This design comes from an exercise in tuning for small area and a short achievable clock period on the open sky130 flow, not from production work. Where RTL was checked, it was by simulation tests only, not by an equivalence proof against the original. Some runs may be left out. An edit can pass the tests and still lose a function that they never use. No functional check of the RTL was part of run 7. The flow treats the clock pin as an ideal source, which a real chip does not have.

==> run_1/placement.png <==
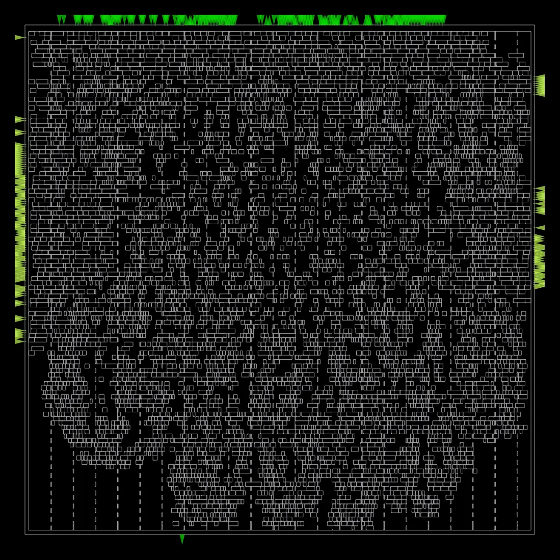
==> run_1/sizes.png <==
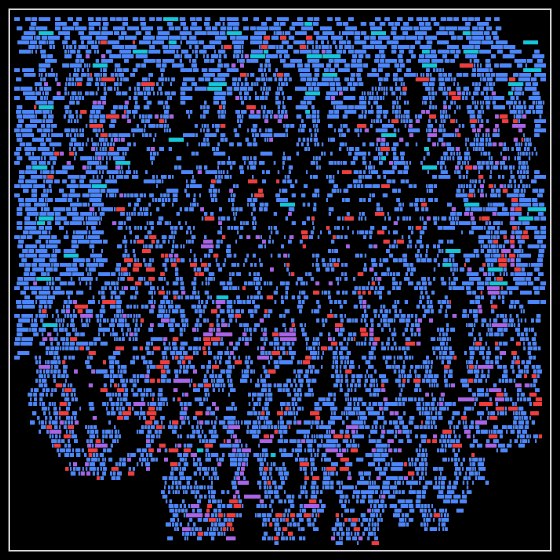
==> run_1/layer_met1.png <==
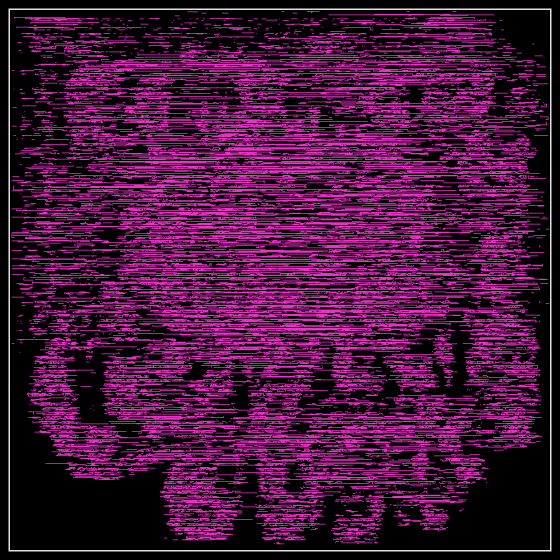
==> run_1/layer_met4.png <==
Cells faint in the background.
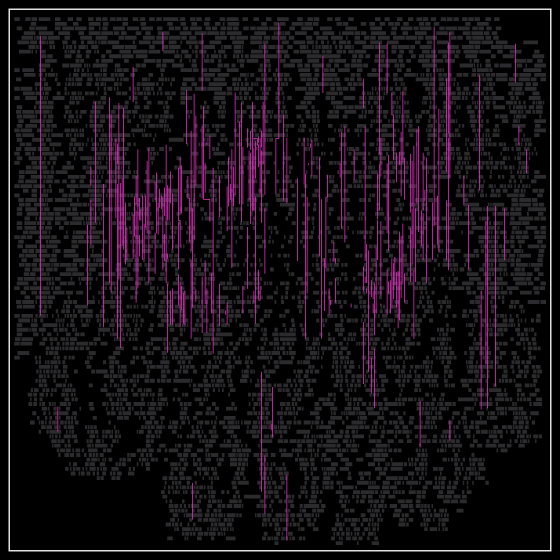
$ cat flow/config.mk
export PLATFORM = sky130hd
export DESIGN_NAME = encrypter_top
export DESIGN_NICKNAME = encrypter_top
export VERILOG_FILES = /design/flow/design.v
export SDC_FILE = /design/flow/constraint.sdc
export NUM_CORES = 4
export LEC_CHECK = 0
export CAP_MARGIN = 20
export CORE_MARGIN = 2
export CORE_UTILIZATION = 40
export SLEW_MARGIN = 20
$ cat flow/constraint.sdc
create_clock -name core_clock -period 22.0 [get_ports {clk}]
set_input_delay 4.4000 -clock core_clock [delete_from_list [all_inputs] [get_ports {clk}]]
set_output_delay 4.4000 -clock core_clock [all_outputs]
set_load 0.01 [all_outputs]
$ cat flow/design.v
`timescale 1ns / 1ps
module encrypter_top(
    input             clk,
    input      [0:79] data_in,
    input      [0:63] master_key,
    input      [0:63] baby_key,
    output reg [0:79] data_out,
    output reg [0:7]  crc
    );
    reg  [0:79] data_q;
    reg  [0:63] master_q;
    reg  [0:63] baby_q;
    wire [0:79] data_c;
    wire [0:7]  crc_c;
    encrypter core (
        .data_in(data_q),
        .master_key(master_q),
        .baby_key(baby_q),
        .data_out(data_c),
        .crc(crc_c)
    );
    always @(posedge clk) begin
        data_q   <= data_in;
        master_q <= master_key;
        baby_q   <= baby_key;
        data_out <= data_c;
        crc      <= crc_c;
    end
endmodule

`timescale 1ns / 1ps
module CRC(
    input  [0:79] data_in,
    output [0:7]  crc
);
    localparam [7:0] POLY = 8'b01010101;
    wire [7:0] crc_chain [0:80];
    assign crc_chain[0] = 8'b0;
    genvar k;
    generate
        for (k = 0; k < 80; k = k + 1) begin : CRC_LOOP
            wire msb = crc_chain[k][7];
            wire msb_xor = data_in[k] ^ crc_chain[k][7];
            assign crc_chain[k+1] = msb ? ((crc_chain[k] << 1) | data_in[k]) ^ POLY : ((crc_chain[k] << 1) | data_in[k]);
        end
    endgenerate
    assign crc = crc_chain[80];
endmodule
`timescale 1ns / 1ps
module key_creation(
    input [0:63] master_key,
    input [0:63] baby_key,
    output [0:63] final_key
    );
    assign final_key[0:7] = (master_key[0:7] > baby_key[0:7])? master_key[0:7]:baby_key[0:7];
    assign final_key[8:15] = (master_key[8:15] > baby_key[8:15])? master_key[8:15]:baby_key[8:15];
    assign final_key[16:23] = (master_key[16:23] > baby_key[16:23])? master_key[16:23]:baby_key[16:23];
    assign final_key[24:31] = (master_key[24:31] > baby_key[24:31])? master_key[24:31]:baby_key[24:31];
    assign final_key[32:39] = (master_key[32:39] > baby_key[32:39])? master_key[32:39]:baby_key[32:39];
    assign final_key[40:47] = (master_key[40:47] > baby_key[40:47])? master_key[40:47]:baby_key[40:47];
    assign final_key[48:55] = (master_key[48:55] > baby_key[48:55])? master_key[48:55]:baby_key[48:55];
    assign final_key[56:63] = (master_key[56:63] > baby_key[56:63])? master_key[56:63]:baby_key[56:63];
endmodule
`timescale 1ns / 1ps
module bit_level_mixing_encode(
    input  [0:79] data_in,
    input  [0:63] final_key,
    output [0:79] data_out
);
    assign data_out[0:7]   = (data_in[0:7]   >> (final_key[0:7]   & 3'b111)) | (data_in[0:7]   << (8 - (final_key[0:7]   & 3'b111)));
    assign data_out[8:15]  = (data_in[8:15]  >> (final_key[8:15]  & 3'b111)) | (data_in[8:15]  << (8 - (final_key[8:15]  & 3'b111)));
    assign data_out[16:23] = (data_in[16:23] >> (final_key[16:23] & 3'b111)) | (data_in[16:23] << (8 - (final_key[16:23] & 3'b111)));
    assign data_out[24:31] = (data_in[24:31] >> (final_key[24:31] & 3'b111)) | (data_in[24:31] << (8 - (final_key[24:31] & 3'b111)));
    assign data_out[32:39] = (data_in[32:39] >> (final_key[32:39] & 3'b111)) | (data_in[32:39] << (8 - (final_key[32:39] & 3'b111)));
    assign data_out[40:47] = (data_in[40:47] >> (final_key[40:47] & 3'b111)) | (data_in[40:47] << (8 - (final_key[40:47] & 3'b111)));
    assign data_out[48:55] = (data_in[48:55] >> (final_key[48:55] & 3'b111)) | (data_in[48:55] << (8 - (final_key[48:55] & 3'b111)));
    assign data_out[56:63] = (data_in[56:63] >> (final_key[56:63] & 3'b111)) | (data_in[56:63] << (8 - (final_key[56:63] & 3'b111)));
    assign data_out[64:71] = (data_in[64:71] >> (final_key[0:7]   & 3'b111)) | (data_in[64:71] << (8 - (final_key[0:7]   & 3'b111)));
    assign data_out[72:79] = (data_in[72:79] >> (final_key[8:15]  & 3'b111)) | (data_in[72:79] << (8 - (final_key[8:15]  & 3'b111)));
endmodule
`timescale 1ns / 1ps
module shift_encoding(
    input  [0:79] data_in,
    input  [0:63] final_key,
    output [0:79] data_out
);
    wire [3:0] start;
    assign start = (final_key[0:7]   + final_key[8:15]  + 
                    final_key[16:23] + final_key[24:31] + 
                    final_key[32:39] + final_key[40:47] + 
                    final_key[48:55] + final_key[56:63]) % 10;
    wire [7:0] raw_step = final_key[0:7];
    wire [7:0] step_odd  = (raw_step[0] == 1'b0) ? raw_step + 1 : raw_step; 
    wire [7:0] step      = (step_odd % 5 == 0) ? step_odd + 2 : step_odd;  
    wire [0:7] bytes_in[0:9];
    genvar i;
    generate
        for (i=0; i<10; i=i+1) begin
            assign bytes_in[i] = data_in[8*i +: 8]; 
        end
    endgenerate
    wire [3:0] idx[0:9];
    genvar j;
    generate
        for (j=0; j<10; j=j+1) begin 
            wire [7:0] tmp = start + j*step;
            assign idx[j] = tmp % 10;  
        end
    endgenerate
    reg [0:79] data_out_reg;
    integer k;
    always @(*) begin
        data_out_reg = 80'b0;
        for (k=0; k<10; k=k+1) begin
            case(idx[k])
                0: data_out_reg[0:7]    = bytes_in[k];
                1: data_out_reg[8:15]   = bytes_in[k];
                2: data_out_reg[16:23]  = bytes_in[k];
                3: data_out_reg[24:31]  = bytes_in[k];
                4: data_out_reg[32:39]  = bytes_in[k];
                5: data_out_reg[40:47]  = bytes_in[k];
                6: data_out_reg[48:55]  = bytes_in[k];
                7: data_out_reg[56:63]  = bytes_in[k];
                8: data_out_reg[64:71]  = bytes_in[k];
                9: data_out_reg[72:79]  = bytes_in[k];
            endcase
        end
    end
    assign data_out = data_out_reg;
endmodule
`timescale 1ns / 1ps
module xor_encoding(
        input [0:79] data_in,
        input [0:63] final_key,
        output [0:79] data_out
    );
    assign data_out[0:7] = data_in[0:7] ^ final_key[0:7];
    assign data_out[8:15] = data_in[8:15] ^ final_key[8:15];
    assign data_out[16:23] = data_in[16:23] ^ final_key[16:23];
    assign data_out[24:31] = data_in[24:31] ^ final_key[24:31];
    assign data_out[32:39] = data_in[32:39] ^ final_key[32:39];
    assign data_out[40:47] = data_in[40:47] ^ final_key[40:47];
    assign data_out[48:55] = data_in[48:55] ^ final_key[48:55];
    assign data_out[56:63] = data_in[56:63] ^ final_key[56:63];
    assign data_out[64:71] = data_in[64:71] ^ final_key[0:7];
    assign data_out[72:79] = data_in[72:79] ^ final_key[8:15];    
endmodule
`timescale 1ns / 1ps
module encrypter(
    input [0:79] data_in,
    input [0:63] master_key,
    input [0:63] baby_key,
    output [0:79] data_out,
    output [0:7] crc
    );
    wire [0:63] final_key;
    wire [0:79] stage_1_in = data_in;
    wire [0:79] stage_1_out;
    CRC stage_crc( .data_in(stage_1_in), .crc(crc));
    key_creation creat_key( .master_key(master_key), .baby_key(baby_key), .final_key(final_key) );
    bit_level_mixing_encode stage_1( .data_in(stage_1_in), .data_out(stage_1_out), .final_key(final_key));
    wire [0:79] stage_2_out;
    shift_encoding stage_2( .data_in(stage_1_out), .final_key(final_key), .data_out(stage_2_out));
    xor_encoding stage_3( .data_in(stage_2_out), .final_key(final_key), .data_out(data_out));
endmodule
$ cat flow/run.sh
#!/bin/bash
# synth_recipe.tcl (not shown) runs the flow's synth.tcl, then flattens the netlist and writes it again
# the make line also repeats each setting of config.mk as NAME=value (left out here)
make -C /OpenROAD-flow-scripts/flow DESIGN_CONFIG=/design/flow/config.mk WORK_HOME=/design/flow/orfs CLKGATE_MAP_FILE= SYNTH_SCRIPT=/design/flow/synth_recipe.tcl finish
==> summary.txt, run 1 <==
Floorplanning
  – Die H: 317 µm
  – CORE AREA: 0.0969 mm²
  – IO Count: 297
  – FP Rows: 114
  – Die Width: 317 µm
  – DIE AREA: 0.100 mm²
  – Initial Utilization: 40.4%

Synthesis
  – Simple-gate share of the synthesized area: 21.5%
  – Yosys top cell area share: 15.1%
  – Mapped Area: 0.0391 mm²
  – Post-synth EDFFs: 0
  – Ys flop type: dfxtp_1
  – Complex-gate fraction of the synthesized area: 34.3%
  – Xor and xnor area share after synthesis: 7.31%
  – Synth Area per Inst: 7.43 µm²
  – Largest area contributor in the netlist: dfxtp_1
  – Adder-cell share of the synthesized area: 9.85%
  – Post-synthesis cell count: 5271
  – Largest family of logic cells by synthesized area: compound AO/OA/AOI/OAI gates
  – Yosys warns: 3
  – Synth Net Count: 5746
  – Sequential element share of the synthesized area: 15.1%
  – Synth cell types: 144
  – Commonest cells post-synth: 482 x nor2_1, 420 x nand2_1, 352 x a21oi_1
  – Largest cells by area after synthesis: dfxtp_1 15%, ha_1 6.7%, xnor2_1 5.5%
  – Ys async rst share: 0%
  – Mux share of post-synthesis cell area: 6.24%
  – FF+latch count, synth: 296
  – Most frequent cell after synthesis: nor2_1

Clocking
  – Root Buffer: clkbuf_16
  – Clock Latency Late Sink: 0.62 ns
  – H-tree depth: 1
  – Clk sinks: 296
  – Clock Path Buffers: 3
  – CTS tree: done
  – # hold bufs at CTS: 0
  – TritonCTS buffer count: 31
  – Reg clk slew, reported paths: 0.08 ns

Placed design
  – Post-DP HPWL: 144000 µm
  – PortBufs: 296
  – GPL Wtd Cong: 1.09
  – Dpl cell area: 0.0442 mm²
  – Pre-CTS WS: -0.423 ns

Global routing
  – Grt total ovfl: 0
  – Global Route Usage Sum: 34.2%
  – Largest net degree at the start of global routing: 56
  – Met3 Track Usage GR: 8.45%
  – First-pass GRT wire length: 263000 µm
  – GRT busiest layer: met2
  – Initial antenna violation count: 5
  – Vias in the first global route: 41.1k
  – Grt met2 use: 51.9%

Critical path
  – Maximum net fanout on the critical path: 20
  – CP max stage delay: 0.66 ns
  – WP data arrival: 21.45 ns
  – Critical Path Start Type: flip-flop
  – Most used cell, CP: inv_1
  – WS Path Type: reg -> reg
  – Worst path slowest cell: fa_1
  – Crit. End Element: flip-flop
  – Worst reg-to-reg path cell count: 80
  – Crit path required time: 22.48 ns

STA
  – Worst slew margin: 14.0%
  – Least-Margin Pin Slew: 1.28 ns
  – Final worst slack: 1.03 ns
  – Peak Freq: 47.7 MHz
  – Tcrit/Tclk final: 95.3%
  – Final Hold Viols: 0
  – Final Skew: 0.0247 ns
  – Setup TNS: 0 ns
  – Final setup viols: 0
  – Hold_ws: 0.658 ns
  – Min Tclk post-route: 20.97 ns
  – Pins over their slew limit: 0

Worst hold path
  – Hold Path Class: reg -> reg
  – Worst Hold Depth: 2

Route
  – Average wire per standard cell: 26.5 µm
  – Via density: 6.57
  – Initial DRC count: 6209
  – DR DRC count: 0
  – DR pass1 iterations: 9
  – Detail Route Antenna Nets: 0

Final layout
  – Nets: 6039
  – Fill cell count: 9630
  – Fin area: 0.0460 mm²
  – Layout cells sized above 1: 11.0%
  – Synthesis-to-finish area growth: 17.5%

Job
  – Maxcap violations: 0

Run status
  – Outcome: no timing/DRC/antenna violations
About placement.png:
sequential share of cell area: 12.9%
# Taps: 1276
fin util: 47.5%

About sizes.png:
| colour | size | cells |
|---|---|---|
| red | _2 cells | 300 |
| cyan | _6 and larger | 50 |
| blue | _0 and _1 cells | 4974 |
| purple | _3 and _4 cells | 265 |

About layer_met1.png:
main direction: horizontal
share of all routed wire: 42%
longest straight run: 99.4 µm
met1 Track Usage GR: 46.6%
Final Routed Wirelength: 182000 µm
via count: 45.1k

About layer_met4.png:
main direction: vertical
share of all routed wire: 4.5%
nets with wire on the layer: 164

[run 1: logic make-up after synthesis]
family | after synthesis
compound gates | 1870
xor+xnor | 312
fa+ha+maj | 276
buf+inv | 560
flops | 296
mux | 225
simple gates | 1732
[run 1: path summary, 6_finish.rpt]
check	start	to	slack, ns
hold reg to reg	baby_q[24]	data_out[24]	0.66
hold / removal	baby_q[24]	data_out[24]	0.66
setup reg to reg	baby_q[14]	data_out[72]	1.03
setup / recovery	baby_q[14]	data_out[72]	1.03
[run 1: final cells by class]
class,instances,area [µm²],area share [%]
tap,1276,1600,3.47
clock buffer,40,860,1.87
timing repair buffer,507,4560,9.92
sequential,296,5930,12.9
clock inverter,18,263,0.571
multi-input combinational,4415,31600,68.7
antenna,7,17.5,0.0381
inverter,313,1180,2.58
[run 1: through the flow]
stage | utilization [%] | cells
after global routing | 47.5 | 6865
after floorplan | - | 5271
final | 47.5 | 6872
after detailed placement | 45.7 | 6785
after CTS | 46.9 | 6845
after global placement | 45.7 | 6785
[run 1: placed cells by master (no fill, tap or decap), types with 157 or more instances in the layout]
master	Yosys	final
buf_4	3	209
o21ai_0	250	240
mux2i_1	163	157
nand2_1	420	418
nor3_1	167	160
nand3_1	179	177
nor2_1	482	475
a21oi_1	352	338
dfxtp_1	296	296
inv_1	281	280
clkdlybuf4s50_1	0	296
xnor2_1	247	242
ha_1	209	208
o22ai_1	161	157
[run 1: layer usage]
metal / vias up / share of wire, %
met2: 2493 / 43
met5: - / 0.062
met3: 491 / 11
met4: 6 / 4.5
met1: 21600 / 42
li1: 20500 / -
[run 1: critical path, delay by kind of cell, from the launching register on]
| family | cells | cell delay [ns] |
|---|---|---|
| DFF | 1 | 0.34 |
| and+or+nand+nor | 22 | 5.67 |
| adders and majority gates | 11 | 4.52 |
| muxes | 2 | 0.68 |
| buffers and inverters | 11 | 1.41 |
| xor gates and xnor gates | 5 | 1.28 |
| AOI/OAI and AO/OA | 29 | 6.92 |
[run 1: what timing repair did]
item                                    CTS  global route
endpoints found under the setup margin   34            80
pin swaps                                 1            16
setup buffers                             2            20
endpoints found under the hold margin     0             0
resized for setup                         6            84
==> run_1/metal_density.png <==
The die is cut into 32 by 32 equal tiles; dark blue is low, red is high, scaled to the fullest tile. Values are wire area over tile area, all layers added.
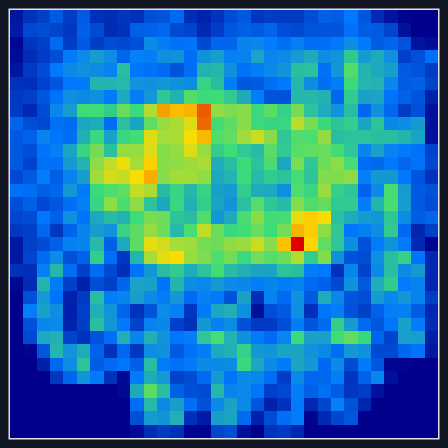

## Run 2: files that changed since run 1, shown whole
removed: flow/run.sh
==> flow/design.v <==
`timescale 1ns / 1ps
module encrypter_top(
    input             clk,
    input      [0:79] data_in,
    input      [0:63] master_key,
    input      [0:63] baby_key,
    output reg [0:79] data_out,
    output reg [0:7]  crc
    );
    reg  [0:79] data_q;
    reg  [0:63] master_q;
    reg  [0:63] baby_q;
    wire [0:79] data_c;
    wire [0:7]  crc_c;
    encrypter core (
        .data_in(data_q),
        .master_key(master_q),
        .baby_key(baby_q),
        .data_out(data_c),
        .crc(crc_c)
    );
    always @(posedge clk) begin
        data_q   <= data_in;
        master_q <= master_key;
        baby_q   <= baby_key;
        data_out <= data_c;
        crc      <= crc_c;
    end
endmodule

module CRC(
    input  [0:79] data_in,
    output [0:7]  crc
);
    wire [0:9] col [0:7];
    wire [0:9] par;
    genvar m, c;
    generate
        for (c = 0; c < 10; c = c + 1) begin : COL
            assign par[c] = data_in[c]      ^ data_in[c + 10] ^ data_in[c + 20] ^ data_in[c + 30] ^
                            data_in[c + 40] ^ data_in[c + 50] ^ data_in[c + 60] ^ data_in[c + 70];
        end
        for (c = 0; c < 8; c = c + 1) begin : OUT
            assign crc[c] = par[c + 2] ^ ((c % 2 == 0) ? par[0] : par[1]);
        end
    endgenerate
endmodule
`timescale 1ns / 1ps
module key_creation(
    input [0:63] master_key,
    input [0:63] baby_key,
    output [0:63] final_key
    );
    assign final_key[0:7] = (master_key[0:7] > baby_key[0:7])? master_key[0:7]:baby_key[0:7];
    assign final_key[8:15] = (master_key[8:15] > baby_key[8:15])? master_key[8:15]:baby_key[8:15];
    assign final_key[16:23] = (master_key[16:23] > baby_key[16:23])? master_key[16:23]:baby_key[16:23];
    assign final_key[24:31] = (master_key[24:31] > baby_key[24:31])? master_key[24:31]:baby_key[24:31];
    assign final_key[32:39] = (master_key[32:39] > baby_key[32:39])? master_key[32:39]:baby_key[32:39];
    assign final_key[40:47] = (master_key[40:47] > baby_key[40:47])? master_key[40:47]:baby_key[40:47];
    assign final_key[48:55] = (master_key[48:55] > baby_key[48:55])? master_key[48:55]:baby_key[48:55];
    assign final_key[56:63] = (master_key[56:63] > baby_key[56:63])? master_key[56:63]:baby_key[56:63];
endmodule
module bit_level_mixing_encode(
    input  [0:79] data_in,
    input  [0:63] final_key,
    output [0:79] data_out
);
    function [0:7] rotr;
        input [0:7] x;
        input [2:0] s;
        reg   [0:7] a, b;
        begin
            a    = s[0] ? {x[7],   x[0:6]} : x;
            b    = s[1] ? {a[6:7], a[0:5]} : a;
            rotr = s[2] ? {b[4:7], b[0:3]} : b;
        end
    endfunction
    genvar b;
    generate
        for (b = 0; b < 10; b = b + 1) begin : BYTE
            assign data_out[8*b +: 8] = rotr(data_in[8*b +: 8], final_key[8*(b % 8) + 5 +: 3]);
        end
    endgenerate
endmodule
module shift_encoding(
    input  [0:79] data_in,
    input  [0:63] final_key,
    output [0:79] data_out
);
    function [4:0] res5;
        input [3:0] x;
        begin
            res5[0] = (x == 4'd0) | (x == 4'd5) | (x == 4'd10) | (x == 4'd15);
            res5[1] = (x == 4'd1) | (x == 4'd6) | (x == 4'd11);
            res5[2] = (x == 4'd2) | (x == 4'd7) | (x == 4'd12);
            res5[3] = (x == 4'd3) | (x == 4'd8) | (x == 4'd13);
            res5[4] = (x == 4'd4) | (x == 4'd9) | (x == 4'd14);
        end
    endfunction
    function [4:0] add5;
        input [4:0] a, b;
        begin
            add5[0] = (a[0] & b[0]) | (a[1] & b[4]) | (a[2] & b[3]) | (a[3] & b[2]) | (a[4] & b[1]);
            add5[1] = (a[0] & b[1]) | (a[1] & b[0]) | (a[2] & b[4]) | (a[3] & b[3]) | (a[4] & b[2]);
            add5[2] = (a[0] & b[2]) | (a[1] & b[1]) | (a[2] & b[0]) | (a[3] & b[4]) | (a[4] & b[3]);
            add5[3] = (a[0] & b[3]) | (a[1] & b[2]) | (a[2] & b[1]) | (a[3] & b[0]) | (a[4] & b[4]);
            add5[4] = (a[0] & b[4]) | (a[1] & b[3]) | (a[2] & b[2]) | (a[3] & b[1]) | (a[4] & b[0]);
        end
    endfunction
    function [4:0] neg5;
        input [3:0] x;
        reg   [4:0] r;
        begin
            r    = res5(x);
            neg5 = {r[1], r[2], r[3], r[4], r[0]};
        end
    endfunction
    function [4:0] dec5;
        input [4:0] a;
        begin
            dec5 = {a[0], a[4:1]};
        end
    endfunction
    wire [7:0] kb [0:7];
    wire [4:0] kr [0:7];
    genvar i;
    generate
        for (i = 0; i < 8; i = i + 1) begin : KRES
            assign kb[i] = final_key[8*i +: 8];
            assign kr[i] = add5(res5(kb[i][7:4]), res5(kb[i][3:0]));
        end
    endgenerate
    wire [4:0] start5 = add5(add5(add5(kr[0], kr[1]), add5(kr[2], kr[3])),
                             add5(add5(kr[4], kr[5]), add5(kr[6], kr[7])));
    wire       start2 = kb[0][0] ^ kb[1][0] ^ kb[2][0] ^ kb[3][0] ^
                        kb[4][0] ^ kb[5][0] ^ kb[6][0] ^ kb[7][0];
    wire [3:0] start;
    assign start[0] = start2;
    assign start[1] = start2 ? (start5[3] | start5[2]) : (start5[2] | start5[1]);   
    assign start[2] = start2 ? (start5[0] | start5[2]) : (start5[4] | start5[1]);   
    assign start[3] = start2 ? start5[4] : start5[3];                               
    wire [7:0] s1   = {kb[0][7:1], 1'b1};
    wire [4:0] s1r  = add5(res5(s1[7:4]), res5(s1[3:0]));
    wire       bump = s1r[0];                  
    wire [7:0] step = bump ? s1 + 8'd2 : s1;
    wire       s1max = &s1;
    wire [4:0] s5   = bump ? (s1max ? 5'b00010 : 5'b00100) : s1r;
    wire [11:0] prod [1:9];
    assign prod[1] = {4'd0, step};
    assign prod[2] = {3'd0, step, 1'b0};
    assign prod[3] = {4'd0, step} + {3'd0, step, 1'b0};
    assign prod[4] = {2'd0, step, 2'b0};
    assign prod[5] = {4'd0, step} + {2'd0, step, 2'b0};
    assign prod[6] = {prod[3][10:0], 1'b0};
    assign prod[7] = {1'd0, step, 3'b0} - {4'd0, step};
    assign prod[8] = {1'd0, step, 3'b0};
    assign prod[9] = {1'd0, step, 3'b0} + {4'd0, step};
    wire [4:0] ix5 [0:9];
    assign ix5[0] = start5;
    genvar j, k;
    generate
        for (j = 1; j < 10; j = j + 1) begin : IDX
            wire [3:0] hi = prod[j][11:8];
            wire [7:0] lo = prod[j][7:0];
            wire [4:0] js5;
            for (k = 0; k < 5; k = k + 1) begin : JS
                if (j % 5 == 0) begin : Z
                    assign js5[k] = (k == 0);
                end else begin : P
                    assign js5[k] = s5[(k * ((j % 5 == 1) ? 1 : (j % 5 == 2) ? 3 :
                                             (j % 5 == 3) ? 2 : 4)) % 5];
                end
            end
            wire [4:0] a = add5(js5, neg5(hi));
            wire [3:0] l4 = lo[3:0];
            wire g0 = l4[0] & start[0], p0 = l4[0] | start[0];
            wire g1 = l4[1] & start[1], p1 = l4[1] | start[1];
            wire g2 = l4[2] & start[2], p2 = l4[2] | start[2];
            wire g3 = l4[3] & start[3], p3 = l4[3] | start[3];
            wire c  = (&lo[7:4]) & (g3 | (p3 & g2) | (p3 & p2 & g1) | (p3 & p2 & p1 & g0));
            wire [4:0] sa = add5(start5, a);
            assign ix5[j] = c ? dec5(sa) : sa;
        end
    endgenerate
    wire [4:0] sel [0:9];
    generate
        for (j = 0; j < 10; j = j + 1) begin : SEL
            if (j >= 8) begin : LAST
                assign sel[j] = ix5[j];
            end else if (j >= 6) begin : L1
                assign sel[j] = ix5[j] & ~ix5[j+2];
            end else if (j >= 4) begin : L2
                assign sel[j] = ix5[j] & ~(ix5[j+2] | ix5[j+4]);
            end else if (j >= 2) begin : L3
                assign sel[j] = ix5[j] & ~(ix5[j+2] | ix5[j+4] | ix5[j+6]);
            end else begin : L4
                assign sel[j] = ix5[j] & ~(ix5[j+2] | ix5[j+4] | ix5[j+6] | ix5[j+8]);
            end
        end
    endgenerate
    wire [7:0] ev [0:4];
    wire [7:0] od [0:4];
    generate
        for (k = 0; k < 5; k = k + 1) begin : SLOT
            assign ev[k] = ({8{sel[0][k]}} & data_in[0:7])   | ({8{sel[2][k]}} & data_in[16:23]) |
                           ({8{sel[4][k]}} & data_in[32:39]) | ({8{sel[6][k]}} & data_in[48:55]) |
                           ({8{sel[8][k]}} & data_in[64:71]);
            assign od[k] = ({8{sel[1][k]}} & data_in[8:15])  | ({8{sel[3][k]}} & data_in[24:31]) |
                           ({8{sel[5][k]}} & data_in[40:47]) | ({8{sel[7][k]}} & data_in[56:63]) |
                           ({8{sel[9][k]}} & data_in[72:79]);
        end
    endgenerate
    genvar p;
    generate
        for (p = 0; p < 10; p = p + 1) begin : POS
            assign data_out[8*p +: 8] = ((p % 2) == 0) ? (start2 ? od[p % 5] : ev[p % 5])
                                                       : (start2 ? ev[p % 5] : od[p % 5]);
        end
    endgenerate
endmodule
`timescale 1ns / 1ps
module xor_encoding(
        input [0:79] data_in,
        input [0:63] final_key,
        output [0:79] data_out
    );
    assign data_out[0:7] = data_in[0:7] ^ final_key[0:7];
    assign data_out[8:15] = data_in[8:15] ^ final_key[8:15];
    assign data_out[16:23] = data_in[16:23] ^ final_key[16:23];
    assign data_out[24:31] = data_in[24:31] ^ final_key[24:31];
    assign data_out[32:39] = data_in[32:39] ^ final_key[32:39];
    assign data_out[40:47] = data_in[40:47] ^ final_key[40:47];
    assign data_out[48:55] = data_in[48:55] ^ final_key[48:55];
    assign data_out[56:63] = data_in[56:63] ^ final_key[56:63];
    assign data_out[64:71] = data_in[64:71] ^ final_key[0:7];
    assign data_out[72:79] = data_in[72:79] ^ final_key[8:15];    
endmodule
`timescale 1ns / 1ps
module encrypter(
    input [0:79] data_in,
    input [0:63] master_key,
    input [0:63] baby_key,
    output [0:79] data_out,
    output [0:7] crc
    );
    wire [0:63] final_key;
    wire [0:79] stage_1_in = data_in;
    wire [0:79] stage_1_out;
    CRC stage_crc( .data_in(stage_1_in), .crc(crc));
    key_creation creat_key( .master_key(master_key), .baby_key(baby_key), .final_key(final_key) );
    bit_level_mixing_encode stage_1( .data_in(stage_1_in), .data_out(stage_1_out), .final_key(final_key));
    wire [0:79] stage_2_out;
    shift_encoding stage_2( .data_in(stage_1_out), .final_key(final_key), .data_out(stage_2_out));
    xor_encoding stage_3( .data_in(stage_2_out), .final_key(final_key), .data_out(data_out));
endmodule
==> flow/flow/run.sh <==
#!/bin/bash
# Layout flow: the standard ORFS flow, except that synthesis maps the
# logic with flow/abc.script (delay-targeted mapping with area recovery)
# instead of ORFS's ABC speed script, and leaves adders to ABC instead of
# extracting full/half adder cells. Registers, flattening and renaming are
# those of the standard synthesis.
set -uo pipefail
export MY_ABC_SCRIPT="$PWD/flow/abc.script"
bash standard.sh SYNTH_SCRIPT="$PWD/flow/my_synth.tcl" ADDER_MAP_FILE= finish > flow_make.log 2>&1
status=$?
cp -f orfs/logs/*/*/*/*.log . 2>/dev/null || true
exit $status
==> flow/flow/abc.script <==
strash
dch
map -D 4500
topo
stime -c
buffer -c
upsize -c -D 4500
dnsize -c -D 4500
==> flow/flow/my_synth.tcl <==
# synth_recipe.tcl with ABC's technology mapping script replaced.
proc synth {args} { yosys synth -nofsm -noshare {*}$args }
proc abc {args} {
  set out {}
  set i 0
  while {$i < [llength $args]} {
    set a [lindex $args $i]
    if {$a eq "-script"} {
      lappend out -script $::env(MY_ABC_SCRIPT)
      incr i 2
      continue
    }
    if {$a eq "-D"} {
      incr i 2
      continue
    }
    lappend out $a
    incr i
  }
  puts "abc (flow/abc.script): $out"
  yosys abc {*}$out
}
source $::env(SCRIPTS_DIR)/synth.tcl
# left out here: clear keep_hierarchy, flatten, clean up, hide names made inside functions, write 1_2_yosys.v
==> flow/standard.sh <==
#!/bin/bash
# synth_recipe.tcl (not shown) runs the flow's synth.tcl, then flattens the netlist and writes it again
# the make line also repeats each setting of config.mk as NAME=value (left out here)
make -C /OpenROAD-flow-scripts/flow DESIGN_CONFIG=/design/flow/config.mk WORK_HOME=/design/flow/orfs CLKGATE_MAP_FILE= SYNTH_SCRIPT=/design/flow/synth_recipe.tcl "${@:-finish}"
==> run_2/metal_density.png <==
The die is cut into 24 by 24 equal tiles; dark blue is low, red is high, scaled to the fullest tile. Values are wire area over tile area, all layers added.
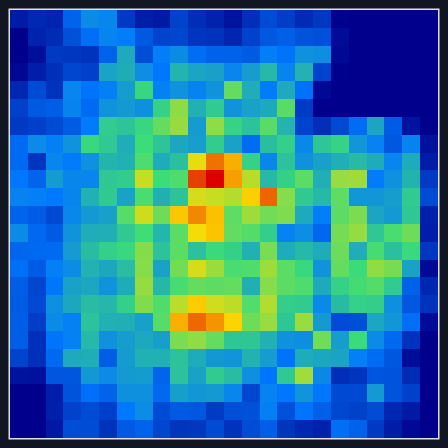
nearly empty tiles: 9.4%
tiles over half the peak: 17%
densest ninth of the die: centre
Final Routed Wirelength: 92300 µm
average wire per standard cell: 20.4 µm
Global Route Usage Sum: 30.0%

==> run 2 against run 1 <==
Compared with the run above:
- still clean
- fmax increased by 130%
- global-route usage down 4.2 points
- sequential share of layout area up 8.4 points
- via count is 43% lower
- utilization increased by 1.8 points
- non-clock buffer count down 183
- critical path depth down 45
- routed wire length decreased by 49%
- die area is 41% lower
- setup slack better by 12 ns
- final area down 39%
- clock skew rose by 0.0025 ns
==> summary.txt, run 2 <==
Synthesis
  – Largest cells by area after synthesis: dfxtp_1 26%, nand2_1 15%, a22oi_1 5.6% (was dfxtp_1 15%, ha_1 6.7%, xnor2_1 5.5%)
  – Yosys warns: 3 (unchanged)
  – Synth cell types: 78 (was 144)
  – Yosys top cell area share: 25.9% (was 15.1%)
  – Mux share of post-synthesis cell area: 2.08% (was 6.24%)
  – Xor and xnor area share after synthesis: 6.58% (was 7.31%)
  – Sequential element share of the synthesized area: 25.9% (was 15.1%)
  – Ys flop type: dfxtp_1 (unchanged)
  – Post-synthesis cell count: 3477 (was 5271)
  – Commonest cells post-synth: 885 x nand2_1, 328 x nor2_1, 313 x inv_1 (was 482 x nor2_1, 420 x nand2_1, 352 x a21oi_1)
  – Most frequent cell after synthesis: nand2_1 (was nor2_1)
  – FF+latch count, synth: 296 (unchanged)
  – Simple-gate share of the synthesized area: 28.6% (was 21.5%)
  – Largest family of logic cells by synthesized area: compound AO/OA/AOI/OAI gates (unchanged)
  – Complex-gate fraction of the synthesized area: 28.8% (was 34.3%)
  – Synth Net Count: 3686 (was 5746)
  – Ys async rst share: 0% (unchanged)
  – Post-synth EDFFs: 0 (unchanged)
  – Largest area contributor in the netlist: dfxtp_1 (unchanged)
  – Mapped Area: 0.0229 mm² (was 0.0391 mm²)
  – Synth Area per Inst: 6.58 µm² (was 7.43 µm²)
  – Adder-cell share of the synthesized area: 0% (was 9.85%)

Placed design
  – Post-DP HPWL: 74500 µm (was 144000 µm)
  – Dpl cell area: 0.0265 mm² (was 0.0442 mm²)
  – PortBufs: 296 (unchanged)
  – Placed cells: 4451 (was 6785)
  – GPL Wtd Cong: 1.04 (was 1.09)
  – Pre-CTS WS: 13.09 ns (was -0.423 ns)

Clocking
  – Reg clk slew, reported paths: 0.07 ns (was 0.08 ns)
  – Postcts setup bufs: 0 (was 2)
  – # hold bufs at CTS: 0 (unchanged)
  – Post-CTS sizing: 0 (was 6)
  – CTS tree: done (unchanged)
  – H-tree depth: 2 (was 1)
  – Clock Path Buffers: 3 (unchanged)
  – Clock Latency Late Sink: 0.58 ns (was 0.62 ns)
  – Clk sinks: 296 (unchanged)
  – Root Buffer: clkbuf_16 (unchanged)
  – TritonCTS buffer count: 37 (was 31)

Critical path
  – WS Path Type: reg -> reg (unchanged)
  – Worst path top cell family by delay: compound AO/OA/AOI/OAI gates (unchanged)
  – Most used cell, CP: nand2_1 (was inv_1)
  – Critical Path Start Type: flip-flop (unchanged)
  – Critical Path End: data_out[49] (was data_out[72])
  – Buf+Inv Stages, Crit Path: 4 (was 11)
  – Crit. End Element: flip-flop (unchanged)
  – RR Endpoint: data_out[49] (was data_out[72])
  – Reg-to-Reg Start: master_q[48] (was baby_q[14])
  – Worst path slowest cell: a21oi_1 (was fa_1)
  – R2R Setup Slk: 12.88 ns (was 1.03 ns)
  – Worst reg-to-reg path cell count: 35 (was 80)
  – Crit path launch: master_q[48] (was baby_q[14])
  – Crit path required time: 22.42 ns (was 22.48 ns)
  – CP max stage delay: 0.64 ns (was 0.66 ns)
  – WP data arrival: 9.55 ns (was 21.45 ns)
  – Maximum net fanout on the critical path: 32 (was 20)
  – Worst path depth: 35 (was 80)

Run status
  – Outcome: no timing/DRC/antenna violations (unchanged)

Route
  – Via density: 5.73 (was 6.57)
  – Detail Route Antenna Nets: 0 (unchanged)
  – DR pass1 iterations: 8 (was 9)
  – Initial DRC count: 3209 (was 6209)
  – DR DRC count: 0 (unchanged)

Final layout
  – Fin area: 0.0279 mm² (was 0.0460 mm²)
  – Diode count: 0 (was 7)
  – Most frequent cells in the layout: 885 x nand2_1, 325 x nor2_1, 313 x inv_1 (was 475 x nor2_1, 418 x nand2_1, 338 x a21oi_1)
  – Layout cells sized above 1: 7.39% (was 11.0%)
  – Synthesis-to-finish area growth: 21.7% (was 17.5%)
  – Nets: 3944 (was 6039)
  – Non-filler cells, final: 4519 (was 6872)
  – Largest regs: data_out (80), data_q (80)
  – Commonest non-fill, non-tap cell in the layout: nand2_1 (was nor2_1)

STA
  – Tcrit/Tclk final: 41.5% (was 95.3%)
  – Least-Margin Pin Slew: 1.31 ns (was 1.28 ns)
  – Setup TNS: 0 ns (unchanged)
  – Final Hold Viols: 0 (unchanged)
  – RSZ-0062 raised after global routing: no
  – Peak Freq: 110 MHz (was 47.7 MHz)
  – Min Tclk post-route: 9.12 ns (was 20.97 ns)
  – Worst slew margin: 11.5% (was 14.0%)
  – Final setup viols: 0 (unchanged)
  – Pins over their slew limit: 0 (unchanged)
  – Final worst slack: 12.88 ns (was 1.03 ns)
  – Final Skew: 0.0273 ns (was 0.0247 ns)

Floorplanning
  – FP Rows: 87 (was 114)
  – IO Count: 297 (unchanged)
  – CORE AREA: 0.0565 mm² (was 0.0969 mm²)
  – Die H: 243 µm (was 317 µm)
  – Die Width: 243 µm (was 317 µm)
  – DIE AREA: 0.0591 mm² (was 0.100 mm²)
  – Initial Utilization: 40.5% (was 40.4%)

Global routing
  – First-pass GRT wire length: 139000 µm (was 263000 µm)
  – Largest net degree at the start of global routing: 82 (was 56)
  – Vias in the first global route: 23.2k (was 41.1k)
  – Initial antenna violation count: 0 (was 5)
  – Grt total ovfl: 0 (unchanged)

Job
  – Maxcap violations: 0 (unchanged)

Worst hold path
  – Hold Path Class: reg -> reg (unchanged)
  – Worst Hold Depth: 4 (was 2)
==> run_2/layer_met1.png <==
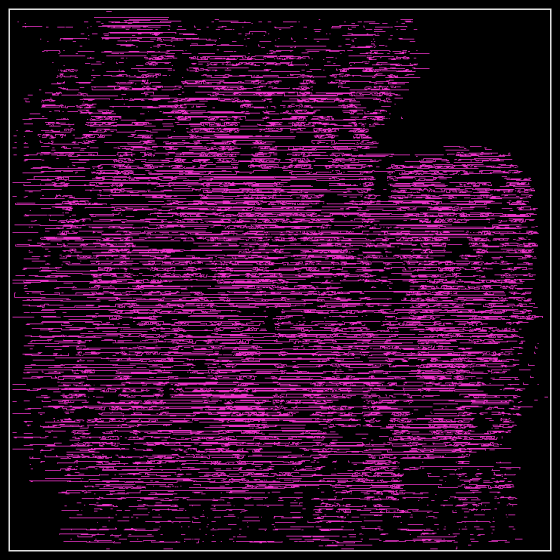
via count: 25.9k
met1 Track Usage GR: 38.4%

==> run 2: changes by cell type after synthesis, sizes merged, moves of 63 or more <==
cell,delta
clkbuf,-120
nand2,+472
mux2i,-125
nor3,-140
a211oi,-89
a22oi,+121
nor2,-143
nand2b,-63
a21oi,-237
xor2,+72
xnor2,-207
nand3,-70
ha,-209
o211ai,-86
==> run 2: cell type report <==
type | count | area [µm²]
fillers | 5668 | 28600
multi-input cells | 2718 | 15200
flip-flops and latches | 296 | 5930
repair buffers | 324 | 3170
inverters | 358 | 1340
clock buffers | 50 | 1080
well taps | 756 | 946
clock inverters | 17 | 226
==> run 2: worst reg2reg max path: cells and delay by family (launching register included) <==
| kind | cells | cell delay (ns) |
|---|---|---|
| flops | 1 | 0.31 |
| buf+inv | 4 | 0.98 |
| xor+xnor | 1 | 0.23 |
| simple gates | 16 | 3.36 |
| compound gates | 14 | 4.12 |
==> run 2: kinds of logic (layout without fill, tap and decap cells) <==
logic type,Yosys count,in the layout
and+or+nand+nor,1527,1527
AOI/OAI and AO/OA,973,973
buffers and inverters,463,749
DFF,296,296
xor gates and xnor gates,172,172
muxes,46,46
==> run 2: worst min path at each step <==
stage                      start           end
finish              master_q[24]  data_out[24]
detailed placement  master_q[24]  data_out[24]
floorplan             baby_q[32]  data_out[32]
CTS                 master_q[24]  data_out[24]
global placement      baby_q[24]  data_out[24]
global route        master_q[44]  data_out[44]
==> run 2: per-layer routing <==
layer,global-route usage (%),share of wire (%),up-vias
li1,-,-,12600
met1,38.4,41,11700
met2,46.4,43,1297
met3,6.23,8.8,265
met4,17.8,6.6,0
met5,0,0,-
==> run 2: metrics by stage <==
step	hold WS [ns]	utilization [%]
5_1_grt	0.694	49.3
3_5_place_dp	0.624	47.0
3_3_place_gp	0.616	47.0
2_1_floorplan	0.545	-
4_1_cts	0.634	49.3
6_report	0.624	49.3
==> run_2/layer_met4.png <==
Cells faint in the background.
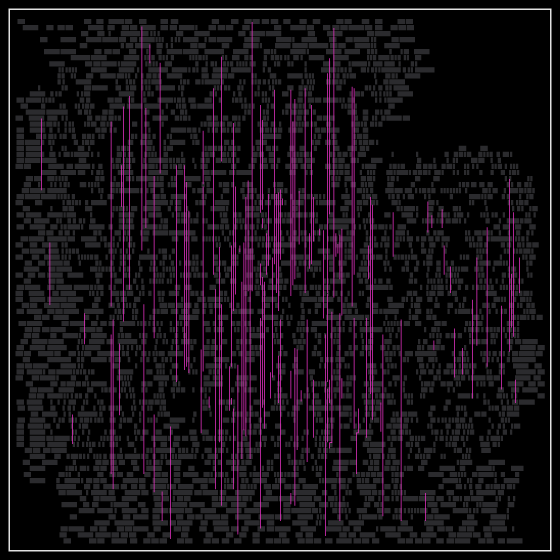

==> run 3: changes to the inputs <==
--- a/flow/flow/run.sh
+++ b/flow/flow/run.sh
@@ -6,7 +6,7 @@
 # those of the standard synthesis.
 set -uo pipefail
 export MY_ABC_SCRIPT="$PWD/flow/abc.script"
-bash standard.sh SYNTH_SCRIPT="$PWD/flow/my_synth.tcl" ADDER_MAP_FILE= finish > flow_make.log 2>&1
+bash standard.sh SYNTH_SCRIPT="$PWD/flow/my_synth.tcl" ADDER_MAP_FILE= SETUP_SLACK_MARGIN=16 finish > flow_make.log 2>&1
 status=$?
 cp -f orfs/logs/*/*/*/*.log . 2>/dev/null || true
 exit $status
==> run_3/layer_met4.png <==
Cells faint in the background.
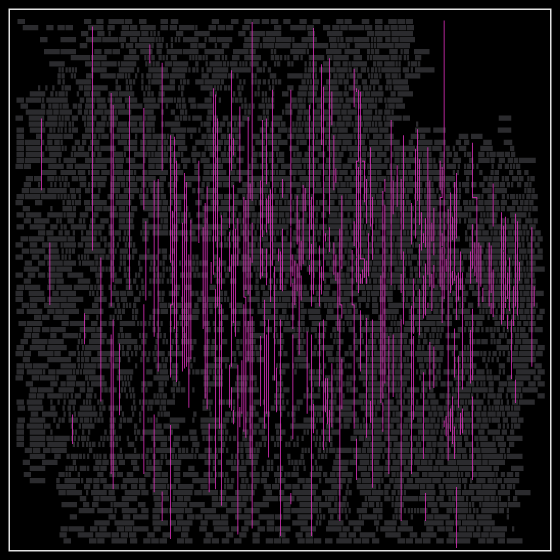
main direction: vertical
wire length on this layer: 9310 µm
longest straight run: 125 µm
Final Routed Wirelength: 113000 µm
via count: 29.6k

==> run_3/placement.png <==
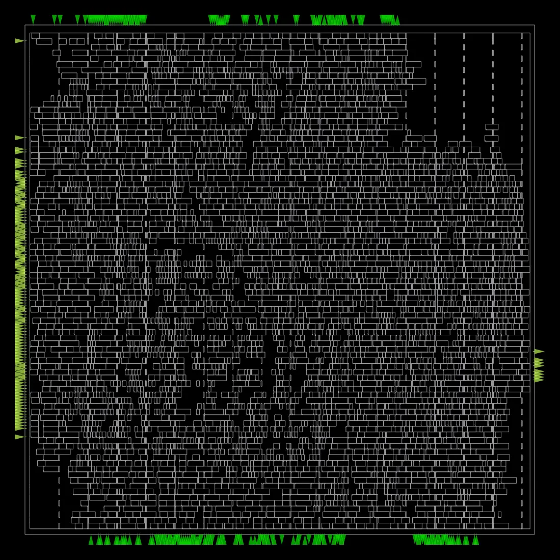
CORE AREA: 0.0565 mm²
FP Rows: 87
sequential share of cell area: 16.2%
fill cell count: 4590
non-filler cells, final: 4909

==> run 3 against run 2 <==
Compared with the run above:
- utilization rose by 16 points
- non-clock buffer count rose by 378
- critical path depth rose by 8
- final cell count rose by 8.6%
- final area rose by 32%
- fmax rose by 28%
- via count rose by 14%
- register-to-register slack improved by 2.0 ns
- sequential cell count did not move
- critical endpoint is now data_out[61]
- highest routed layer unchanged
==> summary.txt, run 3 <==
Synthesis
  – Yosys top cell area share: 25.9% (unchanged)
  – Yosys warns: 3 (unchanged)
  – FF+latch count, synth: 296 (unchanged)
  – Commonest cells post-synth: 885 x nand2_1, 328 x nor2_1, 313 x inv_1 (unchanged)
  – Synth cell types: 78 (unchanged)
  – Ys async rst share: 0% (unchanged)
  – Largest cells by area after synthesis: dfxtp_1 26%, nand2_1 15%, a22oi_1 5.6% (unchanged)
  – Post-synth EDFFs: 0 (unchanged)
  – Post-synthesis cell count: 3477 (unchanged)
  – Ys flop type: dfxtp_1 (unchanged)
  – Synth Area per Inst: 6.58 µm² (unchanged)
  – Sequential element share of the synthesized area: 25.9% (unchanged)
  – Synth Net Count: 3686 (unchanged)
  – Most frequent cell after synthesis: nand2_1 (unchanged)
  – Largest area contributor in the netlist: dfxtp_1 (unchanged)
  – Mapped Area: 0.0229 mm² (unchanged)

STA
  – Pins over their slew limit: 0 (unchanged)
  – Peak Freq: 141 MHz (was 110 MHz)
  – Min Tclk post-route: 7.11 ns (was 9.12 ns)
  – Hold_ws: 0.643 ns (was 0.624 ns)
  – Least-Margin Pin Slew: 1.38 ns (was 1.31 ns)
  – Final Skew: 0.0333 ns (was 0.0273 ns)
  – Worst slew margin: 7.11% (was 11.5%)
  – Setup TNS: 0 ns (unchanged)
  – RSZ-0062 raised after global routing: yes (was no)
  – Final Hold Viols: 0 (unchanged)
  – Final setup viols: 0 (unchanged)
  – Tcrit/Tclk final: 32.3% (was 41.5%)

Critical path
  – Worst reg-to-reg path cell count: 43 (was 35)
  – Critical Path Start Type: flip-flop (unchanged)
  – WP data arrival: 7.55 ns (was 9.55 ns)
  – CP max stage delay: 0.39 ns (was 0.64 ns)
  – WS Path Type: reg -> reg (unchanged)
  – Maximum net fanout on the critical path: 5 (was 32)
  – Crit path required time: 22.44 ns (was 22.42 ns)
  – Crit. End Element: flip-flop (unchanged)
  – Worst path slowest cell: nor2_4 (was a21oi_1)

Floorplanning
  – Die Width: 243 µm (unchanged)
  – IO Count: 297 (unchanged)
  – DIE AREA: 0.0591 mm² (unchanged)
  – Initial Utilization: 40.5% (unchanged)
  – Die H: 243 µm (unchanged)

Placed design
  – Placed cells: 4451 (unchanged)
  – PortBufs: 296 (unchanged)
  – Post-DP HPWL: 74500 µm (unchanged)
  – GPL Wtd Cong: 1.04 (unchanged)

Final layout
  – Commonest non-fill, non-tap cell in the layout: nand2_1 (unchanged)
  – Nets: 4334 (was 3944)
  – Fin util: 65.1% (was 49.3%)
  – Most frequent cells in the layout: 695 x nand2_1, 316 x buf_4, 295 x clkdlybuf4s50_1 (was 885 x nand2_1, 325 x nor2_1, 313 x inv_1)
  – Layout cells sized above 1: 34.7% (was 7.39%)
  – Largest regs: data_out (80), data_q (80) (unchanged)
  – Diode count: 0 (unchanged)
  – Synthesis-to-finish area growth: 60.7% (was 21.7%)

Global routing
  – Global Route Usage Sum: 34.8% (was 30.0%)
  – First-pass GRT wire length: 162000 µm (was 139000 µm)
  – Vias in the first global route: 27.2k (was 23.2k)
  – Grt total ovfl: 0 (unchanged)
  – Largest net degree at the start of global routing: 82 (unchanged)
  – Initial antenna violation count: 0 (unchanged)

Clocking
  – H-tree depth: 2 (unchanged)
  – Root Buffer: clkbuf_16 (unchanged)
  – Clock Latency Late Sink: 0.59 ns (was 0.58 ns)
  – Clk sinks: 296 (unchanged)
  – TritonCTS buffer count: 37 (unchanged)
  – Reg clk slew, reported paths: 0.06 ns (was 0.07 ns)
  – CTS tree: done (unchanged)
  – Clock Path Buffers: 3 (unchanged)

Route
  – Via density: 6.03 (was 5.73)
  – Detail Route Antenna Nets: 0 (unchanged)
  – Average wire per standard cell: 22.9 µm (was 20.4 µm)
  – DR pass1 iterations: 7 (was 8)
  – Initial DRC count: 3758 (was 3209)
  – DR DRC count: 0 (unchanged)

Worst hold path
  – Worst Hold Depth: 4 (unchanged)
  – Hold Path Class: reg -> reg (unchanged)

Job
  – Maxcap violations: 0 (unchanged)

Run status
  – Outcome: no timing/DRC/antenna violations (unchanged)
run 3: layout make-up:
type	count	area, µm²
timing repair inverter	3	18.8
clock inverter	17	226
clock buffer	50	1080
sequential	296	5950
tap	756	946
inverter	358	1440
fill	4590	19700
multi-input combinational	2727	20300
timing repair buffer	702	6850
run 3: worst max-delay path, delay by kind of cell, from the launching register on:
kind                   cells  cell delay, ns
AND/OR/NAND/NOR           19            2.71
AO/OA/AOI/OAI             13            2.32
buffers and inverters     10            1.29
flip-flops                 1            0.33
XOR/XNOR                   1            0.23
run 3: final timing paths:
kind	startpoint	endpoint	slack, ns
worst max-delay path	master_q[1]	data_out[61]	14.89
worst min-delay path	master_q[24]	data_out[24]	0.64
worst max register to register	master_q[1]	data_out[61]	14.89
worst min register to register	master_q[24]	data_out[24]	0.64
run 3: metal layers:
| layer | up-vias | track usage [%] | part of all wire (%) |
|---|---|---|---|
| met2 | 1898 | 54.7 | 44 |
| met5 | - | 0 | 0 |
| met1 | 13700 | 42.2 | 38 |
| met3 | 543 | 8.31 | 10 |
| met4 | 0 | 23.2 | 8.3 |
| li1 | 13400 | - | - |
run 3: cells by family (layout without fill, tap and decap cells):
kind of cell	count (synthesis)	after routing	synth area share, %
AOI/OAI and AO/OA	973	978	28.8
xor gates and xnor gates	172	172	6.58
buffers and inverters	463	1130	8.08
DFF	296	296	25.9
muxes	46	46	2.08
and+or+nand+nor	1527	1531	28.6
run 3: metrics by stage:
step           worst slack (ns)  cell area, µm²
4_1_cts                   15.42           34600
3_3_place_gp              13.23           26500
3_5_place_dp              13.09           26500
5_1_grt                   14.68           36800
6_report                  14.89           36800
2_1_floorplan             16.18           22900
run 3: timing repair:
action / CTS / global route
pin swaps: 211 / 208
gates cloned: 17 / 5
gates resized for setup: 897 / 333
setup buffers: 279 / 89
hold buffers: 0 / 0
endpoints found under the setup margin: 84 / 81
==> run_3/sizes.png <==
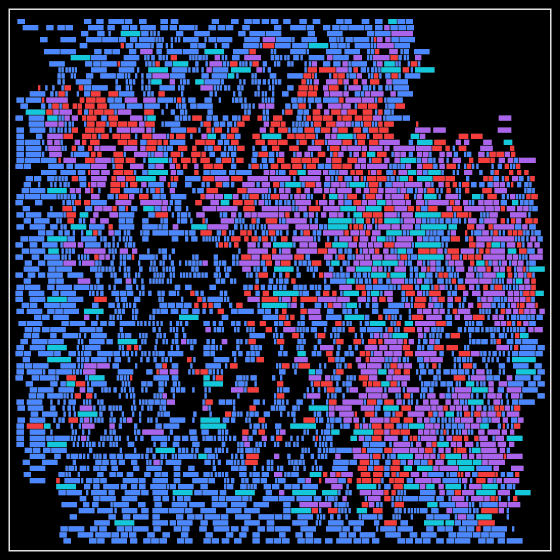

==> run 4: changes to the inputs <==
==> flow/run.sh (new file) <==
#!/bin/bash
# synth_recipe.tcl (not shown) runs the flow's synth.tcl, then flattens the netlist and writes it again
# the make line also repeats each setting of config.mk as NAME=value (left out here)
make -C /OpenROAD-flow-scripts/flow DESIGN_CONFIG=/design/flow/config.mk WORK_HOME=/design/flow/orfs CLKGATE_MAP_FILE= SYNTH_SCRIPT=/design/flow/synth_recipe.tcl finish
removed: flow/flow/run.sh
removed: flow/flow/abc.script
removed: flow/flow/my_synth.tcl
removed: flow/standard.sh
==> run_4/sizes.png <==
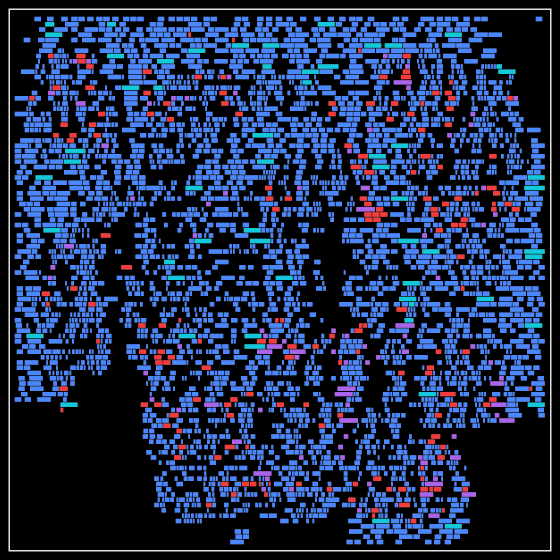
final worst slack: 11.43 ns
synthesis-to-finish area growth: 17.5%
bufs w/o clock: 355
fin area: 0.0353 mm²

==> run 4 against run 3 <==
Compared with the run above:
- largest cell class unchanged
- register-to-register slack got worse by 3.5 ns
- via count is 7.5% higher
- critical path type unchanged
- utilization decreased by 18 points
- still clean on timing, DRC and antenna
- area after synthesis grew 31%
- sequential cell count unchanged
- sequential share of layout area grew 0.63 points
- setup slack got worse by 3.5 ns
==> summary.txt, run 4 <==
Run status
  – Outcome: no timing/DRC/antenna violations (unchanged)

Synthesis
  – Simple-gate share of the synthesized area: 19.3% (was 28.6%)
  – Ys async rst share: 0% (unchanged)
  – Ys flop type: dfxtp_1 (unchanged)
  – Sequential element share of the synthesized area: 19.7% (was 25.9%)
  – Largest cells by area after synthesis: dfxtp_1 20%, mux2i_1 15%, nand2_1 5.0% (was dfxtp_1 26%, nand2_1 15%, a22oi_1 5.6%)
  – Mux share of post-synthesis cell area: 18.9% (was 2.08%)
  – Commonest cells post-synth: 450 x mux2i_1, 399 x nand2_1, 318 x nor2_1 (was 885 x nand2_1, 328 x nor2_1, 313 x inv_1)
  – Largest family of logic cells by synthesized area: compound AO/OA/AOI/OAI gates (unchanged)
  – Synth Area per Inst: 7.90 µm² (was 6.58 µm²)
  – Post-synth EDFFs: 0 (unchanged)
  – Complex-gate fraction of the synthesized area: 27.2% (was 28.8%)
  – Post-synthesis cell count: 3801 (was 3477)
  – Synth Net Count: 4103 (was 3686)
  – FF+latch count, synth: 296 (unchanged)
  – Mapped Area: 0.0300 mm² (was 0.0229 mm²)
  – Xor and xnor area share after synthesis: 6.04% (was 6.58%)
  – Synth cell types: 123 (was 78)
  – Yosys warns: 3 (unchanged)
  – Adder-cell share of the synthesized area: 4.02% (was 0%)
  – Yosys top cell area share: 19.7% (was 25.9%)
  – Largest area contributor in the netlist: dfxtp_1 (unchanged)
  – Most frequent cell after synthesis: mux2i_1 (was nand2_1)

Placed design
  – PortBufs: 296 (unchanged)
  – GPL Wtd Cong: 1.04 (about the same)
  – Post-DP HPWL: 95400 µm (was 74500 µm)
  – Pre-CTS WS: 11.77 ns (was 13.09 ns)

Clocking
  – Postcts setup bufs: 0 (was 279)
  – CTS tree: done (unchanged)
  – TritonCTS buffer count: 39 (was 37)
  – Reg clk slew, reported paths: 0.06 ns (about the same)
  – H-tree depth: 2 (unchanged)
  – Post-CTS sizing: 0 (was 897)
  – Root Buffer: clkbuf_16 (unchanged)
  – Clk sinks: 296 (unchanged)
  – Clock Path Buffers: 3 (unchanged)
  – Clock Latency Late Sink: 0.58 ns (was 0.59 ns)
  – # hold bufs at CTS: 0 (unchanged)

Critical path
  – Worst path slowest cell: o2bb2ai_1 (was nor2_4)
  – Maximum net fanout on the critical path: 19 (was 5)
  – CP max stage delay: 0.80 ns (was 0.39 ns)
  – Crit. End Element: flip-flop (unchanged)
  – Worst reg-to-reg path cell count: 34 (was 43)
  – Crit path required time: 22.42 ns (was 22.44 ns)
  – WS Path Type: reg -> reg (unchanged)
  – Most used cell, CP: nor2_1
  – WP data arrival: 10.99 ns (was 7.55 ns)
  – Critical Path Start Type: flip-flop (unchanged)

Global routing
  – Largest net degree at the start of global routing: 63 (was 82)
  – Vias in the first global route: 28.7k (was 27.2k)
  – Global Route Usage Sum: 29.8% (was 34.8%)
  – Initial antenna violation count: 2 (was 0)
  – Grt total ovfl: 0 (unchanged)
  – First-pass GRT wire length: 180000 µm (was 162000 µm)

Worst hold path
  – Worst Hold Depth: 2 (was 4)
  – Hold Path Class: reg -> reg (unchanged)

STA
  – Final Hold Viols: 0 (unchanged)
  – Min Tclk post-route: 10.57 ns (was 7.11 ns)
  – Setup TNS: 0 ns (unchanged)
  – Tcrit/Tclk final: 48.0% (was 32.3%)
  – Worst slew margin: 20.0% (was 7.11%)
  – Least-Margin Pin Slew: 1.20 ns (was 1.38 ns)
  – Peak Freq: 94.6 MHz (was 141 MHz)
  – Final setup viols: 0 (unchanged)
  – RSZ-0062 raised after global routing: no (was yes)
  – Pins over their slew limit: 0 (unchanged)
  – Final Skew: 0.0299 ns (was 0.0333 ns)

Floorplanning
  – Die H: 278 µm (was 243 µm)
  – Initial Utilization: 40.4% (was 40.5%)
  – Die Width: 278 µm (was 243 µm)
  – IO Count: 297 (unchanged)
  – CORE AREA: 0.0743 mm² (was 0.0565 mm²)
  – DIE AREA: 0.0773 mm² (was 0.0591 mm²)
  – FP Rows: 100 (was 87)

Route
  – DR DRC count: 0 (unchanged)
  – DR pass1 iterations: 10 (was 7)
  – Via density: 6.37 (was 6.03)
  – Initial DRC count: 4188 (was 3758)
  – Average wire per standard cell: 24.4 µm (was 22.9 µm)
  – Detail Route Antenna Nets: 0 (unchanged)

Final layout
  – Nets: 4294 (was 4334)
  – Most frequent cells in the layout: 444 x mux2i_1, 398 x nand2_1, 318 x nor2_1 (was 695 x nand2_1, 316 x buf_4, 295 x clkdlybuf4s50_1)
  – Largest regs: data_out (80), data_q (80) (unchanged)
  – Commonest non-fill, non-tap cell in the layout: mux2i_1 (was nand2_1)
  – Diode count: 0 (unchanged)
  – Layout cells sized above 1: 8.08% (was 34.7%)

Job
  – Maxcap violations: 0 (unchanged)
==> run_4/layer_met4.png <==
Cells faint in the background.
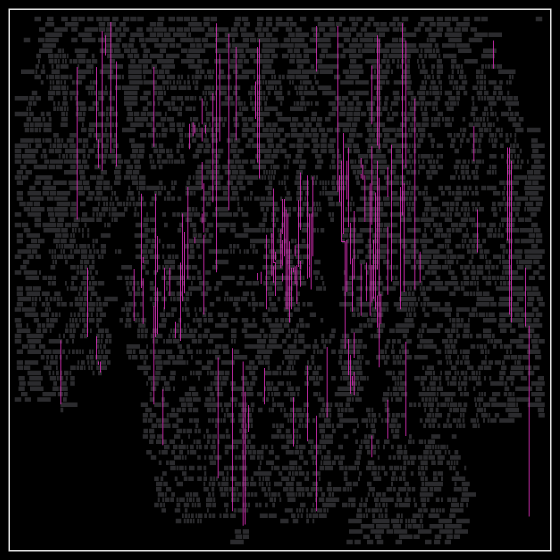
main direction: vertical
longest straight run: 128 µm
nets with wire on the layer: 116
wire length on this layer: 4880 µm
Final Routed Wirelength: 122000 µm
via count: 31.8k

==> run 4: cell count changes after synthesis, moves of 74 or more <==
cell / previous run / this run
mux2i_1: 40 / 450
o21ai_0: 181 / 102
o21ai_1: 115 / 22
ha_1: 0 / 90
xnor2_1: 43 / 152
nand2_1: 885 / 399
mux2_2: 4 / 81
inv_1: 313 / 113
xor2_1: 129 / 55
a22oi_1: 171 / 69
a21oi_1: 117 / 215
==> run 4: logic make-up after synthesis <==
logic type | count (synthesis)
AO/OA/AOI/OAI | 1114
AND/OR/NAND/NOR | 1216
multiplexers | 547
XOR/XNOR | 207
buffers and inverters | 326
adder cells (fa/ha/maj) | 95
flip-flops | 296
==> run 4: worst max-delay path, delay by kind of cell, from the launching register on <==
family	cells	cell delay, ns
multiplexers	1	0.42
buffers and inverters	3	0.76
AO/OA/AOI/OAI	15	4.94
XOR/XNOR	2	0.56
flip-flops	1	0.43
AND/OR/NAND/NOR	11	2.65
adder cells (fa/ha/maj)	2	0.65
==> run 4: path summary, 6_finish.rpt <==
check | from | to | slack (ns)
worst min-delay path | master_q[50] | data_out[50] | 0.70
worst min register to register | master_q[50] | data_out[50] | 0.70
worst max-delay path | baby_q[1] | data_out[16] | 11.43
worst max register to register | baby_q[1] | data_out[16] | 11.43
==> run 4: layout make-up <==
class	instances	area, µm²
multi-input combinational	3179	22800
timing repair buffer	355	3420
tap	969	1210
clock inverter	23	345
inverter	121	454
clock buffer	49	1090
sequential	296	5930
fill	7298	39100
==> run 4: layer usage <==
metal	vias up	wire [µm]	part of all wire, %	track usage (%)
li1	14800	-	-	-
met1	15100	52800	43	41.1
met2	1689	53200	44	46.8
met3	302	11000	9.0	5.04
met4	0	4880	4.0	10.5
met5	-	0	0	0
==> run 4: metrics by stage <==
stage	cell area [µm²]	hold slack (ns)	util [%]	std cells
2_1_floorplan	30000	0.569	-	3801
3_3_place_gp	33800	0.696	45.4	4919
3_5_place_dp	33800	0.695	45.5	4919
4_1_cts	35200	0.708	47.4	4991
5_1_grt	35300	0.769	47.5	4992
6_report	35300	0.699	47.5	4992
==> run_4/metal_density.png <==
The die is cut into 28 by 28 equal tiles; dark blue is low, red is high, scaled to the fullest tile. Values are wire area over tile area, all layers added.
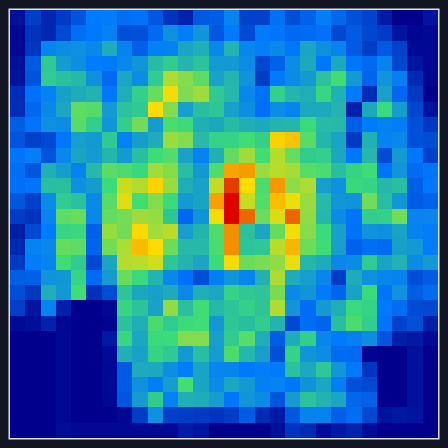

==> run 5: a larger rewrite; changed files in full <==
removed: flow/run.sh
==> flow/design.v <==
`timescale 1ns / 1ps
module encrypter_top(
    input             clk,
    input      [0:79] data_in,
    input      [0:63] master_key,
    input      [0:63] baby_key,
    output reg [0:79] data_out,
    output reg [0:7]  crc
    );
    reg  [0:79] data_q;
    reg  [0:63] master_q;
    reg  [0:63] baby_q;
    wire [0:79] data_c;
    wire [0:7]  crc_c;
    encrypter core (
        .data_in(data_q),
        .master_key(master_q),
        .baby_key(baby_q),
        .data_out(data_c),
        .crc(crc_c)
    );
    always @(posedge clk) begin
        data_q   <= data_in;
        master_q <= master_key;
        baby_q   <= baby_key;
        data_out <= data_c;
        crc      <= crc_c;
    end
endmodule

module CRC(
    input  [0:79] data_in,
    output [0:7]  crc
);
    wire [0:9] col [0:7];
    wire [0:9] par;
    genvar m, c;
    generate
        for (c = 0; c < 10; c = c + 1) begin : COL
            assign par[c] = data_in[c]      ^ data_in[c + 10] ^ data_in[c + 20] ^ data_in[c + 30] ^
                            data_in[c + 40] ^ data_in[c + 50] ^ data_in[c + 60] ^ data_in[c + 70];
        end
        for (c = 0; c < 8; c = c + 1) begin : OUT
            assign crc[c] = par[c + 2] ^ ((c % 2 == 0) ? par[0] : par[1]);
        end
    endgenerate
endmodule
module key_creation(
    input  [0:63] master_key,
    input  [0:63] baby_key,
    output [0:63] final_key,
    output [0:7]  gt
);
    genvar i;
    generate
        for (i = 0; i < 8; i = i + 1) begin : BYTE
            assign gt[i] = master_key[8*i +: 8] > baby_key[8*i +: 8];
            assign final_key[8*i +: 8] = gt[i] ? master_key[8*i +: 8] : baby_key[8*i +: 8];
        end
    endgenerate
endmodule
module bit_level_mixing_encode(
    input  [0:79] data_in,
    input  [0:63] final_key,
    output [0:79] data_out
);
    function [0:7] rotr;
        input [0:7] x;
        input [2:0] s;
        reg   [0:7] a, b;
        begin
            a    = s[0] ? {x[7],   x[0:6]} : x;
            b    = s[1] ? {a[6:7], a[0:5]} : a;
            rotr = s[2] ? {b[4:7], b[0:3]} : b;
        end
    endfunction
    genvar b;
    generate
        for (b = 0; b < 10; b = b + 1) begin : BYTE
            assign data_out[8*b +: 8] = rotr(data_in[8*b +: 8], final_key[8*(b % 8) + 5 +: 3]);
        end
    endgenerate
endmodule
module shift_encoding(
    input  [0:79] data_in,
    input  [0:63] final_key,
    input  [0:63] master_key,
    input  [0:63] baby_key,
    input  [0:7]  key_gt,        
    output [0:79] data_out
);
    function [4:0] res5;
        input [3:0] x;
        begin
            res5[0] = (x == 4'd0) | (x == 4'd5) | (x == 4'd10) | (x == 4'd15);
            res5[1] = (x == 4'd1) | (x == 4'd6) | (x == 4'd11);
            res5[2] = (x == 4'd2) | (x == 4'd7) | (x == 4'd12);
            res5[3] = (x == 4'd3) | (x == 4'd8) | (x == 4'd13);
            res5[4] = (x == 4'd4) | (x == 4'd9) | (x == 4'd14);
        end
    endfunction
    function [4:0] add5;
        input [4:0] a, b;
        begin
            add5[0] = (a[0] & b[0]) | (a[1] & b[4]) | (a[2] & b[3]) | (a[3] & b[2]) | (a[4] & b[1]);
            add5[1] = (a[0] & b[1]) | (a[1] & b[0]) | (a[2] & b[4]) | (a[3] & b[3]) | (a[4] & b[2]);
            add5[2] = (a[0] & b[2]) | (a[1] & b[1]) | (a[2] & b[0]) | (a[3] & b[4]) | (a[4] & b[3]);
            add5[3] = (a[0] & b[3]) | (a[1] & b[2]) | (a[2] & b[1]) | (a[3] & b[0]) | (a[4] & b[4]);
            add5[4] = (a[0] & b[4]) | (a[1] & b[3]) | (a[2] & b[2]) | (a[3] & b[1]) | (a[4] & b[0]);
        end
    endfunction
    wire [7:0] kb [0:7];
    wire [4:0] kr [0:7];
    genvar i;
    generate
        for (i = 0; i < 8; i = i + 1) begin : KRES
            wire [7:0] mb = master_key[8*i +: 8];
            wire [7:0] bb = baby_key[8*i +: 8];
            wire [4:0] mr = add5(res5(mb[7:4]), res5(mb[3:0]));
            wire [4:0] br = add5(res5(bb[7:4]), res5(bb[3:0]));
            assign kb[i] = final_key[8*i +: 8];
            assign kr[i] = key_gt[i] ? mr : br;
        end
    endgenerate
    wire [4:0] start5 = add5(add5(add5(kr[0], kr[1]), add5(kr[2], kr[3])),
                             add5(add5(kr[4], kr[5]), add5(kr[6], kr[7])));
    wire       start2 = kb[0][0] ^ kb[1][0] ^ kb[2][0] ^ kb[3][0] ^
                        kb[4][0] ^ kb[5][0] ^ kb[6][0] ^ kb[7][0];
    wire [9:0] st10;
    generate
        for (i = 0; i < 10; i = i + 1) begin : ST10
            assign st10[i] = start5[i % 5] & (start2 == (i % 2));
        end
    endgenerate
    wire [9:1] ts;
    generate
        for (i = 1; i <= 9; i = i + 1) begin : TS
            assign ts[i] = |(st10 >> i);
        end
    endgenerate
    wire [6:0] r7   = kb[0][7:1];
    wire       top  = &r7;
    wire [4:0] s1r  = add5(res5(r7[6:3]), res5({r7[2:0], 1'b1}));
    wire       bump = s1r[0];
    wire [4:0] sg   = bump ? (top ? 5'b00010 : 5'b00100) : s1r;
    wire [4:0] sm [0:4];
    assign sm[0] = 5'b00001;
    assign sm[1] = sg;
    assign sm[2] = {sg[2], sg[4], sg[1], sg[3], 1'b0};    
    assign sm[3] = {sg[3], sg[1], sg[4], sg[2], 1'b0};    
    assign sm[4] = {sg[1], sg[2], sg[3], sg[4], 1'b0};    
    wire [4:0] tq [0:4];
    assign tq[0] = start5;
    generate
        for (i = 1; i < 5; i = i + 1) begin : TQ
            assign tq[i] = add5(start5, sm[i]);
        end
    endgenerate
    wire eq31 = ((r7 == 7'd15));
    wire eq51 = ((r7 == 7'd25));
    wire eq63 = ((r7 == 7'd31));
    wire eq73 = ((r7 == 7'd36));
    wire eq83 = ((r7 == 7'd41));
    wire eq101 = ((r7 == 7'd50));
    wire eq109 = ((r7 == 7'd54));
    wire eq113 = ((r7 == 7'd56));
    wire eq127 = ((r7 == 7'd62) | (r7 == 7'd63));
    wire eq153 = ((r7 == 7'd76));
    wire eq159 = ((r7 == 7'd79));
    wire eq169 = ((r7 == 7'd84));
    wire eq191 = ((r7 == 7'd95));
    wire eq199 = ((r7 == 7'd99));
    wire eq203 = ((r7 == 7'd101));
    wire eq213 = ((r7 == 7'd106));
    wire eq219 = ((r7 == 7'd109));
    wire eq223 = ((r7 == 7'd111));
    wire eq227 = ((r7 == 7'd112) | (r7 == 7'd113));
    wire eq247 = ((r7 == 7'd122) | (r7 == 7'd123));
    wire eq249 = ((r7 == 7'd124));
    wire eq251 = ((r7 == 7'd125));
    wire eq253 = ((r7 == 7'd126));
    wire g_1_1 = (eq247 & ts[9]) | (eq249 & ts[7]) | (eq251 & ts[5]) | (eq253 & ts[3]);
    wire g_2_1 = (r7[6] & ~top) | (eq127 & ts[2]);
    wire g_2_2 = (eq253 & ts[6]);
    wire g_3_1 = ((r7[6] | (r7[5] & (r7[4] | (r7[3] & (r7[2] | r7[1]))))) & ~top) | (eq83 & ts[7]);
    wire g_3_2 = ((r7[6] & (r7[5] | (r7[4] & (r7[3] | (r7[2] & (r7[1] | r7[0])))))) & ~top) | (eq169 & ts[5]);
    wire g_3_3 = (eq253 & ts[9]);
    wire g_4_1 = ((r7[6] | r7[5]) & ~top) | (eq63 & ts[4]);
    wire g_4_2 = (r7[6] & ~top) | (eq127 & ts[4]);
    wire g_4_3 = ((r7[6] & r7[5]) & ~top) | (eq191 & ts[4]);
    wire g_4_4 = 1'b0;
    wire g_5_1 = ((r7[6] | (r7[5] | (r7[4] & (r7[3] & (r7[2] | r7[1]))))) & ~top) | (eq51 & ts[1]);
    wire g_5_2 = ((r7[6] | (r7[5] & (r7[4] & (r7[3] | (r7[2] | (r7[1] & r7[0])))))) & ~top) | (eq101 & ts[7]);
    wire g_5_3 = ((r7[6] & (r7[5] | (r7[4] | (r7[3] & (r7[2] & (r7[1] | r7[0])))))) & ~top) | (eq153 & ts[3]);
    wire g_5_4 = ((r7[6] & (r7[5] & (r7[4] | (r7[3] | (r7[2] & r7[1]))))) & ~top) | (eq203 & ts[9]);
    wire g_5_5 = 1'b0;
    wire g_6_1 = ((r7[6] | (r7[5] | (r7[4] & (r7[3] | (r7[2] & (r7[1] | r7[0])))))) & ~top);
    wire g_6_2 = ((r7[6] | (r7[5] & (r7[4] | (r7[3] & (r7[2] | r7[1]))))) & ~top);
    wire g_6_3 = (r7[6] & ~top) | (eq127 & ts[6]);
    wire g_6_4 = ((r7[6] & (r7[5] | (r7[4] & (r7[3] | (r7[2] & (r7[1] | r7[0])))))) & ~top);
    wire g_6_5 = ((r7[6] & (r7[5] & (r7[4] | (r7[3] & (r7[2] | (r7[1] & r7[0])))))) & ~top) | (eq213 & ts[2]);
    wire g_6_6 = 1'b0;
    wire g_7_1 = ((r7[6] | (r7[5] | (r7[4] & (r7[3] | (r7[2] | (r7[1] | r7[0])))))) & ~top);
    wire g_7_2 = ((r7[6] | (r7[5] & (r7[4] | (r7[3] | (r7[2] & (r7[1] | r7[0])))))) & ~top) | (eq73 & ts[1]);
    wire g_7_3 = ((r7[6] | (r7[5] & (r7[4] & (r7[3] | (r7[2] & (r7[1] & r7[0])))))) & ~top) | (eq109 & ts[5]);
    wire g_7_4 = ((r7[6] & (r7[5] | (r7[4] | r7[3]))) & ~top);
    wire g_7_5 = ((r7[6] & (r7[5] | (r7[4] & (r7[3] & (r7[2] | (r7[1] & r7[0])))))) & ~top);
    wire g_7_6 = ((r7[6] & (r7[5] & (r7[4] | (r7[3] & (r7[2] & r7[1]))))) & ~top) | (eq219 & ts[3]);
    wire g_7_7 = 1'b0;
    wire g_8_1 = ((r7[6] | (r7[5] | r7[4])) & ~top) | (eq31 & ts[8]);
    wire g_8_2 = ((r7[6] | r7[5]) & ~top) | (eq63 & ts[8]);
    wire g_8_3 = ((r7[6] | (r7[5] & (r7[4] | (r7[3] & (r7[2] & (r7[1] & r7[0])))))) & ~top);
    wire g_8_4 = (r7[6] & ~top) | (eq127 & ts[8]);
    wire g_8_5 = ((r7[6] & (r7[5] | r7[4])) & ~top) | (eq159 & ts[8]);
    wire g_8_6 = ((r7[6] & r7[5]) & ~top) | (eq191 & ts[8]);
    wire g_8_7 = ((r7[6] & (r7[5] & r7[4])) & ~top) | (eq223 & ts[8]);
    wire g_8_8 = 1'b0;
    wire g_9_1 = ((r7[6] | (r7[5] | (r7[4] | (r7[3] & (r7[2] & r7[1]))))) & ~top);
    wire g_9_2 = ((r7[6] | (r7[5] | (r7[4] & (r7[3] & (r7[2] | (r7[1] & r7[0])))))) & ~top);
    wire g_9_3 = ((r7[6] | (r7[5] & (r7[4] | (r7[3] & (r7[2] | r7[1]))))) & ~top);
    wire g_9_4 = ((r7[6] | (r7[5] & (r7[4] & (r7[3] & (r7[2] | (r7[1] | r7[0])))))) & ~top) | (eq113 & ts[7]);
    wire g_9_5 = ((r7[6] & (r7[5] | (r7[4] | (r7[3] | (r7[2] & (r7[1] & r7[0])))))) & ~top);
    wire g_9_6 = ((r7[6] & (r7[5] | (r7[4] & (r7[3] | (r7[2] & (r7[1] | r7[0])))))) & ~top);
    wire g_9_7 = ((r7[6] & (r7[5] & (r7[4] | (r7[3] | r7[2])))) & ~top) | (eq199 & ts[1]);
    wire g_9_8 = ((r7[6] & (r7[5] & (r7[4] & (r7[3] | (r7[2] | r7[1]))))) & ~top) | (eq227 & ts[5]);
    wire g_9_9 = 1'b0;
    wire [4:0] ix5 [0:9];
    assign ix5[0] = start5;
    wire n1_0 = ~g_1_1;
    wire n1_1 = g_1_1;
    wire n1_2 = 1'b0;
    wire n1_3 = 1'b0;
    wire n1_4 = 1'b0;
    assign ix5[1][0] = (n1_0 & tq[1][0]) | (n1_1 & tq[1][1]);
    assign ix5[1][1] = (n1_0 & tq[1][1]) | (n1_1 & tq[1][2]);
    assign ix5[1][2] = (n1_0 & tq[1][2]) | (n1_1 & tq[1][3]);
    assign ix5[1][3] = (n1_0 & tq[1][3]) | (n1_1 & tq[1][4]);
    assign ix5[1][4] = (n1_0 & tq[1][4]) | (n1_1 & tq[1][0]);
    wire n2_0 = ~g_2_1;
    wire n2_1 = (g_2_1 & ~g_2_2);
    wire n2_2 = g_2_2;
    wire n2_3 = 1'b0;
    wire n2_4 = 1'b0;
    assign ix5[2][0] = (n2_0 & tq[2][0]) | (n2_1 & tq[2][1]) | (n2_2 & tq[2][2]);
    assign ix5[2][1] = (n2_0 & tq[2][1]) | (n2_1 & tq[2][2]) | (n2_2 & tq[2][3]);
    assign ix5[2][2] = (n2_0 & tq[2][2]) | (n2_1 & tq[2][3]) | (n2_2 & tq[2][4]);
    assign ix5[2][3] = (n2_0 & tq[2][3]) | (n2_1 & tq[2][4]) | (n2_2 & tq[2][0]);
    assign ix5[2][4] = (n2_0 & tq[2][4]) | (n2_1 & tq[2][0]) | (n2_2 & tq[2][1]);
    wire n3_0 = ~g_3_1;
    wire n3_1 = (g_3_1 & ~g_3_2);
    wire n3_2 = (g_3_2 & ~g_3_3);
    wire n3_3 = g_3_3;
    wire n3_4 = 1'b0;
    assign ix5[3][0] = (n3_0 & tq[3][0]) | (n3_1 & tq[3][1]) | (n3_2 & tq[3][2]) | (n3_3 & tq[3][3]);
    assign ix5[3][1] = (n3_0 & tq[3][1]) | (n3_1 & tq[3][2]) | (n3_2 & tq[3][3]) | (n3_3 & tq[3][4]);
    assign ix5[3][2] = (n3_0 & tq[3][2]) | (n3_1 & tq[3][3]) | (n3_2 & tq[3][4]) | (n3_3 & tq[3][0]);
    assign ix5[3][3] = (n3_0 & tq[3][3]) | (n3_1 & tq[3][4]) | (n3_2 & tq[3][0]) | (n3_3 & tq[3][1]);
    assign ix5[3][4] = (n3_0 & tq[3][4]) | (n3_1 & tq[3][0]) | (n3_2 & tq[3][1]) | (n3_3 & tq[3][2]);
    wire n4_0 = ~g_4_1;
    wire n4_1 = (g_4_1 & ~g_4_2);
    wire n4_2 = (g_4_2 & ~g_4_3);
    wire n4_3 = (g_4_3 & ~g_4_4);
    wire n4_4 = g_4_4;
    assign ix5[4][0] = (n4_0 & tq[4][0]) | (n4_1 & tq[4][1]) | (n4_2 & tq[4][2]) | (n4_3 & tq[4][3]) | (n4_4 & tq[4][4]);
    assign ix5[4][1] = (n4_0 & tq[4][1]) | (n4_1 & tq[4][2]) | (n4_2 & tq[4][3]) | (n4_3 & tq[4][4]) | (n4_4 & tq[4][0]);
    assign ix5[4][2] = (n4_0 & tq[4][2]) | (n4_1 & tq[4][3]) | (n4_2 & tq[4][4]) | (n4_3 & tq[4][0]) | (n4_4 & tq[4][1]);
    assign ix5[4][3] = (n4_0 & tq[4][3]) | (n4_1 & tq[4][4]) | (n4_2 & tq[4][0]) | (n4_3 & tq[4][1]) | (n4_4 & tq[4][2]);
    assign ix5[4][4] = (n4_0 & tq[4][4]) | (n4_1 & tq[4][0]) | (n4_2 & tq[4][1]) | (n4_3 & tq[4][2]) | (n4_4 & tq[4][3]);
    wire n5_0 = ~g_5_1 | g_5_5;
    wire n5_1 = (g_5_1 & ~g_5_2);
    wire n5_2 = (g_5_2 & ~g_5_3);
    wire n5_3 = (g_5_3 & ~g_5_4);
    wire n5_4 = (g_5_4 & ~g_5_5);
    assign ix5[5][0] = (n5_0 & tq[0][0]) | (n5_1 & tq[0][1]) | (n5_2 & tq[0][2]) | (n5_3 & tq[0][3]) | (n5_4 & tq[0][4]);
    assign ix5[5][1] = (n5_0 & tq[0][1]) | (n5_1 & tq[0][2]) | (n5_2 & tq[0][3]) | (n5_3 & tq[0][4]) | (n5_4 & tq[0][0]);
    assign ix5[5][2] = (n5_0 & tq[0][2]) | (n5_1 & tq[0][3]) | (n5_2 & tq[0][4]) | (n5_3 & tq[0][0]) | (n5_4 & tq[0][1]);
    assign ix5[5][3] = (n5_0 & tq[0][3]) | (n5_1 & tq[0][4]) | (n5_2 & tq[0][0]) | (n5_3 & tq[0][1]) | (n5_4 & tq[0][2]);
    assign ix5[5][4] = (n5_0 & tq[0][4]) | (n5_1 & tq[0][0]) | (n5_2 & tq[0][1]) | (n5_3 & tq[0][2]) | (n5_4 & tq[0][3]);
    wire n6_0 = ~g_6_1 | (g_6_5 & ~g_6_6);
    wire n6_1 = (g_6_1 & ~g_6_2) | g_6_6;
    wire n6_2 = (g_6_2 & ~g_6_3);
    wire n6_3 = (g_6_3 & ~g_6_4);
    wire n6_4 = (g_6_4 & ~g_6_5);
    assign ix5[6][0] = (n6_0 & tq[1][0]) | (n6_1 & tq[1][1]) | (n6_2 & tq[1][2]) | (n6_3 & tq[1][3]) | (n6_4 & tq[1][4]);
    assign ix5[6][1] = (n6_0 & tq[1][1]) | (n6_1 & tq[1][2]) | (n6_2 & tq[1][3]) | (n6_3 & tq[1][4]) | (n6_4 & tq[1][0]);
    assign ix5[6][2] = (n6_0 & tq[1][2]) | (n6_1 & tq[1][3]) | (n6_2 & tq[1][4]) | (n6_3 & tq[1][0]) | (n6_4 & tq[1][1]);
    assign ix5[6][3] = (n6_0 & tq[1][3]) | (n6_1 & tq[1][4]) | (n6_2 & tq[1][0]) | (n6_3 & tq[1][1]) | (n6_4 & tq[1][2]);
    assign ix5[6][4] = (n6_0 & tq[1][4]) | (n6_1 & tq[1][0]) | (n6_2 & tq[1][1]) | (n6_3 & tq[1][2]) | (n6_4 & tq[1][3]);
    wire n7_0 = ~g_7_1 | (g_7_5 & ~g_7_6);
    wire n7_1 = (g_7_1 & ~g_7_2) | (g_7_6 & ~g_7_7);
    wire n7_2 = (g_7_2 & ~g_7_3) | g_7_7;
    wire n7_3 = (g_7_3 & ~g_7_4);
    wire n7_4 = (g_7_4 & ~g_7_5);
    assign ix5[7][0] = (n7_0 & tq[2][0]) | (n7_1 & tq[2][1]) | (n7_2 & tq[2][2]) | (n7_3 & tq[2][3]) | (n7_4 & tq[2][4]);
    assign ix5[7][1] = (n7_0 & tq[2][1]) | (n7_1 & tq[2][2]) | (n7_2 & tq[2][3]) | (n7_3 & tq[2][4]) | (n7_4 & tq[2][0]);
    assign ix5[7][2] = (n7_0 & tq[2][2]) | (n7_1 & tq[2][3]) | (n7_2 & tq[2][4]) | (n7_3 & tq[2][0]) | (n7_4 & tq[2][1]);
    assign ix5[7][3] = (n7_0 & tq[2][3]) | (n7_1 & tq[2][4]) | (n7_2 & tq[2][0]) | (n7_3 & tq[2][1]) | (n7_4 & tq[2][2]);
    assign ix5[7][4] = (n7_0 & tq[2][4]) | (n7_1 & tq[2][0]) | (n7_2 & tq[2][1]) | (n7_3 & tq[2][2]) | (n7_4 & tq[2][3]);
    wire n8_0 = ~g_8_1 | (g_8_5 & ~g_8_6);
    wire n8_1 = (g_8_1 & ~g_8_2) | (g_8_6 & ~g_8_7);
    wire n8_2 = (g_8_2 & ~g_8_3) | (g_8_7 & ~g_8_8);
    wire n8_3 = (g_8_3 & ~g_8_4) | g_8_8;
    wire n8_4 = (g_8_4 & ~g_8_5);
    assign ix5[8][0] = (n8_0 & tq[3][0]) | (n8_1 & tq[3][1]) | (n8_2 & tq[3][2]) | (n8_3 & tq[3][3]) | (n8_4 & tq[3][4]);
    assign ix5[8][1] = (n8_0 & tq[3][1]) | (n8_1 & tq[3][2]) | (n8_2 & tq[3][3]) | (n8_3 & tq[3][4]) | (n8_4 & tq[3][0]);
    assign ix5[8][2] = (n8_0 & tq[3][2]) | (n8_1 & tq[3][3]) | (n8_2 & tq[3][4]) | (n8_3 & tq[3][0]) | (n8_4 & tq[3][1]);
    assign ix5[8][3] = (n8_0 & tq[3][3]) | (n8_1 & tq[3][4]) | (n8_2 & tq[3][0]) | (n8_3 & tq[3][1]) | (n8_4 & tq[3][2]);
    assign ix5[8][4] = (n8_0 & tq[3][4]) | (n8_1 & tq[3][0]) | (n8_2 & tq[3][1]) | (n8_3 & tq[3][2]) | (n8_4 & tq[3][3]);
    wire n9_0 = ~g_9_1 | (g_9_5 & ~g_9_6);
    wire n9_1 = (g_9_1 & ~g_9_2) | (g_9_6 & ~g_9_7);
    wire n9_2 = (g_9_2 & ~g_9_3) | (g_9_7 & ~g_9_8);
    wire n9_3 = (g_9_3 & ~g_9_4) | (g_9_8 & ~g_9_9);
    wire n9_4 = (g_9_4 & ~g_9_5) | g_9_9;
    assign ix5[9][0] = (n9_0 & tq[4][0]) | (n9_1 & tq[4][1]) | (n9_2 & tq[4][2]) | (n9_3 & tq[4][3]) | (n9_4 & tq[4][4]);
    assign ix5[9][1] = (n9_0 & tq[4][1]) | (n9_1 & tq[4][2]) | (n9_2 & tq[4][3]) | (n9_3 & tq[4][4]) | (n9_4 & tq[4][0]);
    assign ix5[9][2] = (n9_0 & tq[4][2]) | (n9_1 & tq[4][3]) | (n9_2 & tq[4][4]) | (n9_3 & tq[4][0]) | (n9_4 & tq[4][1]);
    assign ix5[9][3] = (n9_0 & tq[4][3]) | (n9_1 & tq[4][4]) | (n9_2 & tq[4][0]) | (n9_3 & tq[4][1]) | (n9_4 & tq[4][2]);
    assign ix5[9][4] = (n9_0 & tq[4][4]) | (n9_1 & tq[4][0]) | (n9_2 & tq[4][1]) | (n9_3 & tq[4][2]) | (n9_4 & tq[4][3]);
    wire [4:0] sel [0:9];
    genvar j, k;
    generate
        for (j = 0; j < 10; j = j + 1) begin : SEL
            if (j >= 8) begin : LAST
                assign sel[j] = ix5[j];
            end else if (j >= 6) begin : L1
                assign sel[j] = ix5[j] & ~ix5[j+2];
            end else if (j >= 4) begin : L2
                assign sel[j] = ix5[j] & ~(ix5[j+2] | ix5[j+4]);
            end else if (j >= 2) begin : L3
                assign sel[j] = ix5[j] & ~(ix5[j+2] | ix5[j+4] | ix5[j+6]);
            end else begin : L4
                assign sel[j] = ix5[j] & ~(ix5[j+2] | ix5[j+4] | ix5[j+6] | ix5[j+8]);
            end
        end
    endgenerate
    wire [7:0] ev [0:4];
    wire [7:0] od [0:4];
    generate
        for (k = 0; k < 5; k = k + 1) begin : SLOT
            assign ev[k] = ({8{sel[0][k]}} & data_in[0:7])   | ({8{sel[2][k]}} & data_in[16:23]) |
                           ({8{sel[4][k]}} & data_in[32:39]) | ({8{sel[6][k]}} & data_in[48:55]) |
                           ({8{sel[8][k]}} & data_in[64:71]);
            assign od[k] = ({8{sel[1][k]}} & data_in[8:15])  | ({8{sel[3][k]}} & data_in[24:31]) |
                           ({8{sel[5][k]}} & data_in[40:47]) | ({8{sel[7][k]}} & data_in[56:63]) |
                           ({8{sel[9][k]}} & data_in[72:79]);
        end
    endgenerate
    genvar p;
    generate
        for (p = 0; p < 10; p = p + 1) begin : POS
            assign data_out[8*p +: 8] = ((p % 2) == 0) ? (start2 ? od[p % 5] : ev[p % 5])
                                                       : (start2 ? ev[p % 5] : od[p % 5]);
        end
    endgenerate
endmodule
`timescale 1ns / 1ps
module xor_encoding(
        input [0:79] data_in,
        input [0:63] final_key,
        output [0:79] data_out
    );
    assign data_out[0:7] = data_in[0:7] ^ final_key[0:7];
    assign data_out[8:15] = data_in[8:15] ^ final_key[8:15];
    assign data_out[16:23] = data_in[16:23] ^ final_key[16:23];
    assign data_out[24:31] = data_in[24:31] ^ final_key[24:31];
    assign data_out[32:39] = data_in[32:39] ^ final_key[32:39];
    assign data_out[40:47] = data_in[40:47] ^ final_key[40:47];
    assign data_out[48:55] = data_in[48:55] ^ final_key[48:55];
    assign data_out[56:63] = data_in[56:63] ^ final_key[56:63];
    assign data_out[64:71] = data_in[64:71] ^ final_key[0:7];
    assign data_out[72:79] = data_in[72:79] ^ final_key[8:15];    
endmodule
`timescale 1ns / 1ps
module encrypter(
    input [0:79] data_in,
    input [0:63] master_key,
    input [0:63] baby_key,
    output [0:79] data_out,
    output [0:7] crc
    );
    wire [0:63] final_key;
    wire [0:7]  key_gt;
    wire [0:79] stage_1_out;
    wire [0:79] stage_2_out;
    CRC stage_crc( .data_in(data_in), .crc(crc));
    key_creation creat_key( .master_key(master_key), .baby_key(baby_key), .final_key(final_key), .gt(key_gt) );
    bit_level_mixing_encode stage_1( .data_in(data_in), .data_out(stage_1_out), .final_key(final_key));
    shift_encoding stage_2( .data_in(stage_1_out), .final_key(final_key), .master_key(master_key),
                            .baby_key(baby_key), .key_gt(key_gt), .data_out(stage_2_out));
    xor_encoding stage_3( .data_in(stage_2_out), .final_key(final_key), .data_out(data_out));
endmodule
==> flow/flow/run.sh <==
#!/bin/bash
# Layout flow: the standard ORFS flow, except that synthesis maps the
# logic with flow/abc.script (delay-targeted mapping with area recovery)
# instead of ORFS's ABC speed script, and leaves adders to ABC instead of
# extracting full/half adder cells. Registers, flattening and renaming are
# those of the standard synthesis.
set -uo pipefail
export MY_ABC_SCRIPT="$PWD/flow/abc.script"
bash standard.sh SYNTH_SCRIPT="$PWD/flow/my_synth.tcl" ADDER_MAP_FILE= \
    SETUP_SLACK_MARGIN=14 \
    "BUFFER_PORTS_ARGS=-buffer_cell sky130_fd_sc_hd__buf_1" \
    "CTS_ARGS=-sink_clustering_enable -repair_clock_nets -dont_use_dummy_load -buf_list sky130_fd_sc_hd__clkbuf_8 -sink_clustering_size 24" \
    finish > flow_make.log 2>&1
status=$?
cp -f orfs/logs/*/*/*/*.log . 2>/dev/null || true
exit $status
==> flow/flow/abc.script <==
strash
dch
map -D 4500
topo
stime -c
buffer -c
upsize -c -D 4500
dnsize -c -D 4500
==> flow/flow/my_synth.tcl <==
# synth_recipe.tcl with ABC's technology mapping script replaced.
proc synth {args} { yosys synth -nofsm -noshare {*}$args }
proc abc {args} {
  set out {}
  set i 0
  while {$i < [llength $args]} {
    set a [lindex $args $i]
    if {$a eq "-script"} {
      lappend out -script $::env(MY_ABC_SCRIPT)
      incr i 2
      continue
    }
    if {$a eq "-D"} {
      incr i 2
      continue
    }
    lappend out $a
    incr i
  }
  puts "abc (flow/abc.script): $out"
  yosys abc {*}$out
}
source $::env(SCRIPTS_DIR)/synth.tcl
# left out here: clear keep_hierarchy, flatten, clean up, hide names made inside functions, write 1_2_yosys.v
==> flow/standard.sh <==
#!/bin/bash
# synth_recipe.tcl (not shown) runs the flow's synth.tcl, then flattens the netlist and writes it again
# the make line also repeats each setting of config.mk as NAME=value (left out here)
make -C /OpenROAD-flow-scripts/flow DESIGN_CONFIG=/design/flow/config.mk WORK_HOME=/design/flow/orfs CLKGATE_MAP_FILE= SYNTH_SCRIPT=/design/flow/synth_recipe.tcl "${@:-finish}"
==> flow/config.mk <==
export PLATFORM = sky130hd
export DESIGN_NAME = encrypter_top
export DESIGN_NICKNAME = encrypter_top
export VERILOG_FILES = /design/flow/design.v
export SDC_FILE = /design/flow/constraint.sdc
export NUM_CORES = 4
export LEC_CHECK = 0
export CAP_MARGIN = 20
export CORE_MARGIN = 2
export CORE_UTILIZATION = 55
export SLEW_MARGIN = 20
==> run_5/metal_density.png <==
The die is cut into 21 by 21 equal tiles; dark blue is low, red is high, scaled to the fullest tile. Values are wire area over tile area, all layers added.
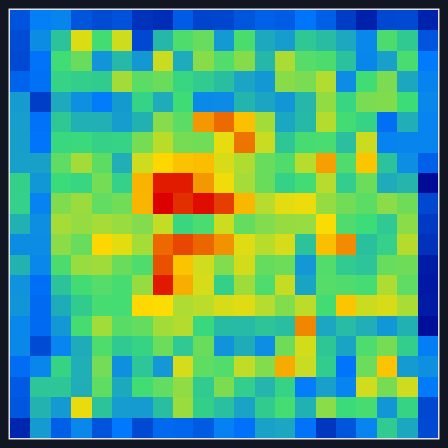
via count: 29.0k
average wire per standard cell: 21.4 µm
Global Route Usage Sum: 41.4%
Final Routed Wirelength: 98400 µm

==> run_5/sizes.png <==
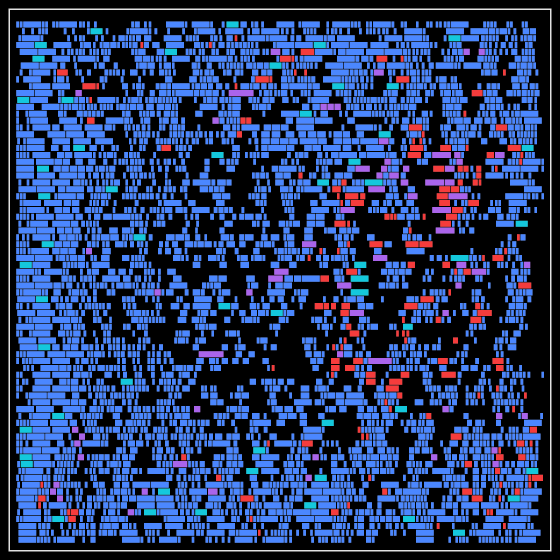
| colour | size | cells |
|---|---|---|
| cyan | _6 and larger | 55 |
| red | _2 cells | 176 |
| blue | _0 and _1 cells | 3721 |
| purple | _3 and _4 cells | 68 |

==> run 5 against run 4 <==
Compared with the run above:
- non-clock buffer count decreased by 17
- hold slack got worse by 0.10 ns
- utilization increased by 14 points
- final area decreased by 24%
- count of clock-buffer cells in the layout increased by 1
- sequential cell count unchanged
- clock skew increased by 0.054 ns
- synthesized cell count decreased by 2.1%
- global-route usage increased by 12 points
==> summary.txt, run 5 <==
STA
  – Tcrit/Tclk final: 35.2% (was 48.0%)
  – Peak Freq: 129 MHz (was 94.6 MHz)
  – Pins over their slew limit: 0 (unchanged)
  – Final setup viols: 0 (unchanged)
  – Final Skew: 0.0835 ns (was 0.0299 ns)
  – RSZ-0062 raised after global routing: yes (was no)
  – Worst slew margin: 18.0% (was 20.0%)
  – Min Tclk post-route: 7.74 ns (was 10.57 ns)
  – Setup TNS: 0 ns (unchanged)
  – Final Hold Viols: 0 (unchanged)
  – Hold_ws: 0.598 ns (was 0.699 ns)
  – Least-Margin Pin Slew: 1.22 ns (was 1.20 ns)

Synthesis
  – Synth Net Count: 3929 (was 4103)
  – Post-synthesis cell count: 3720 (was 3801)
  – Commonest cells post-synth: 680 x nand2_1, 546 x inv_1, 509 x nor2_1 (was 450 x mux2i_1, 399 x nand2_1, 318 x nor2_1)
  – Sequential element share of the synthesized area: 24.5% (was 19.7%)
  – Synth Area per Inst: 6.51 µm² (was 7.90 µm²)
  – Synth cell types: 83 (was 123)
  – Largest area contributor in the netlist: dfxtp_1 (unchanged)
  – Largest cells by area after synthesis: dfxtp_1 24%, nand2_1 11%, inv_1 8.5% (was dfxtp_1 20%, mux2i_1 15%, nand2_1 5.0%)
  – Mapped Area: 0.0242 mm² (was 0.0300 mm²)
  – Yosys top cell area share: 24.5% (was 19.7%)
  – Ys flop type: dfxtp_1 (unchanged)
  – Yosys warns: 3 (unchanged)
  – Most frequent cell after synthesis: nand2_1 (was mux2i_1)
  – FF+latch count, synth: 296 (unchanged)
  – Post-synth EDFFs: 0 (unchanged)
  – Ys async rst share: 0% (unchanged)

Clocking
  – Clk sinks: 296 (unchanged)
  – Clock Latency Late Sink: 0.66 ns (was 0.58 ns)
  – Root Buffer: clkbuf_8 (was clkbuf_16)
  – H-tree depth: 2 (unchanged)
  – Clock Path Buffers: 3 (unchanged)
  – TritonCTS buffer count: 50 (was 39)
  – Reg clk slew, reported paths: 0.06 ns (about the same)
  – CTS tree: done (unchanged)

Floorplanning
  – Die Width: 214 µm (was 278 µm)
  – IO Count: 297 (unchanged)
  – FP Rows: 76 (was 100)
  – DIE AREA: 0.0457 mm² (was 0.0773 mm²)
  – CORE AREA: 0.0433 mm² (was 0.0743 mm²)
  – Die H: 214 µm (was 278 µm)
  – Initial Utilization: 55.9% (was 40.4%)

Global routing
  – First-pass GRT wire length: 147000 µm (was 180000 µm)
  – Met1 Track Usage GR: 52.5% (was 41.1%)
  – GRT busiest layer: met2 (unchanged)
  – Largest net degree at the start of global routing: 58 (was 63)
  – Met3 Track Usage GR: 8.68% (was 5.04%)
  – Vias in the first global route: 26.5k (was 28.7k)
  – Grt met2 use: 64.7% (was 46.8%)
  – Grt total ovfl: 0 (unchanged)
  – Initial antenna violation count: 2 (unchanged)

Route
  – Detail Route Antenna Nets: 0 (unchanged)
  – DR pass1 iterations: 7 (was 10)
  – Via density: 6.29 (was 6.37)
  – Initial DRC count: 4269 (was 4188)
  – DR DRC count: 0 (unchanged)

Critical path
  – CP max stage delay: 0.88 ns (was 0.80 ns)
  – Crit. End Element: flip-flop (unchanged)
  – Critical Path Start Type: flip-flop (unchanged)
  – Worst path slowest cell: nor4_2 (was o2bb2ai_1)
  – WS Path Type: reg -> reg (unchanged)
  – WP data arrival: 8.24 ns (was 10.99 ns)
  – R2R Setup Slk: 14.26 ns (was 11.43 ns)
  – Reg-to-Reg Start: baby_q[1] (unchanged)
  – Crit path required time: 22.50 ns (was 22.42 ns)
  – Maximum net fanout on the critical path: 24 (was 19)
  – Crit path launch: baby_q[1] (unchanged)

Final layout
  – Synthesis-to-finish area growth: 10.7% (was 17.5%)
  – Commonest non-fill, non-tap cell in the layout: nand2_1 (was mux2i_1)
  – Nets: 4231 (was 4294)
  – Layout cells sized above 1: 7.44% (was 8.08%)
  – Non-filler cells, final: 4606 (was 4992)
  – Fin util: 61.9% (was 47.5%)
  – Fill cell count: 3988 (was 7298)
  – Largest regs: data_out (80), data_q (80) (unchanged)
  – Multi-input logic area: 0.0156 mm² (was 0.0228 mm²)
  – Storage cell area: 0.00593 mm² (unchanged)
  – Most frequent cells in the layout: 680 x nand2_1, 546 x inv_1, 503 x nor2_1 (was 444 x mux2i_1, 398 x nand2_1, 318 x nor2_1)

Placed design
  – PortBufs: 296 (unchanged)
  – GPL Wtd Cong: 1.10 (was 1.04)
  – Placed cells: 4545 (was 4919)
  – Post-DP HPWL: 77800 µm (was 95400 µm)

Run status
  – Outcome: no timing/DRC/antenna violations (unchanged)

Worst hold path
  – Hold Path Class: reg -> reg (unchanged)
  – HP Start: baby_q[56] (was master_q[50])

Job
  – Maxcap violations: 0 (unchanged)
==> run 5: cell count changes in the layout (fill, tap and decap cells not counted), sizes merged, moves of 207 or more <==
cell	before	now
nor2	326	533
nand2	401	686
inv	117	620
buf	58	337
mux2i	459	62
clkdlybuf4s50	296	0
==> run 5: what timing repair did <==
action	CTS	global route
hold buffers	0	0
gates cloned	0	2
pin swaps	0	5
setup endpoints to repair	10	80
setup buffers	0	7
resized for setup	3	13
==> run 5: final cells by class <==
| type | instances | share of cell area (%) |
|---|---|---|
| Antenna cell | 1 | 0.00934 |
| Clock buffer | 50 | 2.57 |
| Inverter | 626 | 8.77 |
| Multi-Input combinational cell | 2710 | 58.4 |
| Sequential cell | 296 | 22.1 |
| Tap cell | 585 | 2.73 |
| Timing Repair Buffer | 338 | 5.42 |
==> run 5: critical path, delay by kind of cell (launching register included) <==
kind                      cells  cell delay, ns
AOI/OAI and AO/OA             8            2.37
xor gates and xnor gates      1            0.18
buffers and inverters         6            1.39
DFF                           1            0.37
muxes                         1            0.60
and+or+nand+nor              10            2.71
==> run 5: per-stage QoR <==
stage	worst slack (ns)	instance area (µm²)
after floorplan	16.68	24200
after global placement	14.00	25900
after detailed placement	13.89	25900
after CTS	14.15	26600
after global routing	13.97	26800
final	14.26	26800
==> run 5: kinds of logic after synthesis <==
kind of cell / after synthesis / share of synthesized area, %
buffers and inverters: 716 / 11.4
AO/OA/AOI/OAI: 1136 / 31.9
multiplexers: 63 / 2.61
XOR/XNOR: 165 / 5.97
AND/OR/NAND/NOR: 1344 / 23.6
flip-flops: 296 / 24.5
==> run 5: final timing paths <==
path,cells past startpoint,endpoint
max,26,data_out[56]
min,2,data_out[56]
max reg2reg,26,data_out[56]
min reg2reg,2,data_out[56]
==> run 5: metal layers <==
metal | share of wire [%] | up-vias
met3 | 11 | 448
met4 | 6.8 | 0
met1 | 39 | 13200
li1 | - | 13400
met2 | 43 | 1978
met5 | 0 | -
==> run_5/placement.png <==
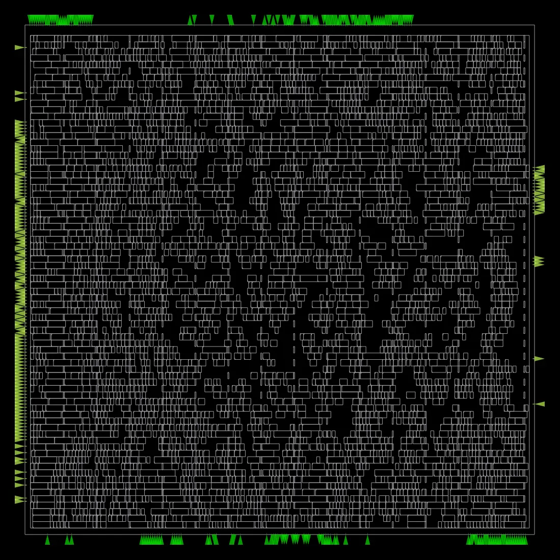

==> run 6: changes to the inputs <==
--- a/flow/flow/run.sh
+++ b/flow/flow/run.sh
@@ -7,7 +7,7 @@
 set -uo pipefail
 export MY_ABC_SCRIPT="$PWD/flow/abc.script"
 bash standard.sh SYNTH_SCRIPT="$PWD/flow/my_synth.tcl" ADDER_MAP_FILE= \
-    SETUP_SLACK_MARGIN=14 \
+    SETUP_SLACK_MARGIN=15 \
     "BUFFER_PORTS_ARGS=-buffer_cell sky130_fd_sc_hd__buf_1" \
     "CTS_ARGS=-sink_clustering_enable -repair_clock_nets -dont_use_dummy_load -buf_list sky130_fd_sc_hd__clkbuf_8 -sink_clustering_size 24" \
     finish > flow_make.log 2>&1
==> run_6/placement.png <==
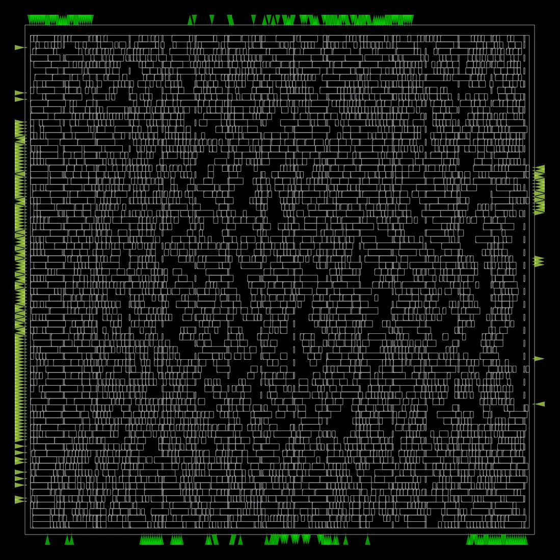
Seq Cell Count: 296
fin util: 65.9%
fill cell count: 3843

==> run 6 against run 5 <==
Compared with the run above:
- final area rose by 6.5%
- highest routed layer is now met5
- final cell count rose by 1.8%
- clock skew shrank 0.0042 ns
- first-iteration DRC count grew 1.9%
- synthesized cell count unchanged
- die area unchanged
- critical path type unchanged
- count of clock-buffer cells in the layout unchanged
==> summary.txt, run 6 <==
Critical path
  – Reg-to-Reg Start: master_q[1] (was baby_q[1])
  – Crit. End Element: flip-flop (unchanged)
  – Critical Path Start Type: flip-flop (unchanged)
  – WS Path Type: reg -> reg (unchanged)
  – Crit path launch: master_q[1] (was baby_q[1])
  – R2R Setup Slk: 15.15 ns (was 14.26 ns)
  – Crit path required time: 22.57 ns (was 22.50 ns)
  – Maximum net fanout on the critical path: 14 (was 24)
  – WP data arrival: 7.42 ns (was 8.24 ns)

STA
  – Min Tclk post-route: 6.85 ns (was 7.74 ns)
  – RSZ-0062 raised after global routing: yes (unchanged)
  – Peak Freq: 146 MHz (was 129 MHz)
  – Final setup viols: 0 (unchanged)
  – Pins over their slew limit: 0 (unchanged)
  – Final Skew: 0.0794 ns (was 0.0835 ns)
  – Final Hold Viols: 0 (unchanged)
  – Worst slew margin: 20.7% (was 18.0%)
  – Least-Margin Pin Slew: 1.18 ns (was 1.22 ns)
  – Tcrit/Tclk final: 31.1% (was 35.2%)
  – Setup TNS: 0 ns (unchanged)

Clocking
  – # hold bufs at CTS: 0 (unchanged)
  – CTS tree: done (unchanged)
  – Clk sinks: 296 (unchanged)
  – H-tree depth: 2 (unchanged)
  – Clock Path Buffers: 3 (unchanged)
  – Root Buffer: clkbuf_8 (unchanged)
  – TritonCTS buffer count: 50 (unchanged)
  – Reg clk slew, reported paths: 0.06 ns (about the same)
  – Clock Latency Late Sink: 0.66 ns (about the same)

Route
  – DR pass1 iterations: 9 (was 7)
  – Initial DRC count: 4350 (was 4269)
  – Average wire per standard cell: 21.6 µm (was 21.4 µm)
  – Via density: 6.33 (was 6.29)
  – DR DRC count: 0 (unchanged)
  – Detail Route Antenna Nets: 0 (unchanged)

Synthesis
  – Ys flop type: dfxtp_1 (unchanged)
  – Commonest cells post-synth: 680 x nand2_1, 546 x inv_1, 509 x nor2_1 (unchanged)
  – Ys async rst share: 0% (unchanged)
  – FF+latch count, synth: 296 (unchanged)
  – Synth Net Count: 3929 (unchanged)
  – Synth Area per Inst: 6.51 µm² (unchanged)
  – Largest cells by area after synthesis: dfxtp_1 24%, nand2_1 11%, inv_1 8.5% (unchanged)
  – Yosys top cell area share: 24.5% (unchanged)
  – Mapped Area: 0.0242 mm² (unchanged)
  – Most frequent cell after synthesis: nand2_1 (unchanged)
  – Post-synthesis cell count: 3720 (unchanged)
  – Sequential element share of the synthesized area: 24.5% (unchanged)
  – Synth cell types: 83 (unchanged)
  – Yosys warns: 3 (unchanged)
  – Largest area contributor in the netlist: dfxtp_1 (unchanged)
  – Post-synth EDFFs: 0 (unchanged)

Floorplanning
  – Die H: 214 µm (unchanged)
  – FP Rows: 76 (unchanged)
  – Initial Utilization: 55.9% (unchanged)
  – DIE AREA: 0.0457 mm² (unchanged)
  – CORE AREA: 0.0433 mm² (unchanged)
  – IO Count: 297 (unchanged)
  – Die Width: 214 µm (unchanged)

Final layout
  – Layout cells sized above 1: 12.5% (was 7.44%)
  – Non-filler cells, final: 4688 (was 4606)
  – Most frequent cells in the layout: 670 x nand2_1, 544 x inv_1, 480 x nor2_1 (was 680 x nand2_1, 546 x inv_1, 503 x nor2_1)
  – Nets: 4313 (was 4231)
  – Largest regs: data_out (80), data_q (80) (unchanged)
  – Synthesis-to-finish area growth: 17.9% (was 10.7%)
  – Commonest non-fill, non-tap cell in the layout: nand2_1 (unchanged)

Run status
  – Outcome: no timing/DRC/antenna violations (unchanged)

Global routing
  – First-pass GRT wire length: 148000 µm (was 147000 µm)
  – Initial antenna violation count: 1 (was 2)
  – Grt total ovfl: 0 (unchanged)
  – Largest net degree at the start of global routing: 58 (unchanged)
  – Vias in the first global route: 26.7k (was 26.5k)
  – Global Route Usage Sum: 41.8% (was 41.4%)

Worst hold path
  – Hold Path Class: reg -> reg (unchanged)
  – HP Start: baby_q[56] (unchanged)

Placed design
  – Placed cells: 4545 (unchanged)
  – Post-DP HPWL: 77800 µm (unchanged)
  – GPL Wtd Cong: 1.10 (unchanged)
  – PortBufs: 296 (unchanged)

Job
  – Maxcap violations: 0 (unchanged)
==> run_6/layer_met4.png <==
Cells faint in the background.
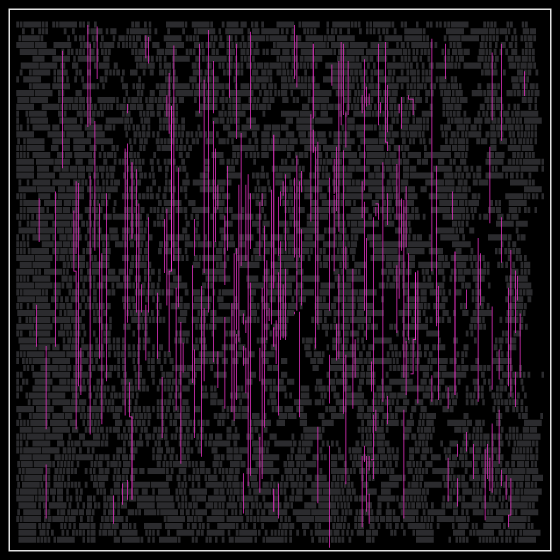
wire length on this layer: 6920 µm
main direction: vertical
via count: 29.7k
Final Routed Wirelength: 101000 µm

-- run 6: cell counts after synthesis --
Identical to the previous run, type by type.
-- run 6: worst paths after layout --
kind,to,cells past startpoint
worst min-delay path,data_out[56],2
worst max register to register,data_out[17],27
worst max-delay path,data_out[17],27
worst min register to register,data_out[56],2
-- run 6: routing by layer --
layer,routed length (µm),track usage [%],up-vias
met5,20,0.431,-
met4,6920,25.8,2
met3,11100,9.56,445
met2,44200,65.3,2063
met1,38800,52.2,13600
li1,-,-,13500
-- run 6: timing repair --
| item | CTS | global route |
|---|---|---|
| pin swaps | 9 | 33 |
| cloned | 4 | 4 |
| setup buffers | 12 | 71 |
| setup endpoints to repair | 80 | 80 |
| hold endpoints to repair | 0 | 0 |
| resized for setup | 51 | 170 |
-- run 6: per-stage QoR --
stage          hold slack (ns)  util [%]  setup WS (ns)  area, µm²
3_3_place_gp             0.587      59.9          14.00      25900
3_5_place_dp             0.593      59.9          13.89      25900
5_1_grt                  0.642      65.9          14.89      28500
2_1_floorplan            0.534         -          16.68      24200
4_1_cts                  0.594      62.6          14.95      27100
6_report                 0.598      65.9          15.15      28500
-- run 6: critical path, stage by stage, from the launching register on --
cell,delay (ns)
dfxtp_1,0.46
inv_1,0.11
a21oi_1,0.16
nand2_1,0.11
nor4_2,0.23
a21oi_1,0.14
a21o_4,0.28
o21ai_4,0.51
clkinvlp_4,0.43
nor2_1,0.38
nor2_1,0.15
o21ai_0,0.41
inv_1,0.17
o2111ai_1,0.29
o21ai_2,0.18
nor2_2,0.42
inv_1,0.08
nand4_1,0.20
inv_1,0.15
o22ai_1,0.19
nor2_1,0.07
nand3_1,0.22
inv_4,0.08
and3_2,0.29
a22oi_1,0.23
o2111ai_1,0.26
mux2i_2,0.41
xnor2_1,0.17
-- run 6: cell families after synthesis --
family,share of synthesized area (%)
and+or+nand+nor,23.6
muxes,2.61
xor gates and xnor gates,5.97
DFF,24.5
AOI/OAI and AO/OA,31.9
buffers and inverters,11.4
-- run 6: final cells by class --
type | instances | area [µm²]
Multi-Input combinational cell | 2713 | 16600
Fill cell | 3843 | 14700
Sequential cell | 296 | 5930
Inverter | 626 | 2380
Timing Repair Buffer | 417 | 2230
Tap cell | 585 | 732
Clock buffer | 50 | 688
Antenna cell | 1 | 2.50
==> run 7: changes to the inputs <==
--- a/flow/design.v
+++ b/flow/design.v
@@ -48,14 +48,13 @@
 module key_creation(
     input  [0:63] master_key,
     input  [0:63] baby_key,
-    output [0:63] final_key,
-    output [0:7]  gt
+    output [0:63] final_key
 );
     genvar i;
     generate
         for (i = 0; i < 8; i = i + 1) begin : BYTE
-            assign gt[i] = master_key[8*i +: 8] > baby_key[8*i +: 8];
-            assign final_key[8*i +: 8] = gt[i] ? master_key[8*i +: 8] : baby_key[8*i +: 8];
+            assign final_key[8*i +: 8] = (master_key[8*i +: 8] > baby_key[8*i +: 8]) ?
+                                         master_key[8*i +: 8] : baby_key[8*i +: 8];
         end
     endgenerate
 endmodule
@@ -84,9 +83,6 @@
 module shift_encoding(
     input  [0:79] data_in,
     input  [0:63] final_key,
-    input  [0:63] master_key,
-    input  [0:63] baby_key,
-    input  [0:7]  key_gt,        
     output [0:79] data_out
 );
     function [4:0] res5;
@@ -114,12 +110,8 @@
     genvar i;
     generate
         for (i = 0; i < 8; i = i + 1) begin : KRES
-            wire [7:0] mb = master_key[8*i +: 8];
-            wire [7:0] bb = baby_key[8*i +: 8];
-            wire [4:0] mr = add5(res5(mb[7:4]), res5(mb[3:0]));
-            wire [4:0] br = add5(res5(bb[7:4]), res5(bb[3:0]));
             assign kb[i] = final_key[8*i +: 8];
-            assign kr[i] = key_gt[i] ? mr : br;
+            assign kr[i] = add5(res5(kb[i][7:4]), res5(kb[i][3:0]));
         end
     endgenerate
     wire [4:0] start5 = add5(add5(add5(kr[0], kr[1]), add5(kr[2], kr[3])),
@@ -379,13 +371,11 @@
     output [0:7] crc
     );
     wire [0:63] final_key;
-    wire [0:7]  key_gt;
     wire [0:79] stage_1_out;
     wire [0:79] stage_2_out;
     CRC stage_crc( .data_in(data_in), .crc(crc));
-    key_creation creat_key( .master_key(master_key), .baby_key(baby_key), .final_key(final_key), .gt(key_gt) );
+    key_creation creat_key( .master_key(master_key), .baby_key(baby_key), .final_key(final_key) );
     bit_level_mixing_encode stage_1( .data_in(data_in), .data_out(stage_1_out), .final_key(final_key));
-    shift_encoding stage_2( .data_in(stage_1_out), .final_key(final_key), .master_key(master_key),
-                            .baby_key(baby_key), .key_gt(key_gt), .data_out(stage_2_out));
+    shift_encoding stage_2( .data_in(stage_1_out), .final_key(final_key), .data_out(stage_2_out));
     xor_encoding stage_3( .data_in(stage_2_out), .final_key(final_key), .data_out(data_out));
 endmodule
==> flow/flow/run.sh (replaced) <==
#!/bin/bash
# Layout flow: the standard ORFS flow, except that synthesis maps the
# logic with flow/abc.script (delay-targeted mapping with area recovery)
# instead of ORFS's ABC speed script, and leaves adders to ABC instead of
# extracting full/half adder cells. Registers, flattening and renaming are
# those of the standard synthesis. Placement buffers the ports with buf_1,
# CTS uses clkbuf_8 without dummy loads, and the output registers' clock is
# delayed as a group after CTS (flow/pre_cts.tcl, flow/post_cts.tcl).
set -uo pipefail
export MY_ABC_SCRIPT="$PWD/flow/abc.script"
export SKEW_CELLS=2 SKEW_CELL=sky130_fd_sc_hd__clkdlybuf4s25_1
bash standard.sh SYNTH_SCRIPT="$PWD/flow/my_synth.tcl" ADDER_MAP_FILE= \
    SETUP_SLACK_MARGIN=15.6 \
    SKIP_CTS_REPAIR_TIMING=1 \
    PRE_CTS_TCL="$PWD/flow/pre_cts.tcl" POST_CTS_TCL="$PWD/flow/post_cts.tcl" \
    "BUFFER_PORTS_ARGS=-buffer_cell sky130_fd_sc_hd__buf_1" \
    "CTS_ARGS=-sink_clustering_enable -repair_clock_nets -dont_use_dummy_load -buf_list {sky130_fd_sc_hd__clkbuf_8 sky130_fd_sc_hd__clkbuf_16}" \
    finish > flow_make.log 2>&1
status=$?
cp -f orfs/logs/*/*/*/*.log . 2>/dev/null || true
exit $status
==> flow/flow/post_cts.tcl (new file) <==
# After CTS: delay the output registers' clock (see pre_cts.tcl) by a chain
# of delay cells in front of skew_out_buf, then repair timing with the skew
# in place.
set skew_block [ord::get_db_block]
set skew_db [ord::get_db]
set skew_cells [expr {[info exists ::env(SKEW_CELLS)] ? $::env(SKEW_CELLS) : 2}]
set skew_master [$skew_db findMaster [expr {[info exists ::env(SKEW_CELL)] ? $::env(SKEW_CELL) : "sky130_fd_sc_hd__clkdlybuf4s25_1"}]]
set skew_inst [$skew_block findInst skew_out_buf]
set skew_a [$skew_inst findITerm A]
set skew_prev [$skew_a getNet]
$skew_a disconnect
set skew_loc [$skew_inst getLocation]
for {set k 0} {$k < $skew_cells} {incr k} {
  set d [odb::dbInst_create $skew_block $skew_master skew_dly_$k]
  set dn [odb::dbNet_create $skew_block clk_skew_dly_$k]
  $dn setSigType CLOCK
  [$d findITerm A] connect $skew_prev
  [$d findITerm X] connect $dn
  $d setLocation [lindex $skew_loc 0] [lindex $skew_loc 1]
  $d setPlacementStatus PLACED
  set skew_prev $dn
}
$skew_a connect $skew_prev
puts "post_cts: $skew_cells delay cells in front of skew_out_buf"
detailed_placement
estimate_parasitics -placement
# cts.tcl's own repair is skipped (SKIP_CTS_REPAIR_TIMING=1) so that it
# sees this skew; the same steps follow here.
repair_timing_helper
detailed_placement
check_placement -verbose
==> flow/flow/pre_cts.tcl (new file) <==
set skew_block [ord::get_db_block]
set skew_db [ord::get_db]
set skew_clknet [$skew_block findNet clk]
set skew_inst [odb::dbInst_create $skew_block [$skew_db findMaster sky130_fd_sc_hd__clkbuf_8] skew_out_buf]
set skew_net [odb::dbNet_create $skew_block clk_skew_out]
$skew_net setSigType CLOCK
[$skew_inst findITerm A] connect $skew_clknet
[$skew_inst findITerm X] connect $skew_net
set skew_n 0
set skew_x 0
set skew_y 0
foreach it [$skew_clknet getITerms] {
  set inst [$it getInst]
  if {[regexp {^(data_out|crc)\\?\[} [$inst getName]] && [[$it getMTerm] getName] eq "CLK"} {
    $it disconnect
    $it connect $skew_net
    set loc [$inst getLocation]
    incr skew_x [lindex $loc 0]
    incr skew_y [lindex $loc 1]
    incr skew_n
  }
}
puts "pre_cts: moved $skew_n output register clock pins to clk_skew_out"
$skew_inst setLocation [expr {$skew_x / $skew_n}] [expr {$skew_y / $skew_n}]
$skew_inst setPlacementStatus PLACED
detailed_placement
--- a/flow/config.mk
+++ b/flow/config.mk
@@ -5,7 +5,8 @@
 export SDC_FILE = /design/flow/constraint.sdc
 export NUM_CORES = 4
 export LEC_CHECK = 0
-export CAP_MARGIN = 20
+export CAP_MARGIN = 30
 export CORE_MARGIN = 2
 export CORE_UTILIZATION = 55
-export SLEW_MARGIN = 20
+export HOLD_SLACK_MARGIN = 0.1
+export SLEW_MARGIN = 30
==> run 7 against run 6 <==
Compared with the run above:
- the flow now stops in global routing (5_1_grt)
- area after synthesis down 10%
- synthesized cell count down 9.5%
==> summary.txt, run 7 <==
Run status
  – Outcome: aborted with a tool error (was no timing/DRC/antenna violations)
  – Failing step: global routing (5_1_grt)
  – Run-stopping error: [ERROR GRT-0232] Routing congestion too high. Check the congestion heatmap in the GUI.

Global routing
  – Largest net degree at the start of global routing: 75
  – Grt total ovfl: 607
  – Global Route Usage Sum: 84.0%

Floorplanning
  – Die Width: 203 µm (was 214 µm)
  – IO Count: 297 (unchanged)
  – FP Rows: 72 (was 76)
  – Die H: 203 µm (was 214 µm)
  – Initial Utilization: 56.1% (was 55.9%)

Synthesis
  – Ys async rst share: 0% (unchanged)
  – Synth Area per Inst: 6.47 µm² (was 6.51 µm²)
  – Largest cells by area after synthesis: dfxtp_1 27%, nand2_1 16%, a22oi_1 6.2% (was dfxtp_1 24%, nand2_1 11%, inv_1 8.5%)
  – Yosys top cell area share: 27.2% (was 24.5%)
  – Most frequent cell after synthesis: nand2_1 (unchanged)
  – Commonest cells post-synth: 928 x nand2_1, 309 x inv_1, 296 x dfxtp_1 (was 680 x nand2_1, 546 x inv_1, 509 x nor2_1)
  – Synth Net Count: 3574 (was 3929)
  – Yosys warns: 3 (unchanged)
  – Post-synth EDFFs: 0 (unchanged)
  – Mapped Area: 0.0218 mm² (was 0.0242 mm²)
  – Synth cell types: 75 (was 83)
  – FF+latch count, synth: 296 (unchanged)
  – Largest area contributor in the netlist: dfxtp_1 (unchanged)
  – Sequential element share of the synthesized area: 27.2% (was 24.5%)
  – Ys flop type: dfxtp_1 (unchanged)
  – Post-synthesis cell count: 3365 (was 3720)

Placed design
  – Pre-CTS WS: 12.97 ns (was 13.89 ns)
  – PortBufs: 296 (unchanged)
  – Post-DP HPWL: 78300 µm (was 77800 µm)
  – GPL Wtd Cong: 1.08 (was 1.10)
  – Dpl cell area: 0.0234 mm² (was 0.0259 mm²)

STA
  – WEP type: sequential cell input
  – Worst EP post-GRT repair: data_out[43]$_DFF_P_/D
==> run 7: cell count changes after synthesis, sizes merged, moves of 58 or more <==
cell,previous run,this run
o2111ai,80,15
xnor2,99,41
nand2,686,938
nand4,17,115
inv,620,335
o22ai,184,87
nand3,32,231
nor2,531,289
==> run 7: cells by family after synthesis <==
kind of cell / Yosys count / synth area share [%]
and+or+nand+nor: 1666 / 33.4
AOI/OAI and AO/OA: 801 / 24.3
buffers and inverters: 422 / 7.61
DFF: 296 / 27.2
xor gates and xnor gates: 142 / 5.71
muxes: 38 / 1.75
==> run 7: metal layers <==
layer  global-route usage [%]  overflow
met1                     81.5         5
met2                     99.5       348
met3                     71.1        23
met4                     87.5       230
met5                     41.1         1
==> run 7: how the worst max path moves through the flow <==
| stage | from | slack (ns) | end | depth (start not counted) |
|---|---|---|---|---|
| after floorplan | baby_q[54] | 16.03 | data_out[6] | 35 |
| after global placement | master_q[6] | 12.97 | data_out[32] | 33 |
| after detailed placement | master_q[6] | 12.97 | data_out[32] | 31 |
==> run 7: metrics by stage <==
step	hold WS (ns)	util (%)	instances
after floorplan	0.524	-	3365
after global placement	0.573	60.1	4118
after detailed placement	0.562	60.2	4118

## Gallery

Metal 1.
picture 1
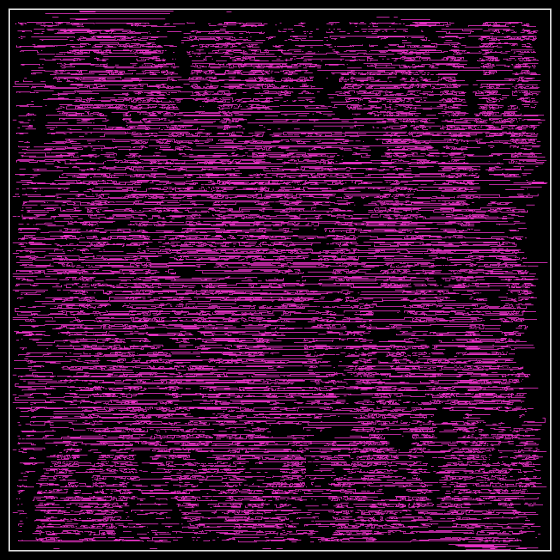
picture 2
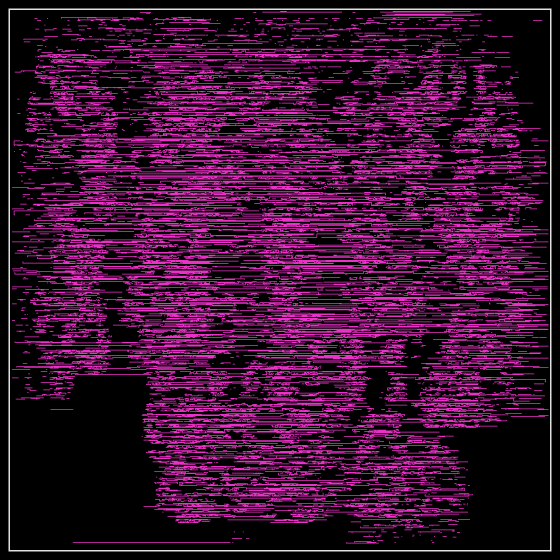
picture 3
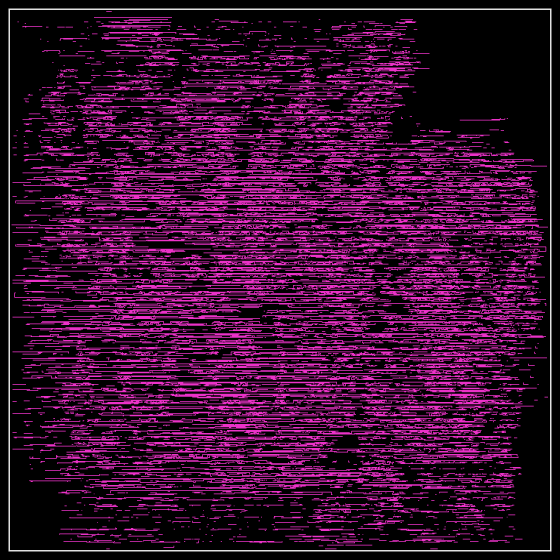
For run 6, see picture 1.
For run 3, see picture 3.
For run 4, see picture 2.

[separate check: timing with driven ports]
The flow's constraints put no driver on any port. The routed layouts listed below were extracted and timed again, unchanged, in two steps. Step 1 assumes that a clkbuf_16 drives the clock port and a buf_2 every other input. Step 2 moves the port delays by t, midway between the first and last clock arrival at a register: inputs arrive t later, outputs are due t later. That takes back most of the time a late clock gives input paths. Slacks: no drivers / after step 1 / after step 2; pairs: no drivers / after step 1.
run | t (ns) | setup WS [ns] | worst setup path after step 2 | clock arrival spread, ns | worst slew at a driven data input, ns
run 1 | 0.678 | 1.033 / 1.033 / 1.033 | register to register | 0.025 / 0.025 | 0.07
run 2 | 0.627 | 12.876 / 12.876 / 12.876 | register to register | 0.028 / 0.027 | 0.07
run 3 | 0.639 | 14.893 / 14.893 / 14.893 | register to register | 0.033 / 0.033 | 0.07
run 4 | 0.634 | 11.431 / 11.431 / 11.431 | register to register | 0.030 / 0.030 | 0.07
run 5 | 0.684 | 14.259 / 14.259 / 14.259 | register to register | 0.083 / 0.084 | 0.05
run 6 | 0.683 | 15.151 / 15.151 / 15.151 | register to register | 0.079 / 0.080 | 0.05
After both steps every run listed still meets setup and hold.
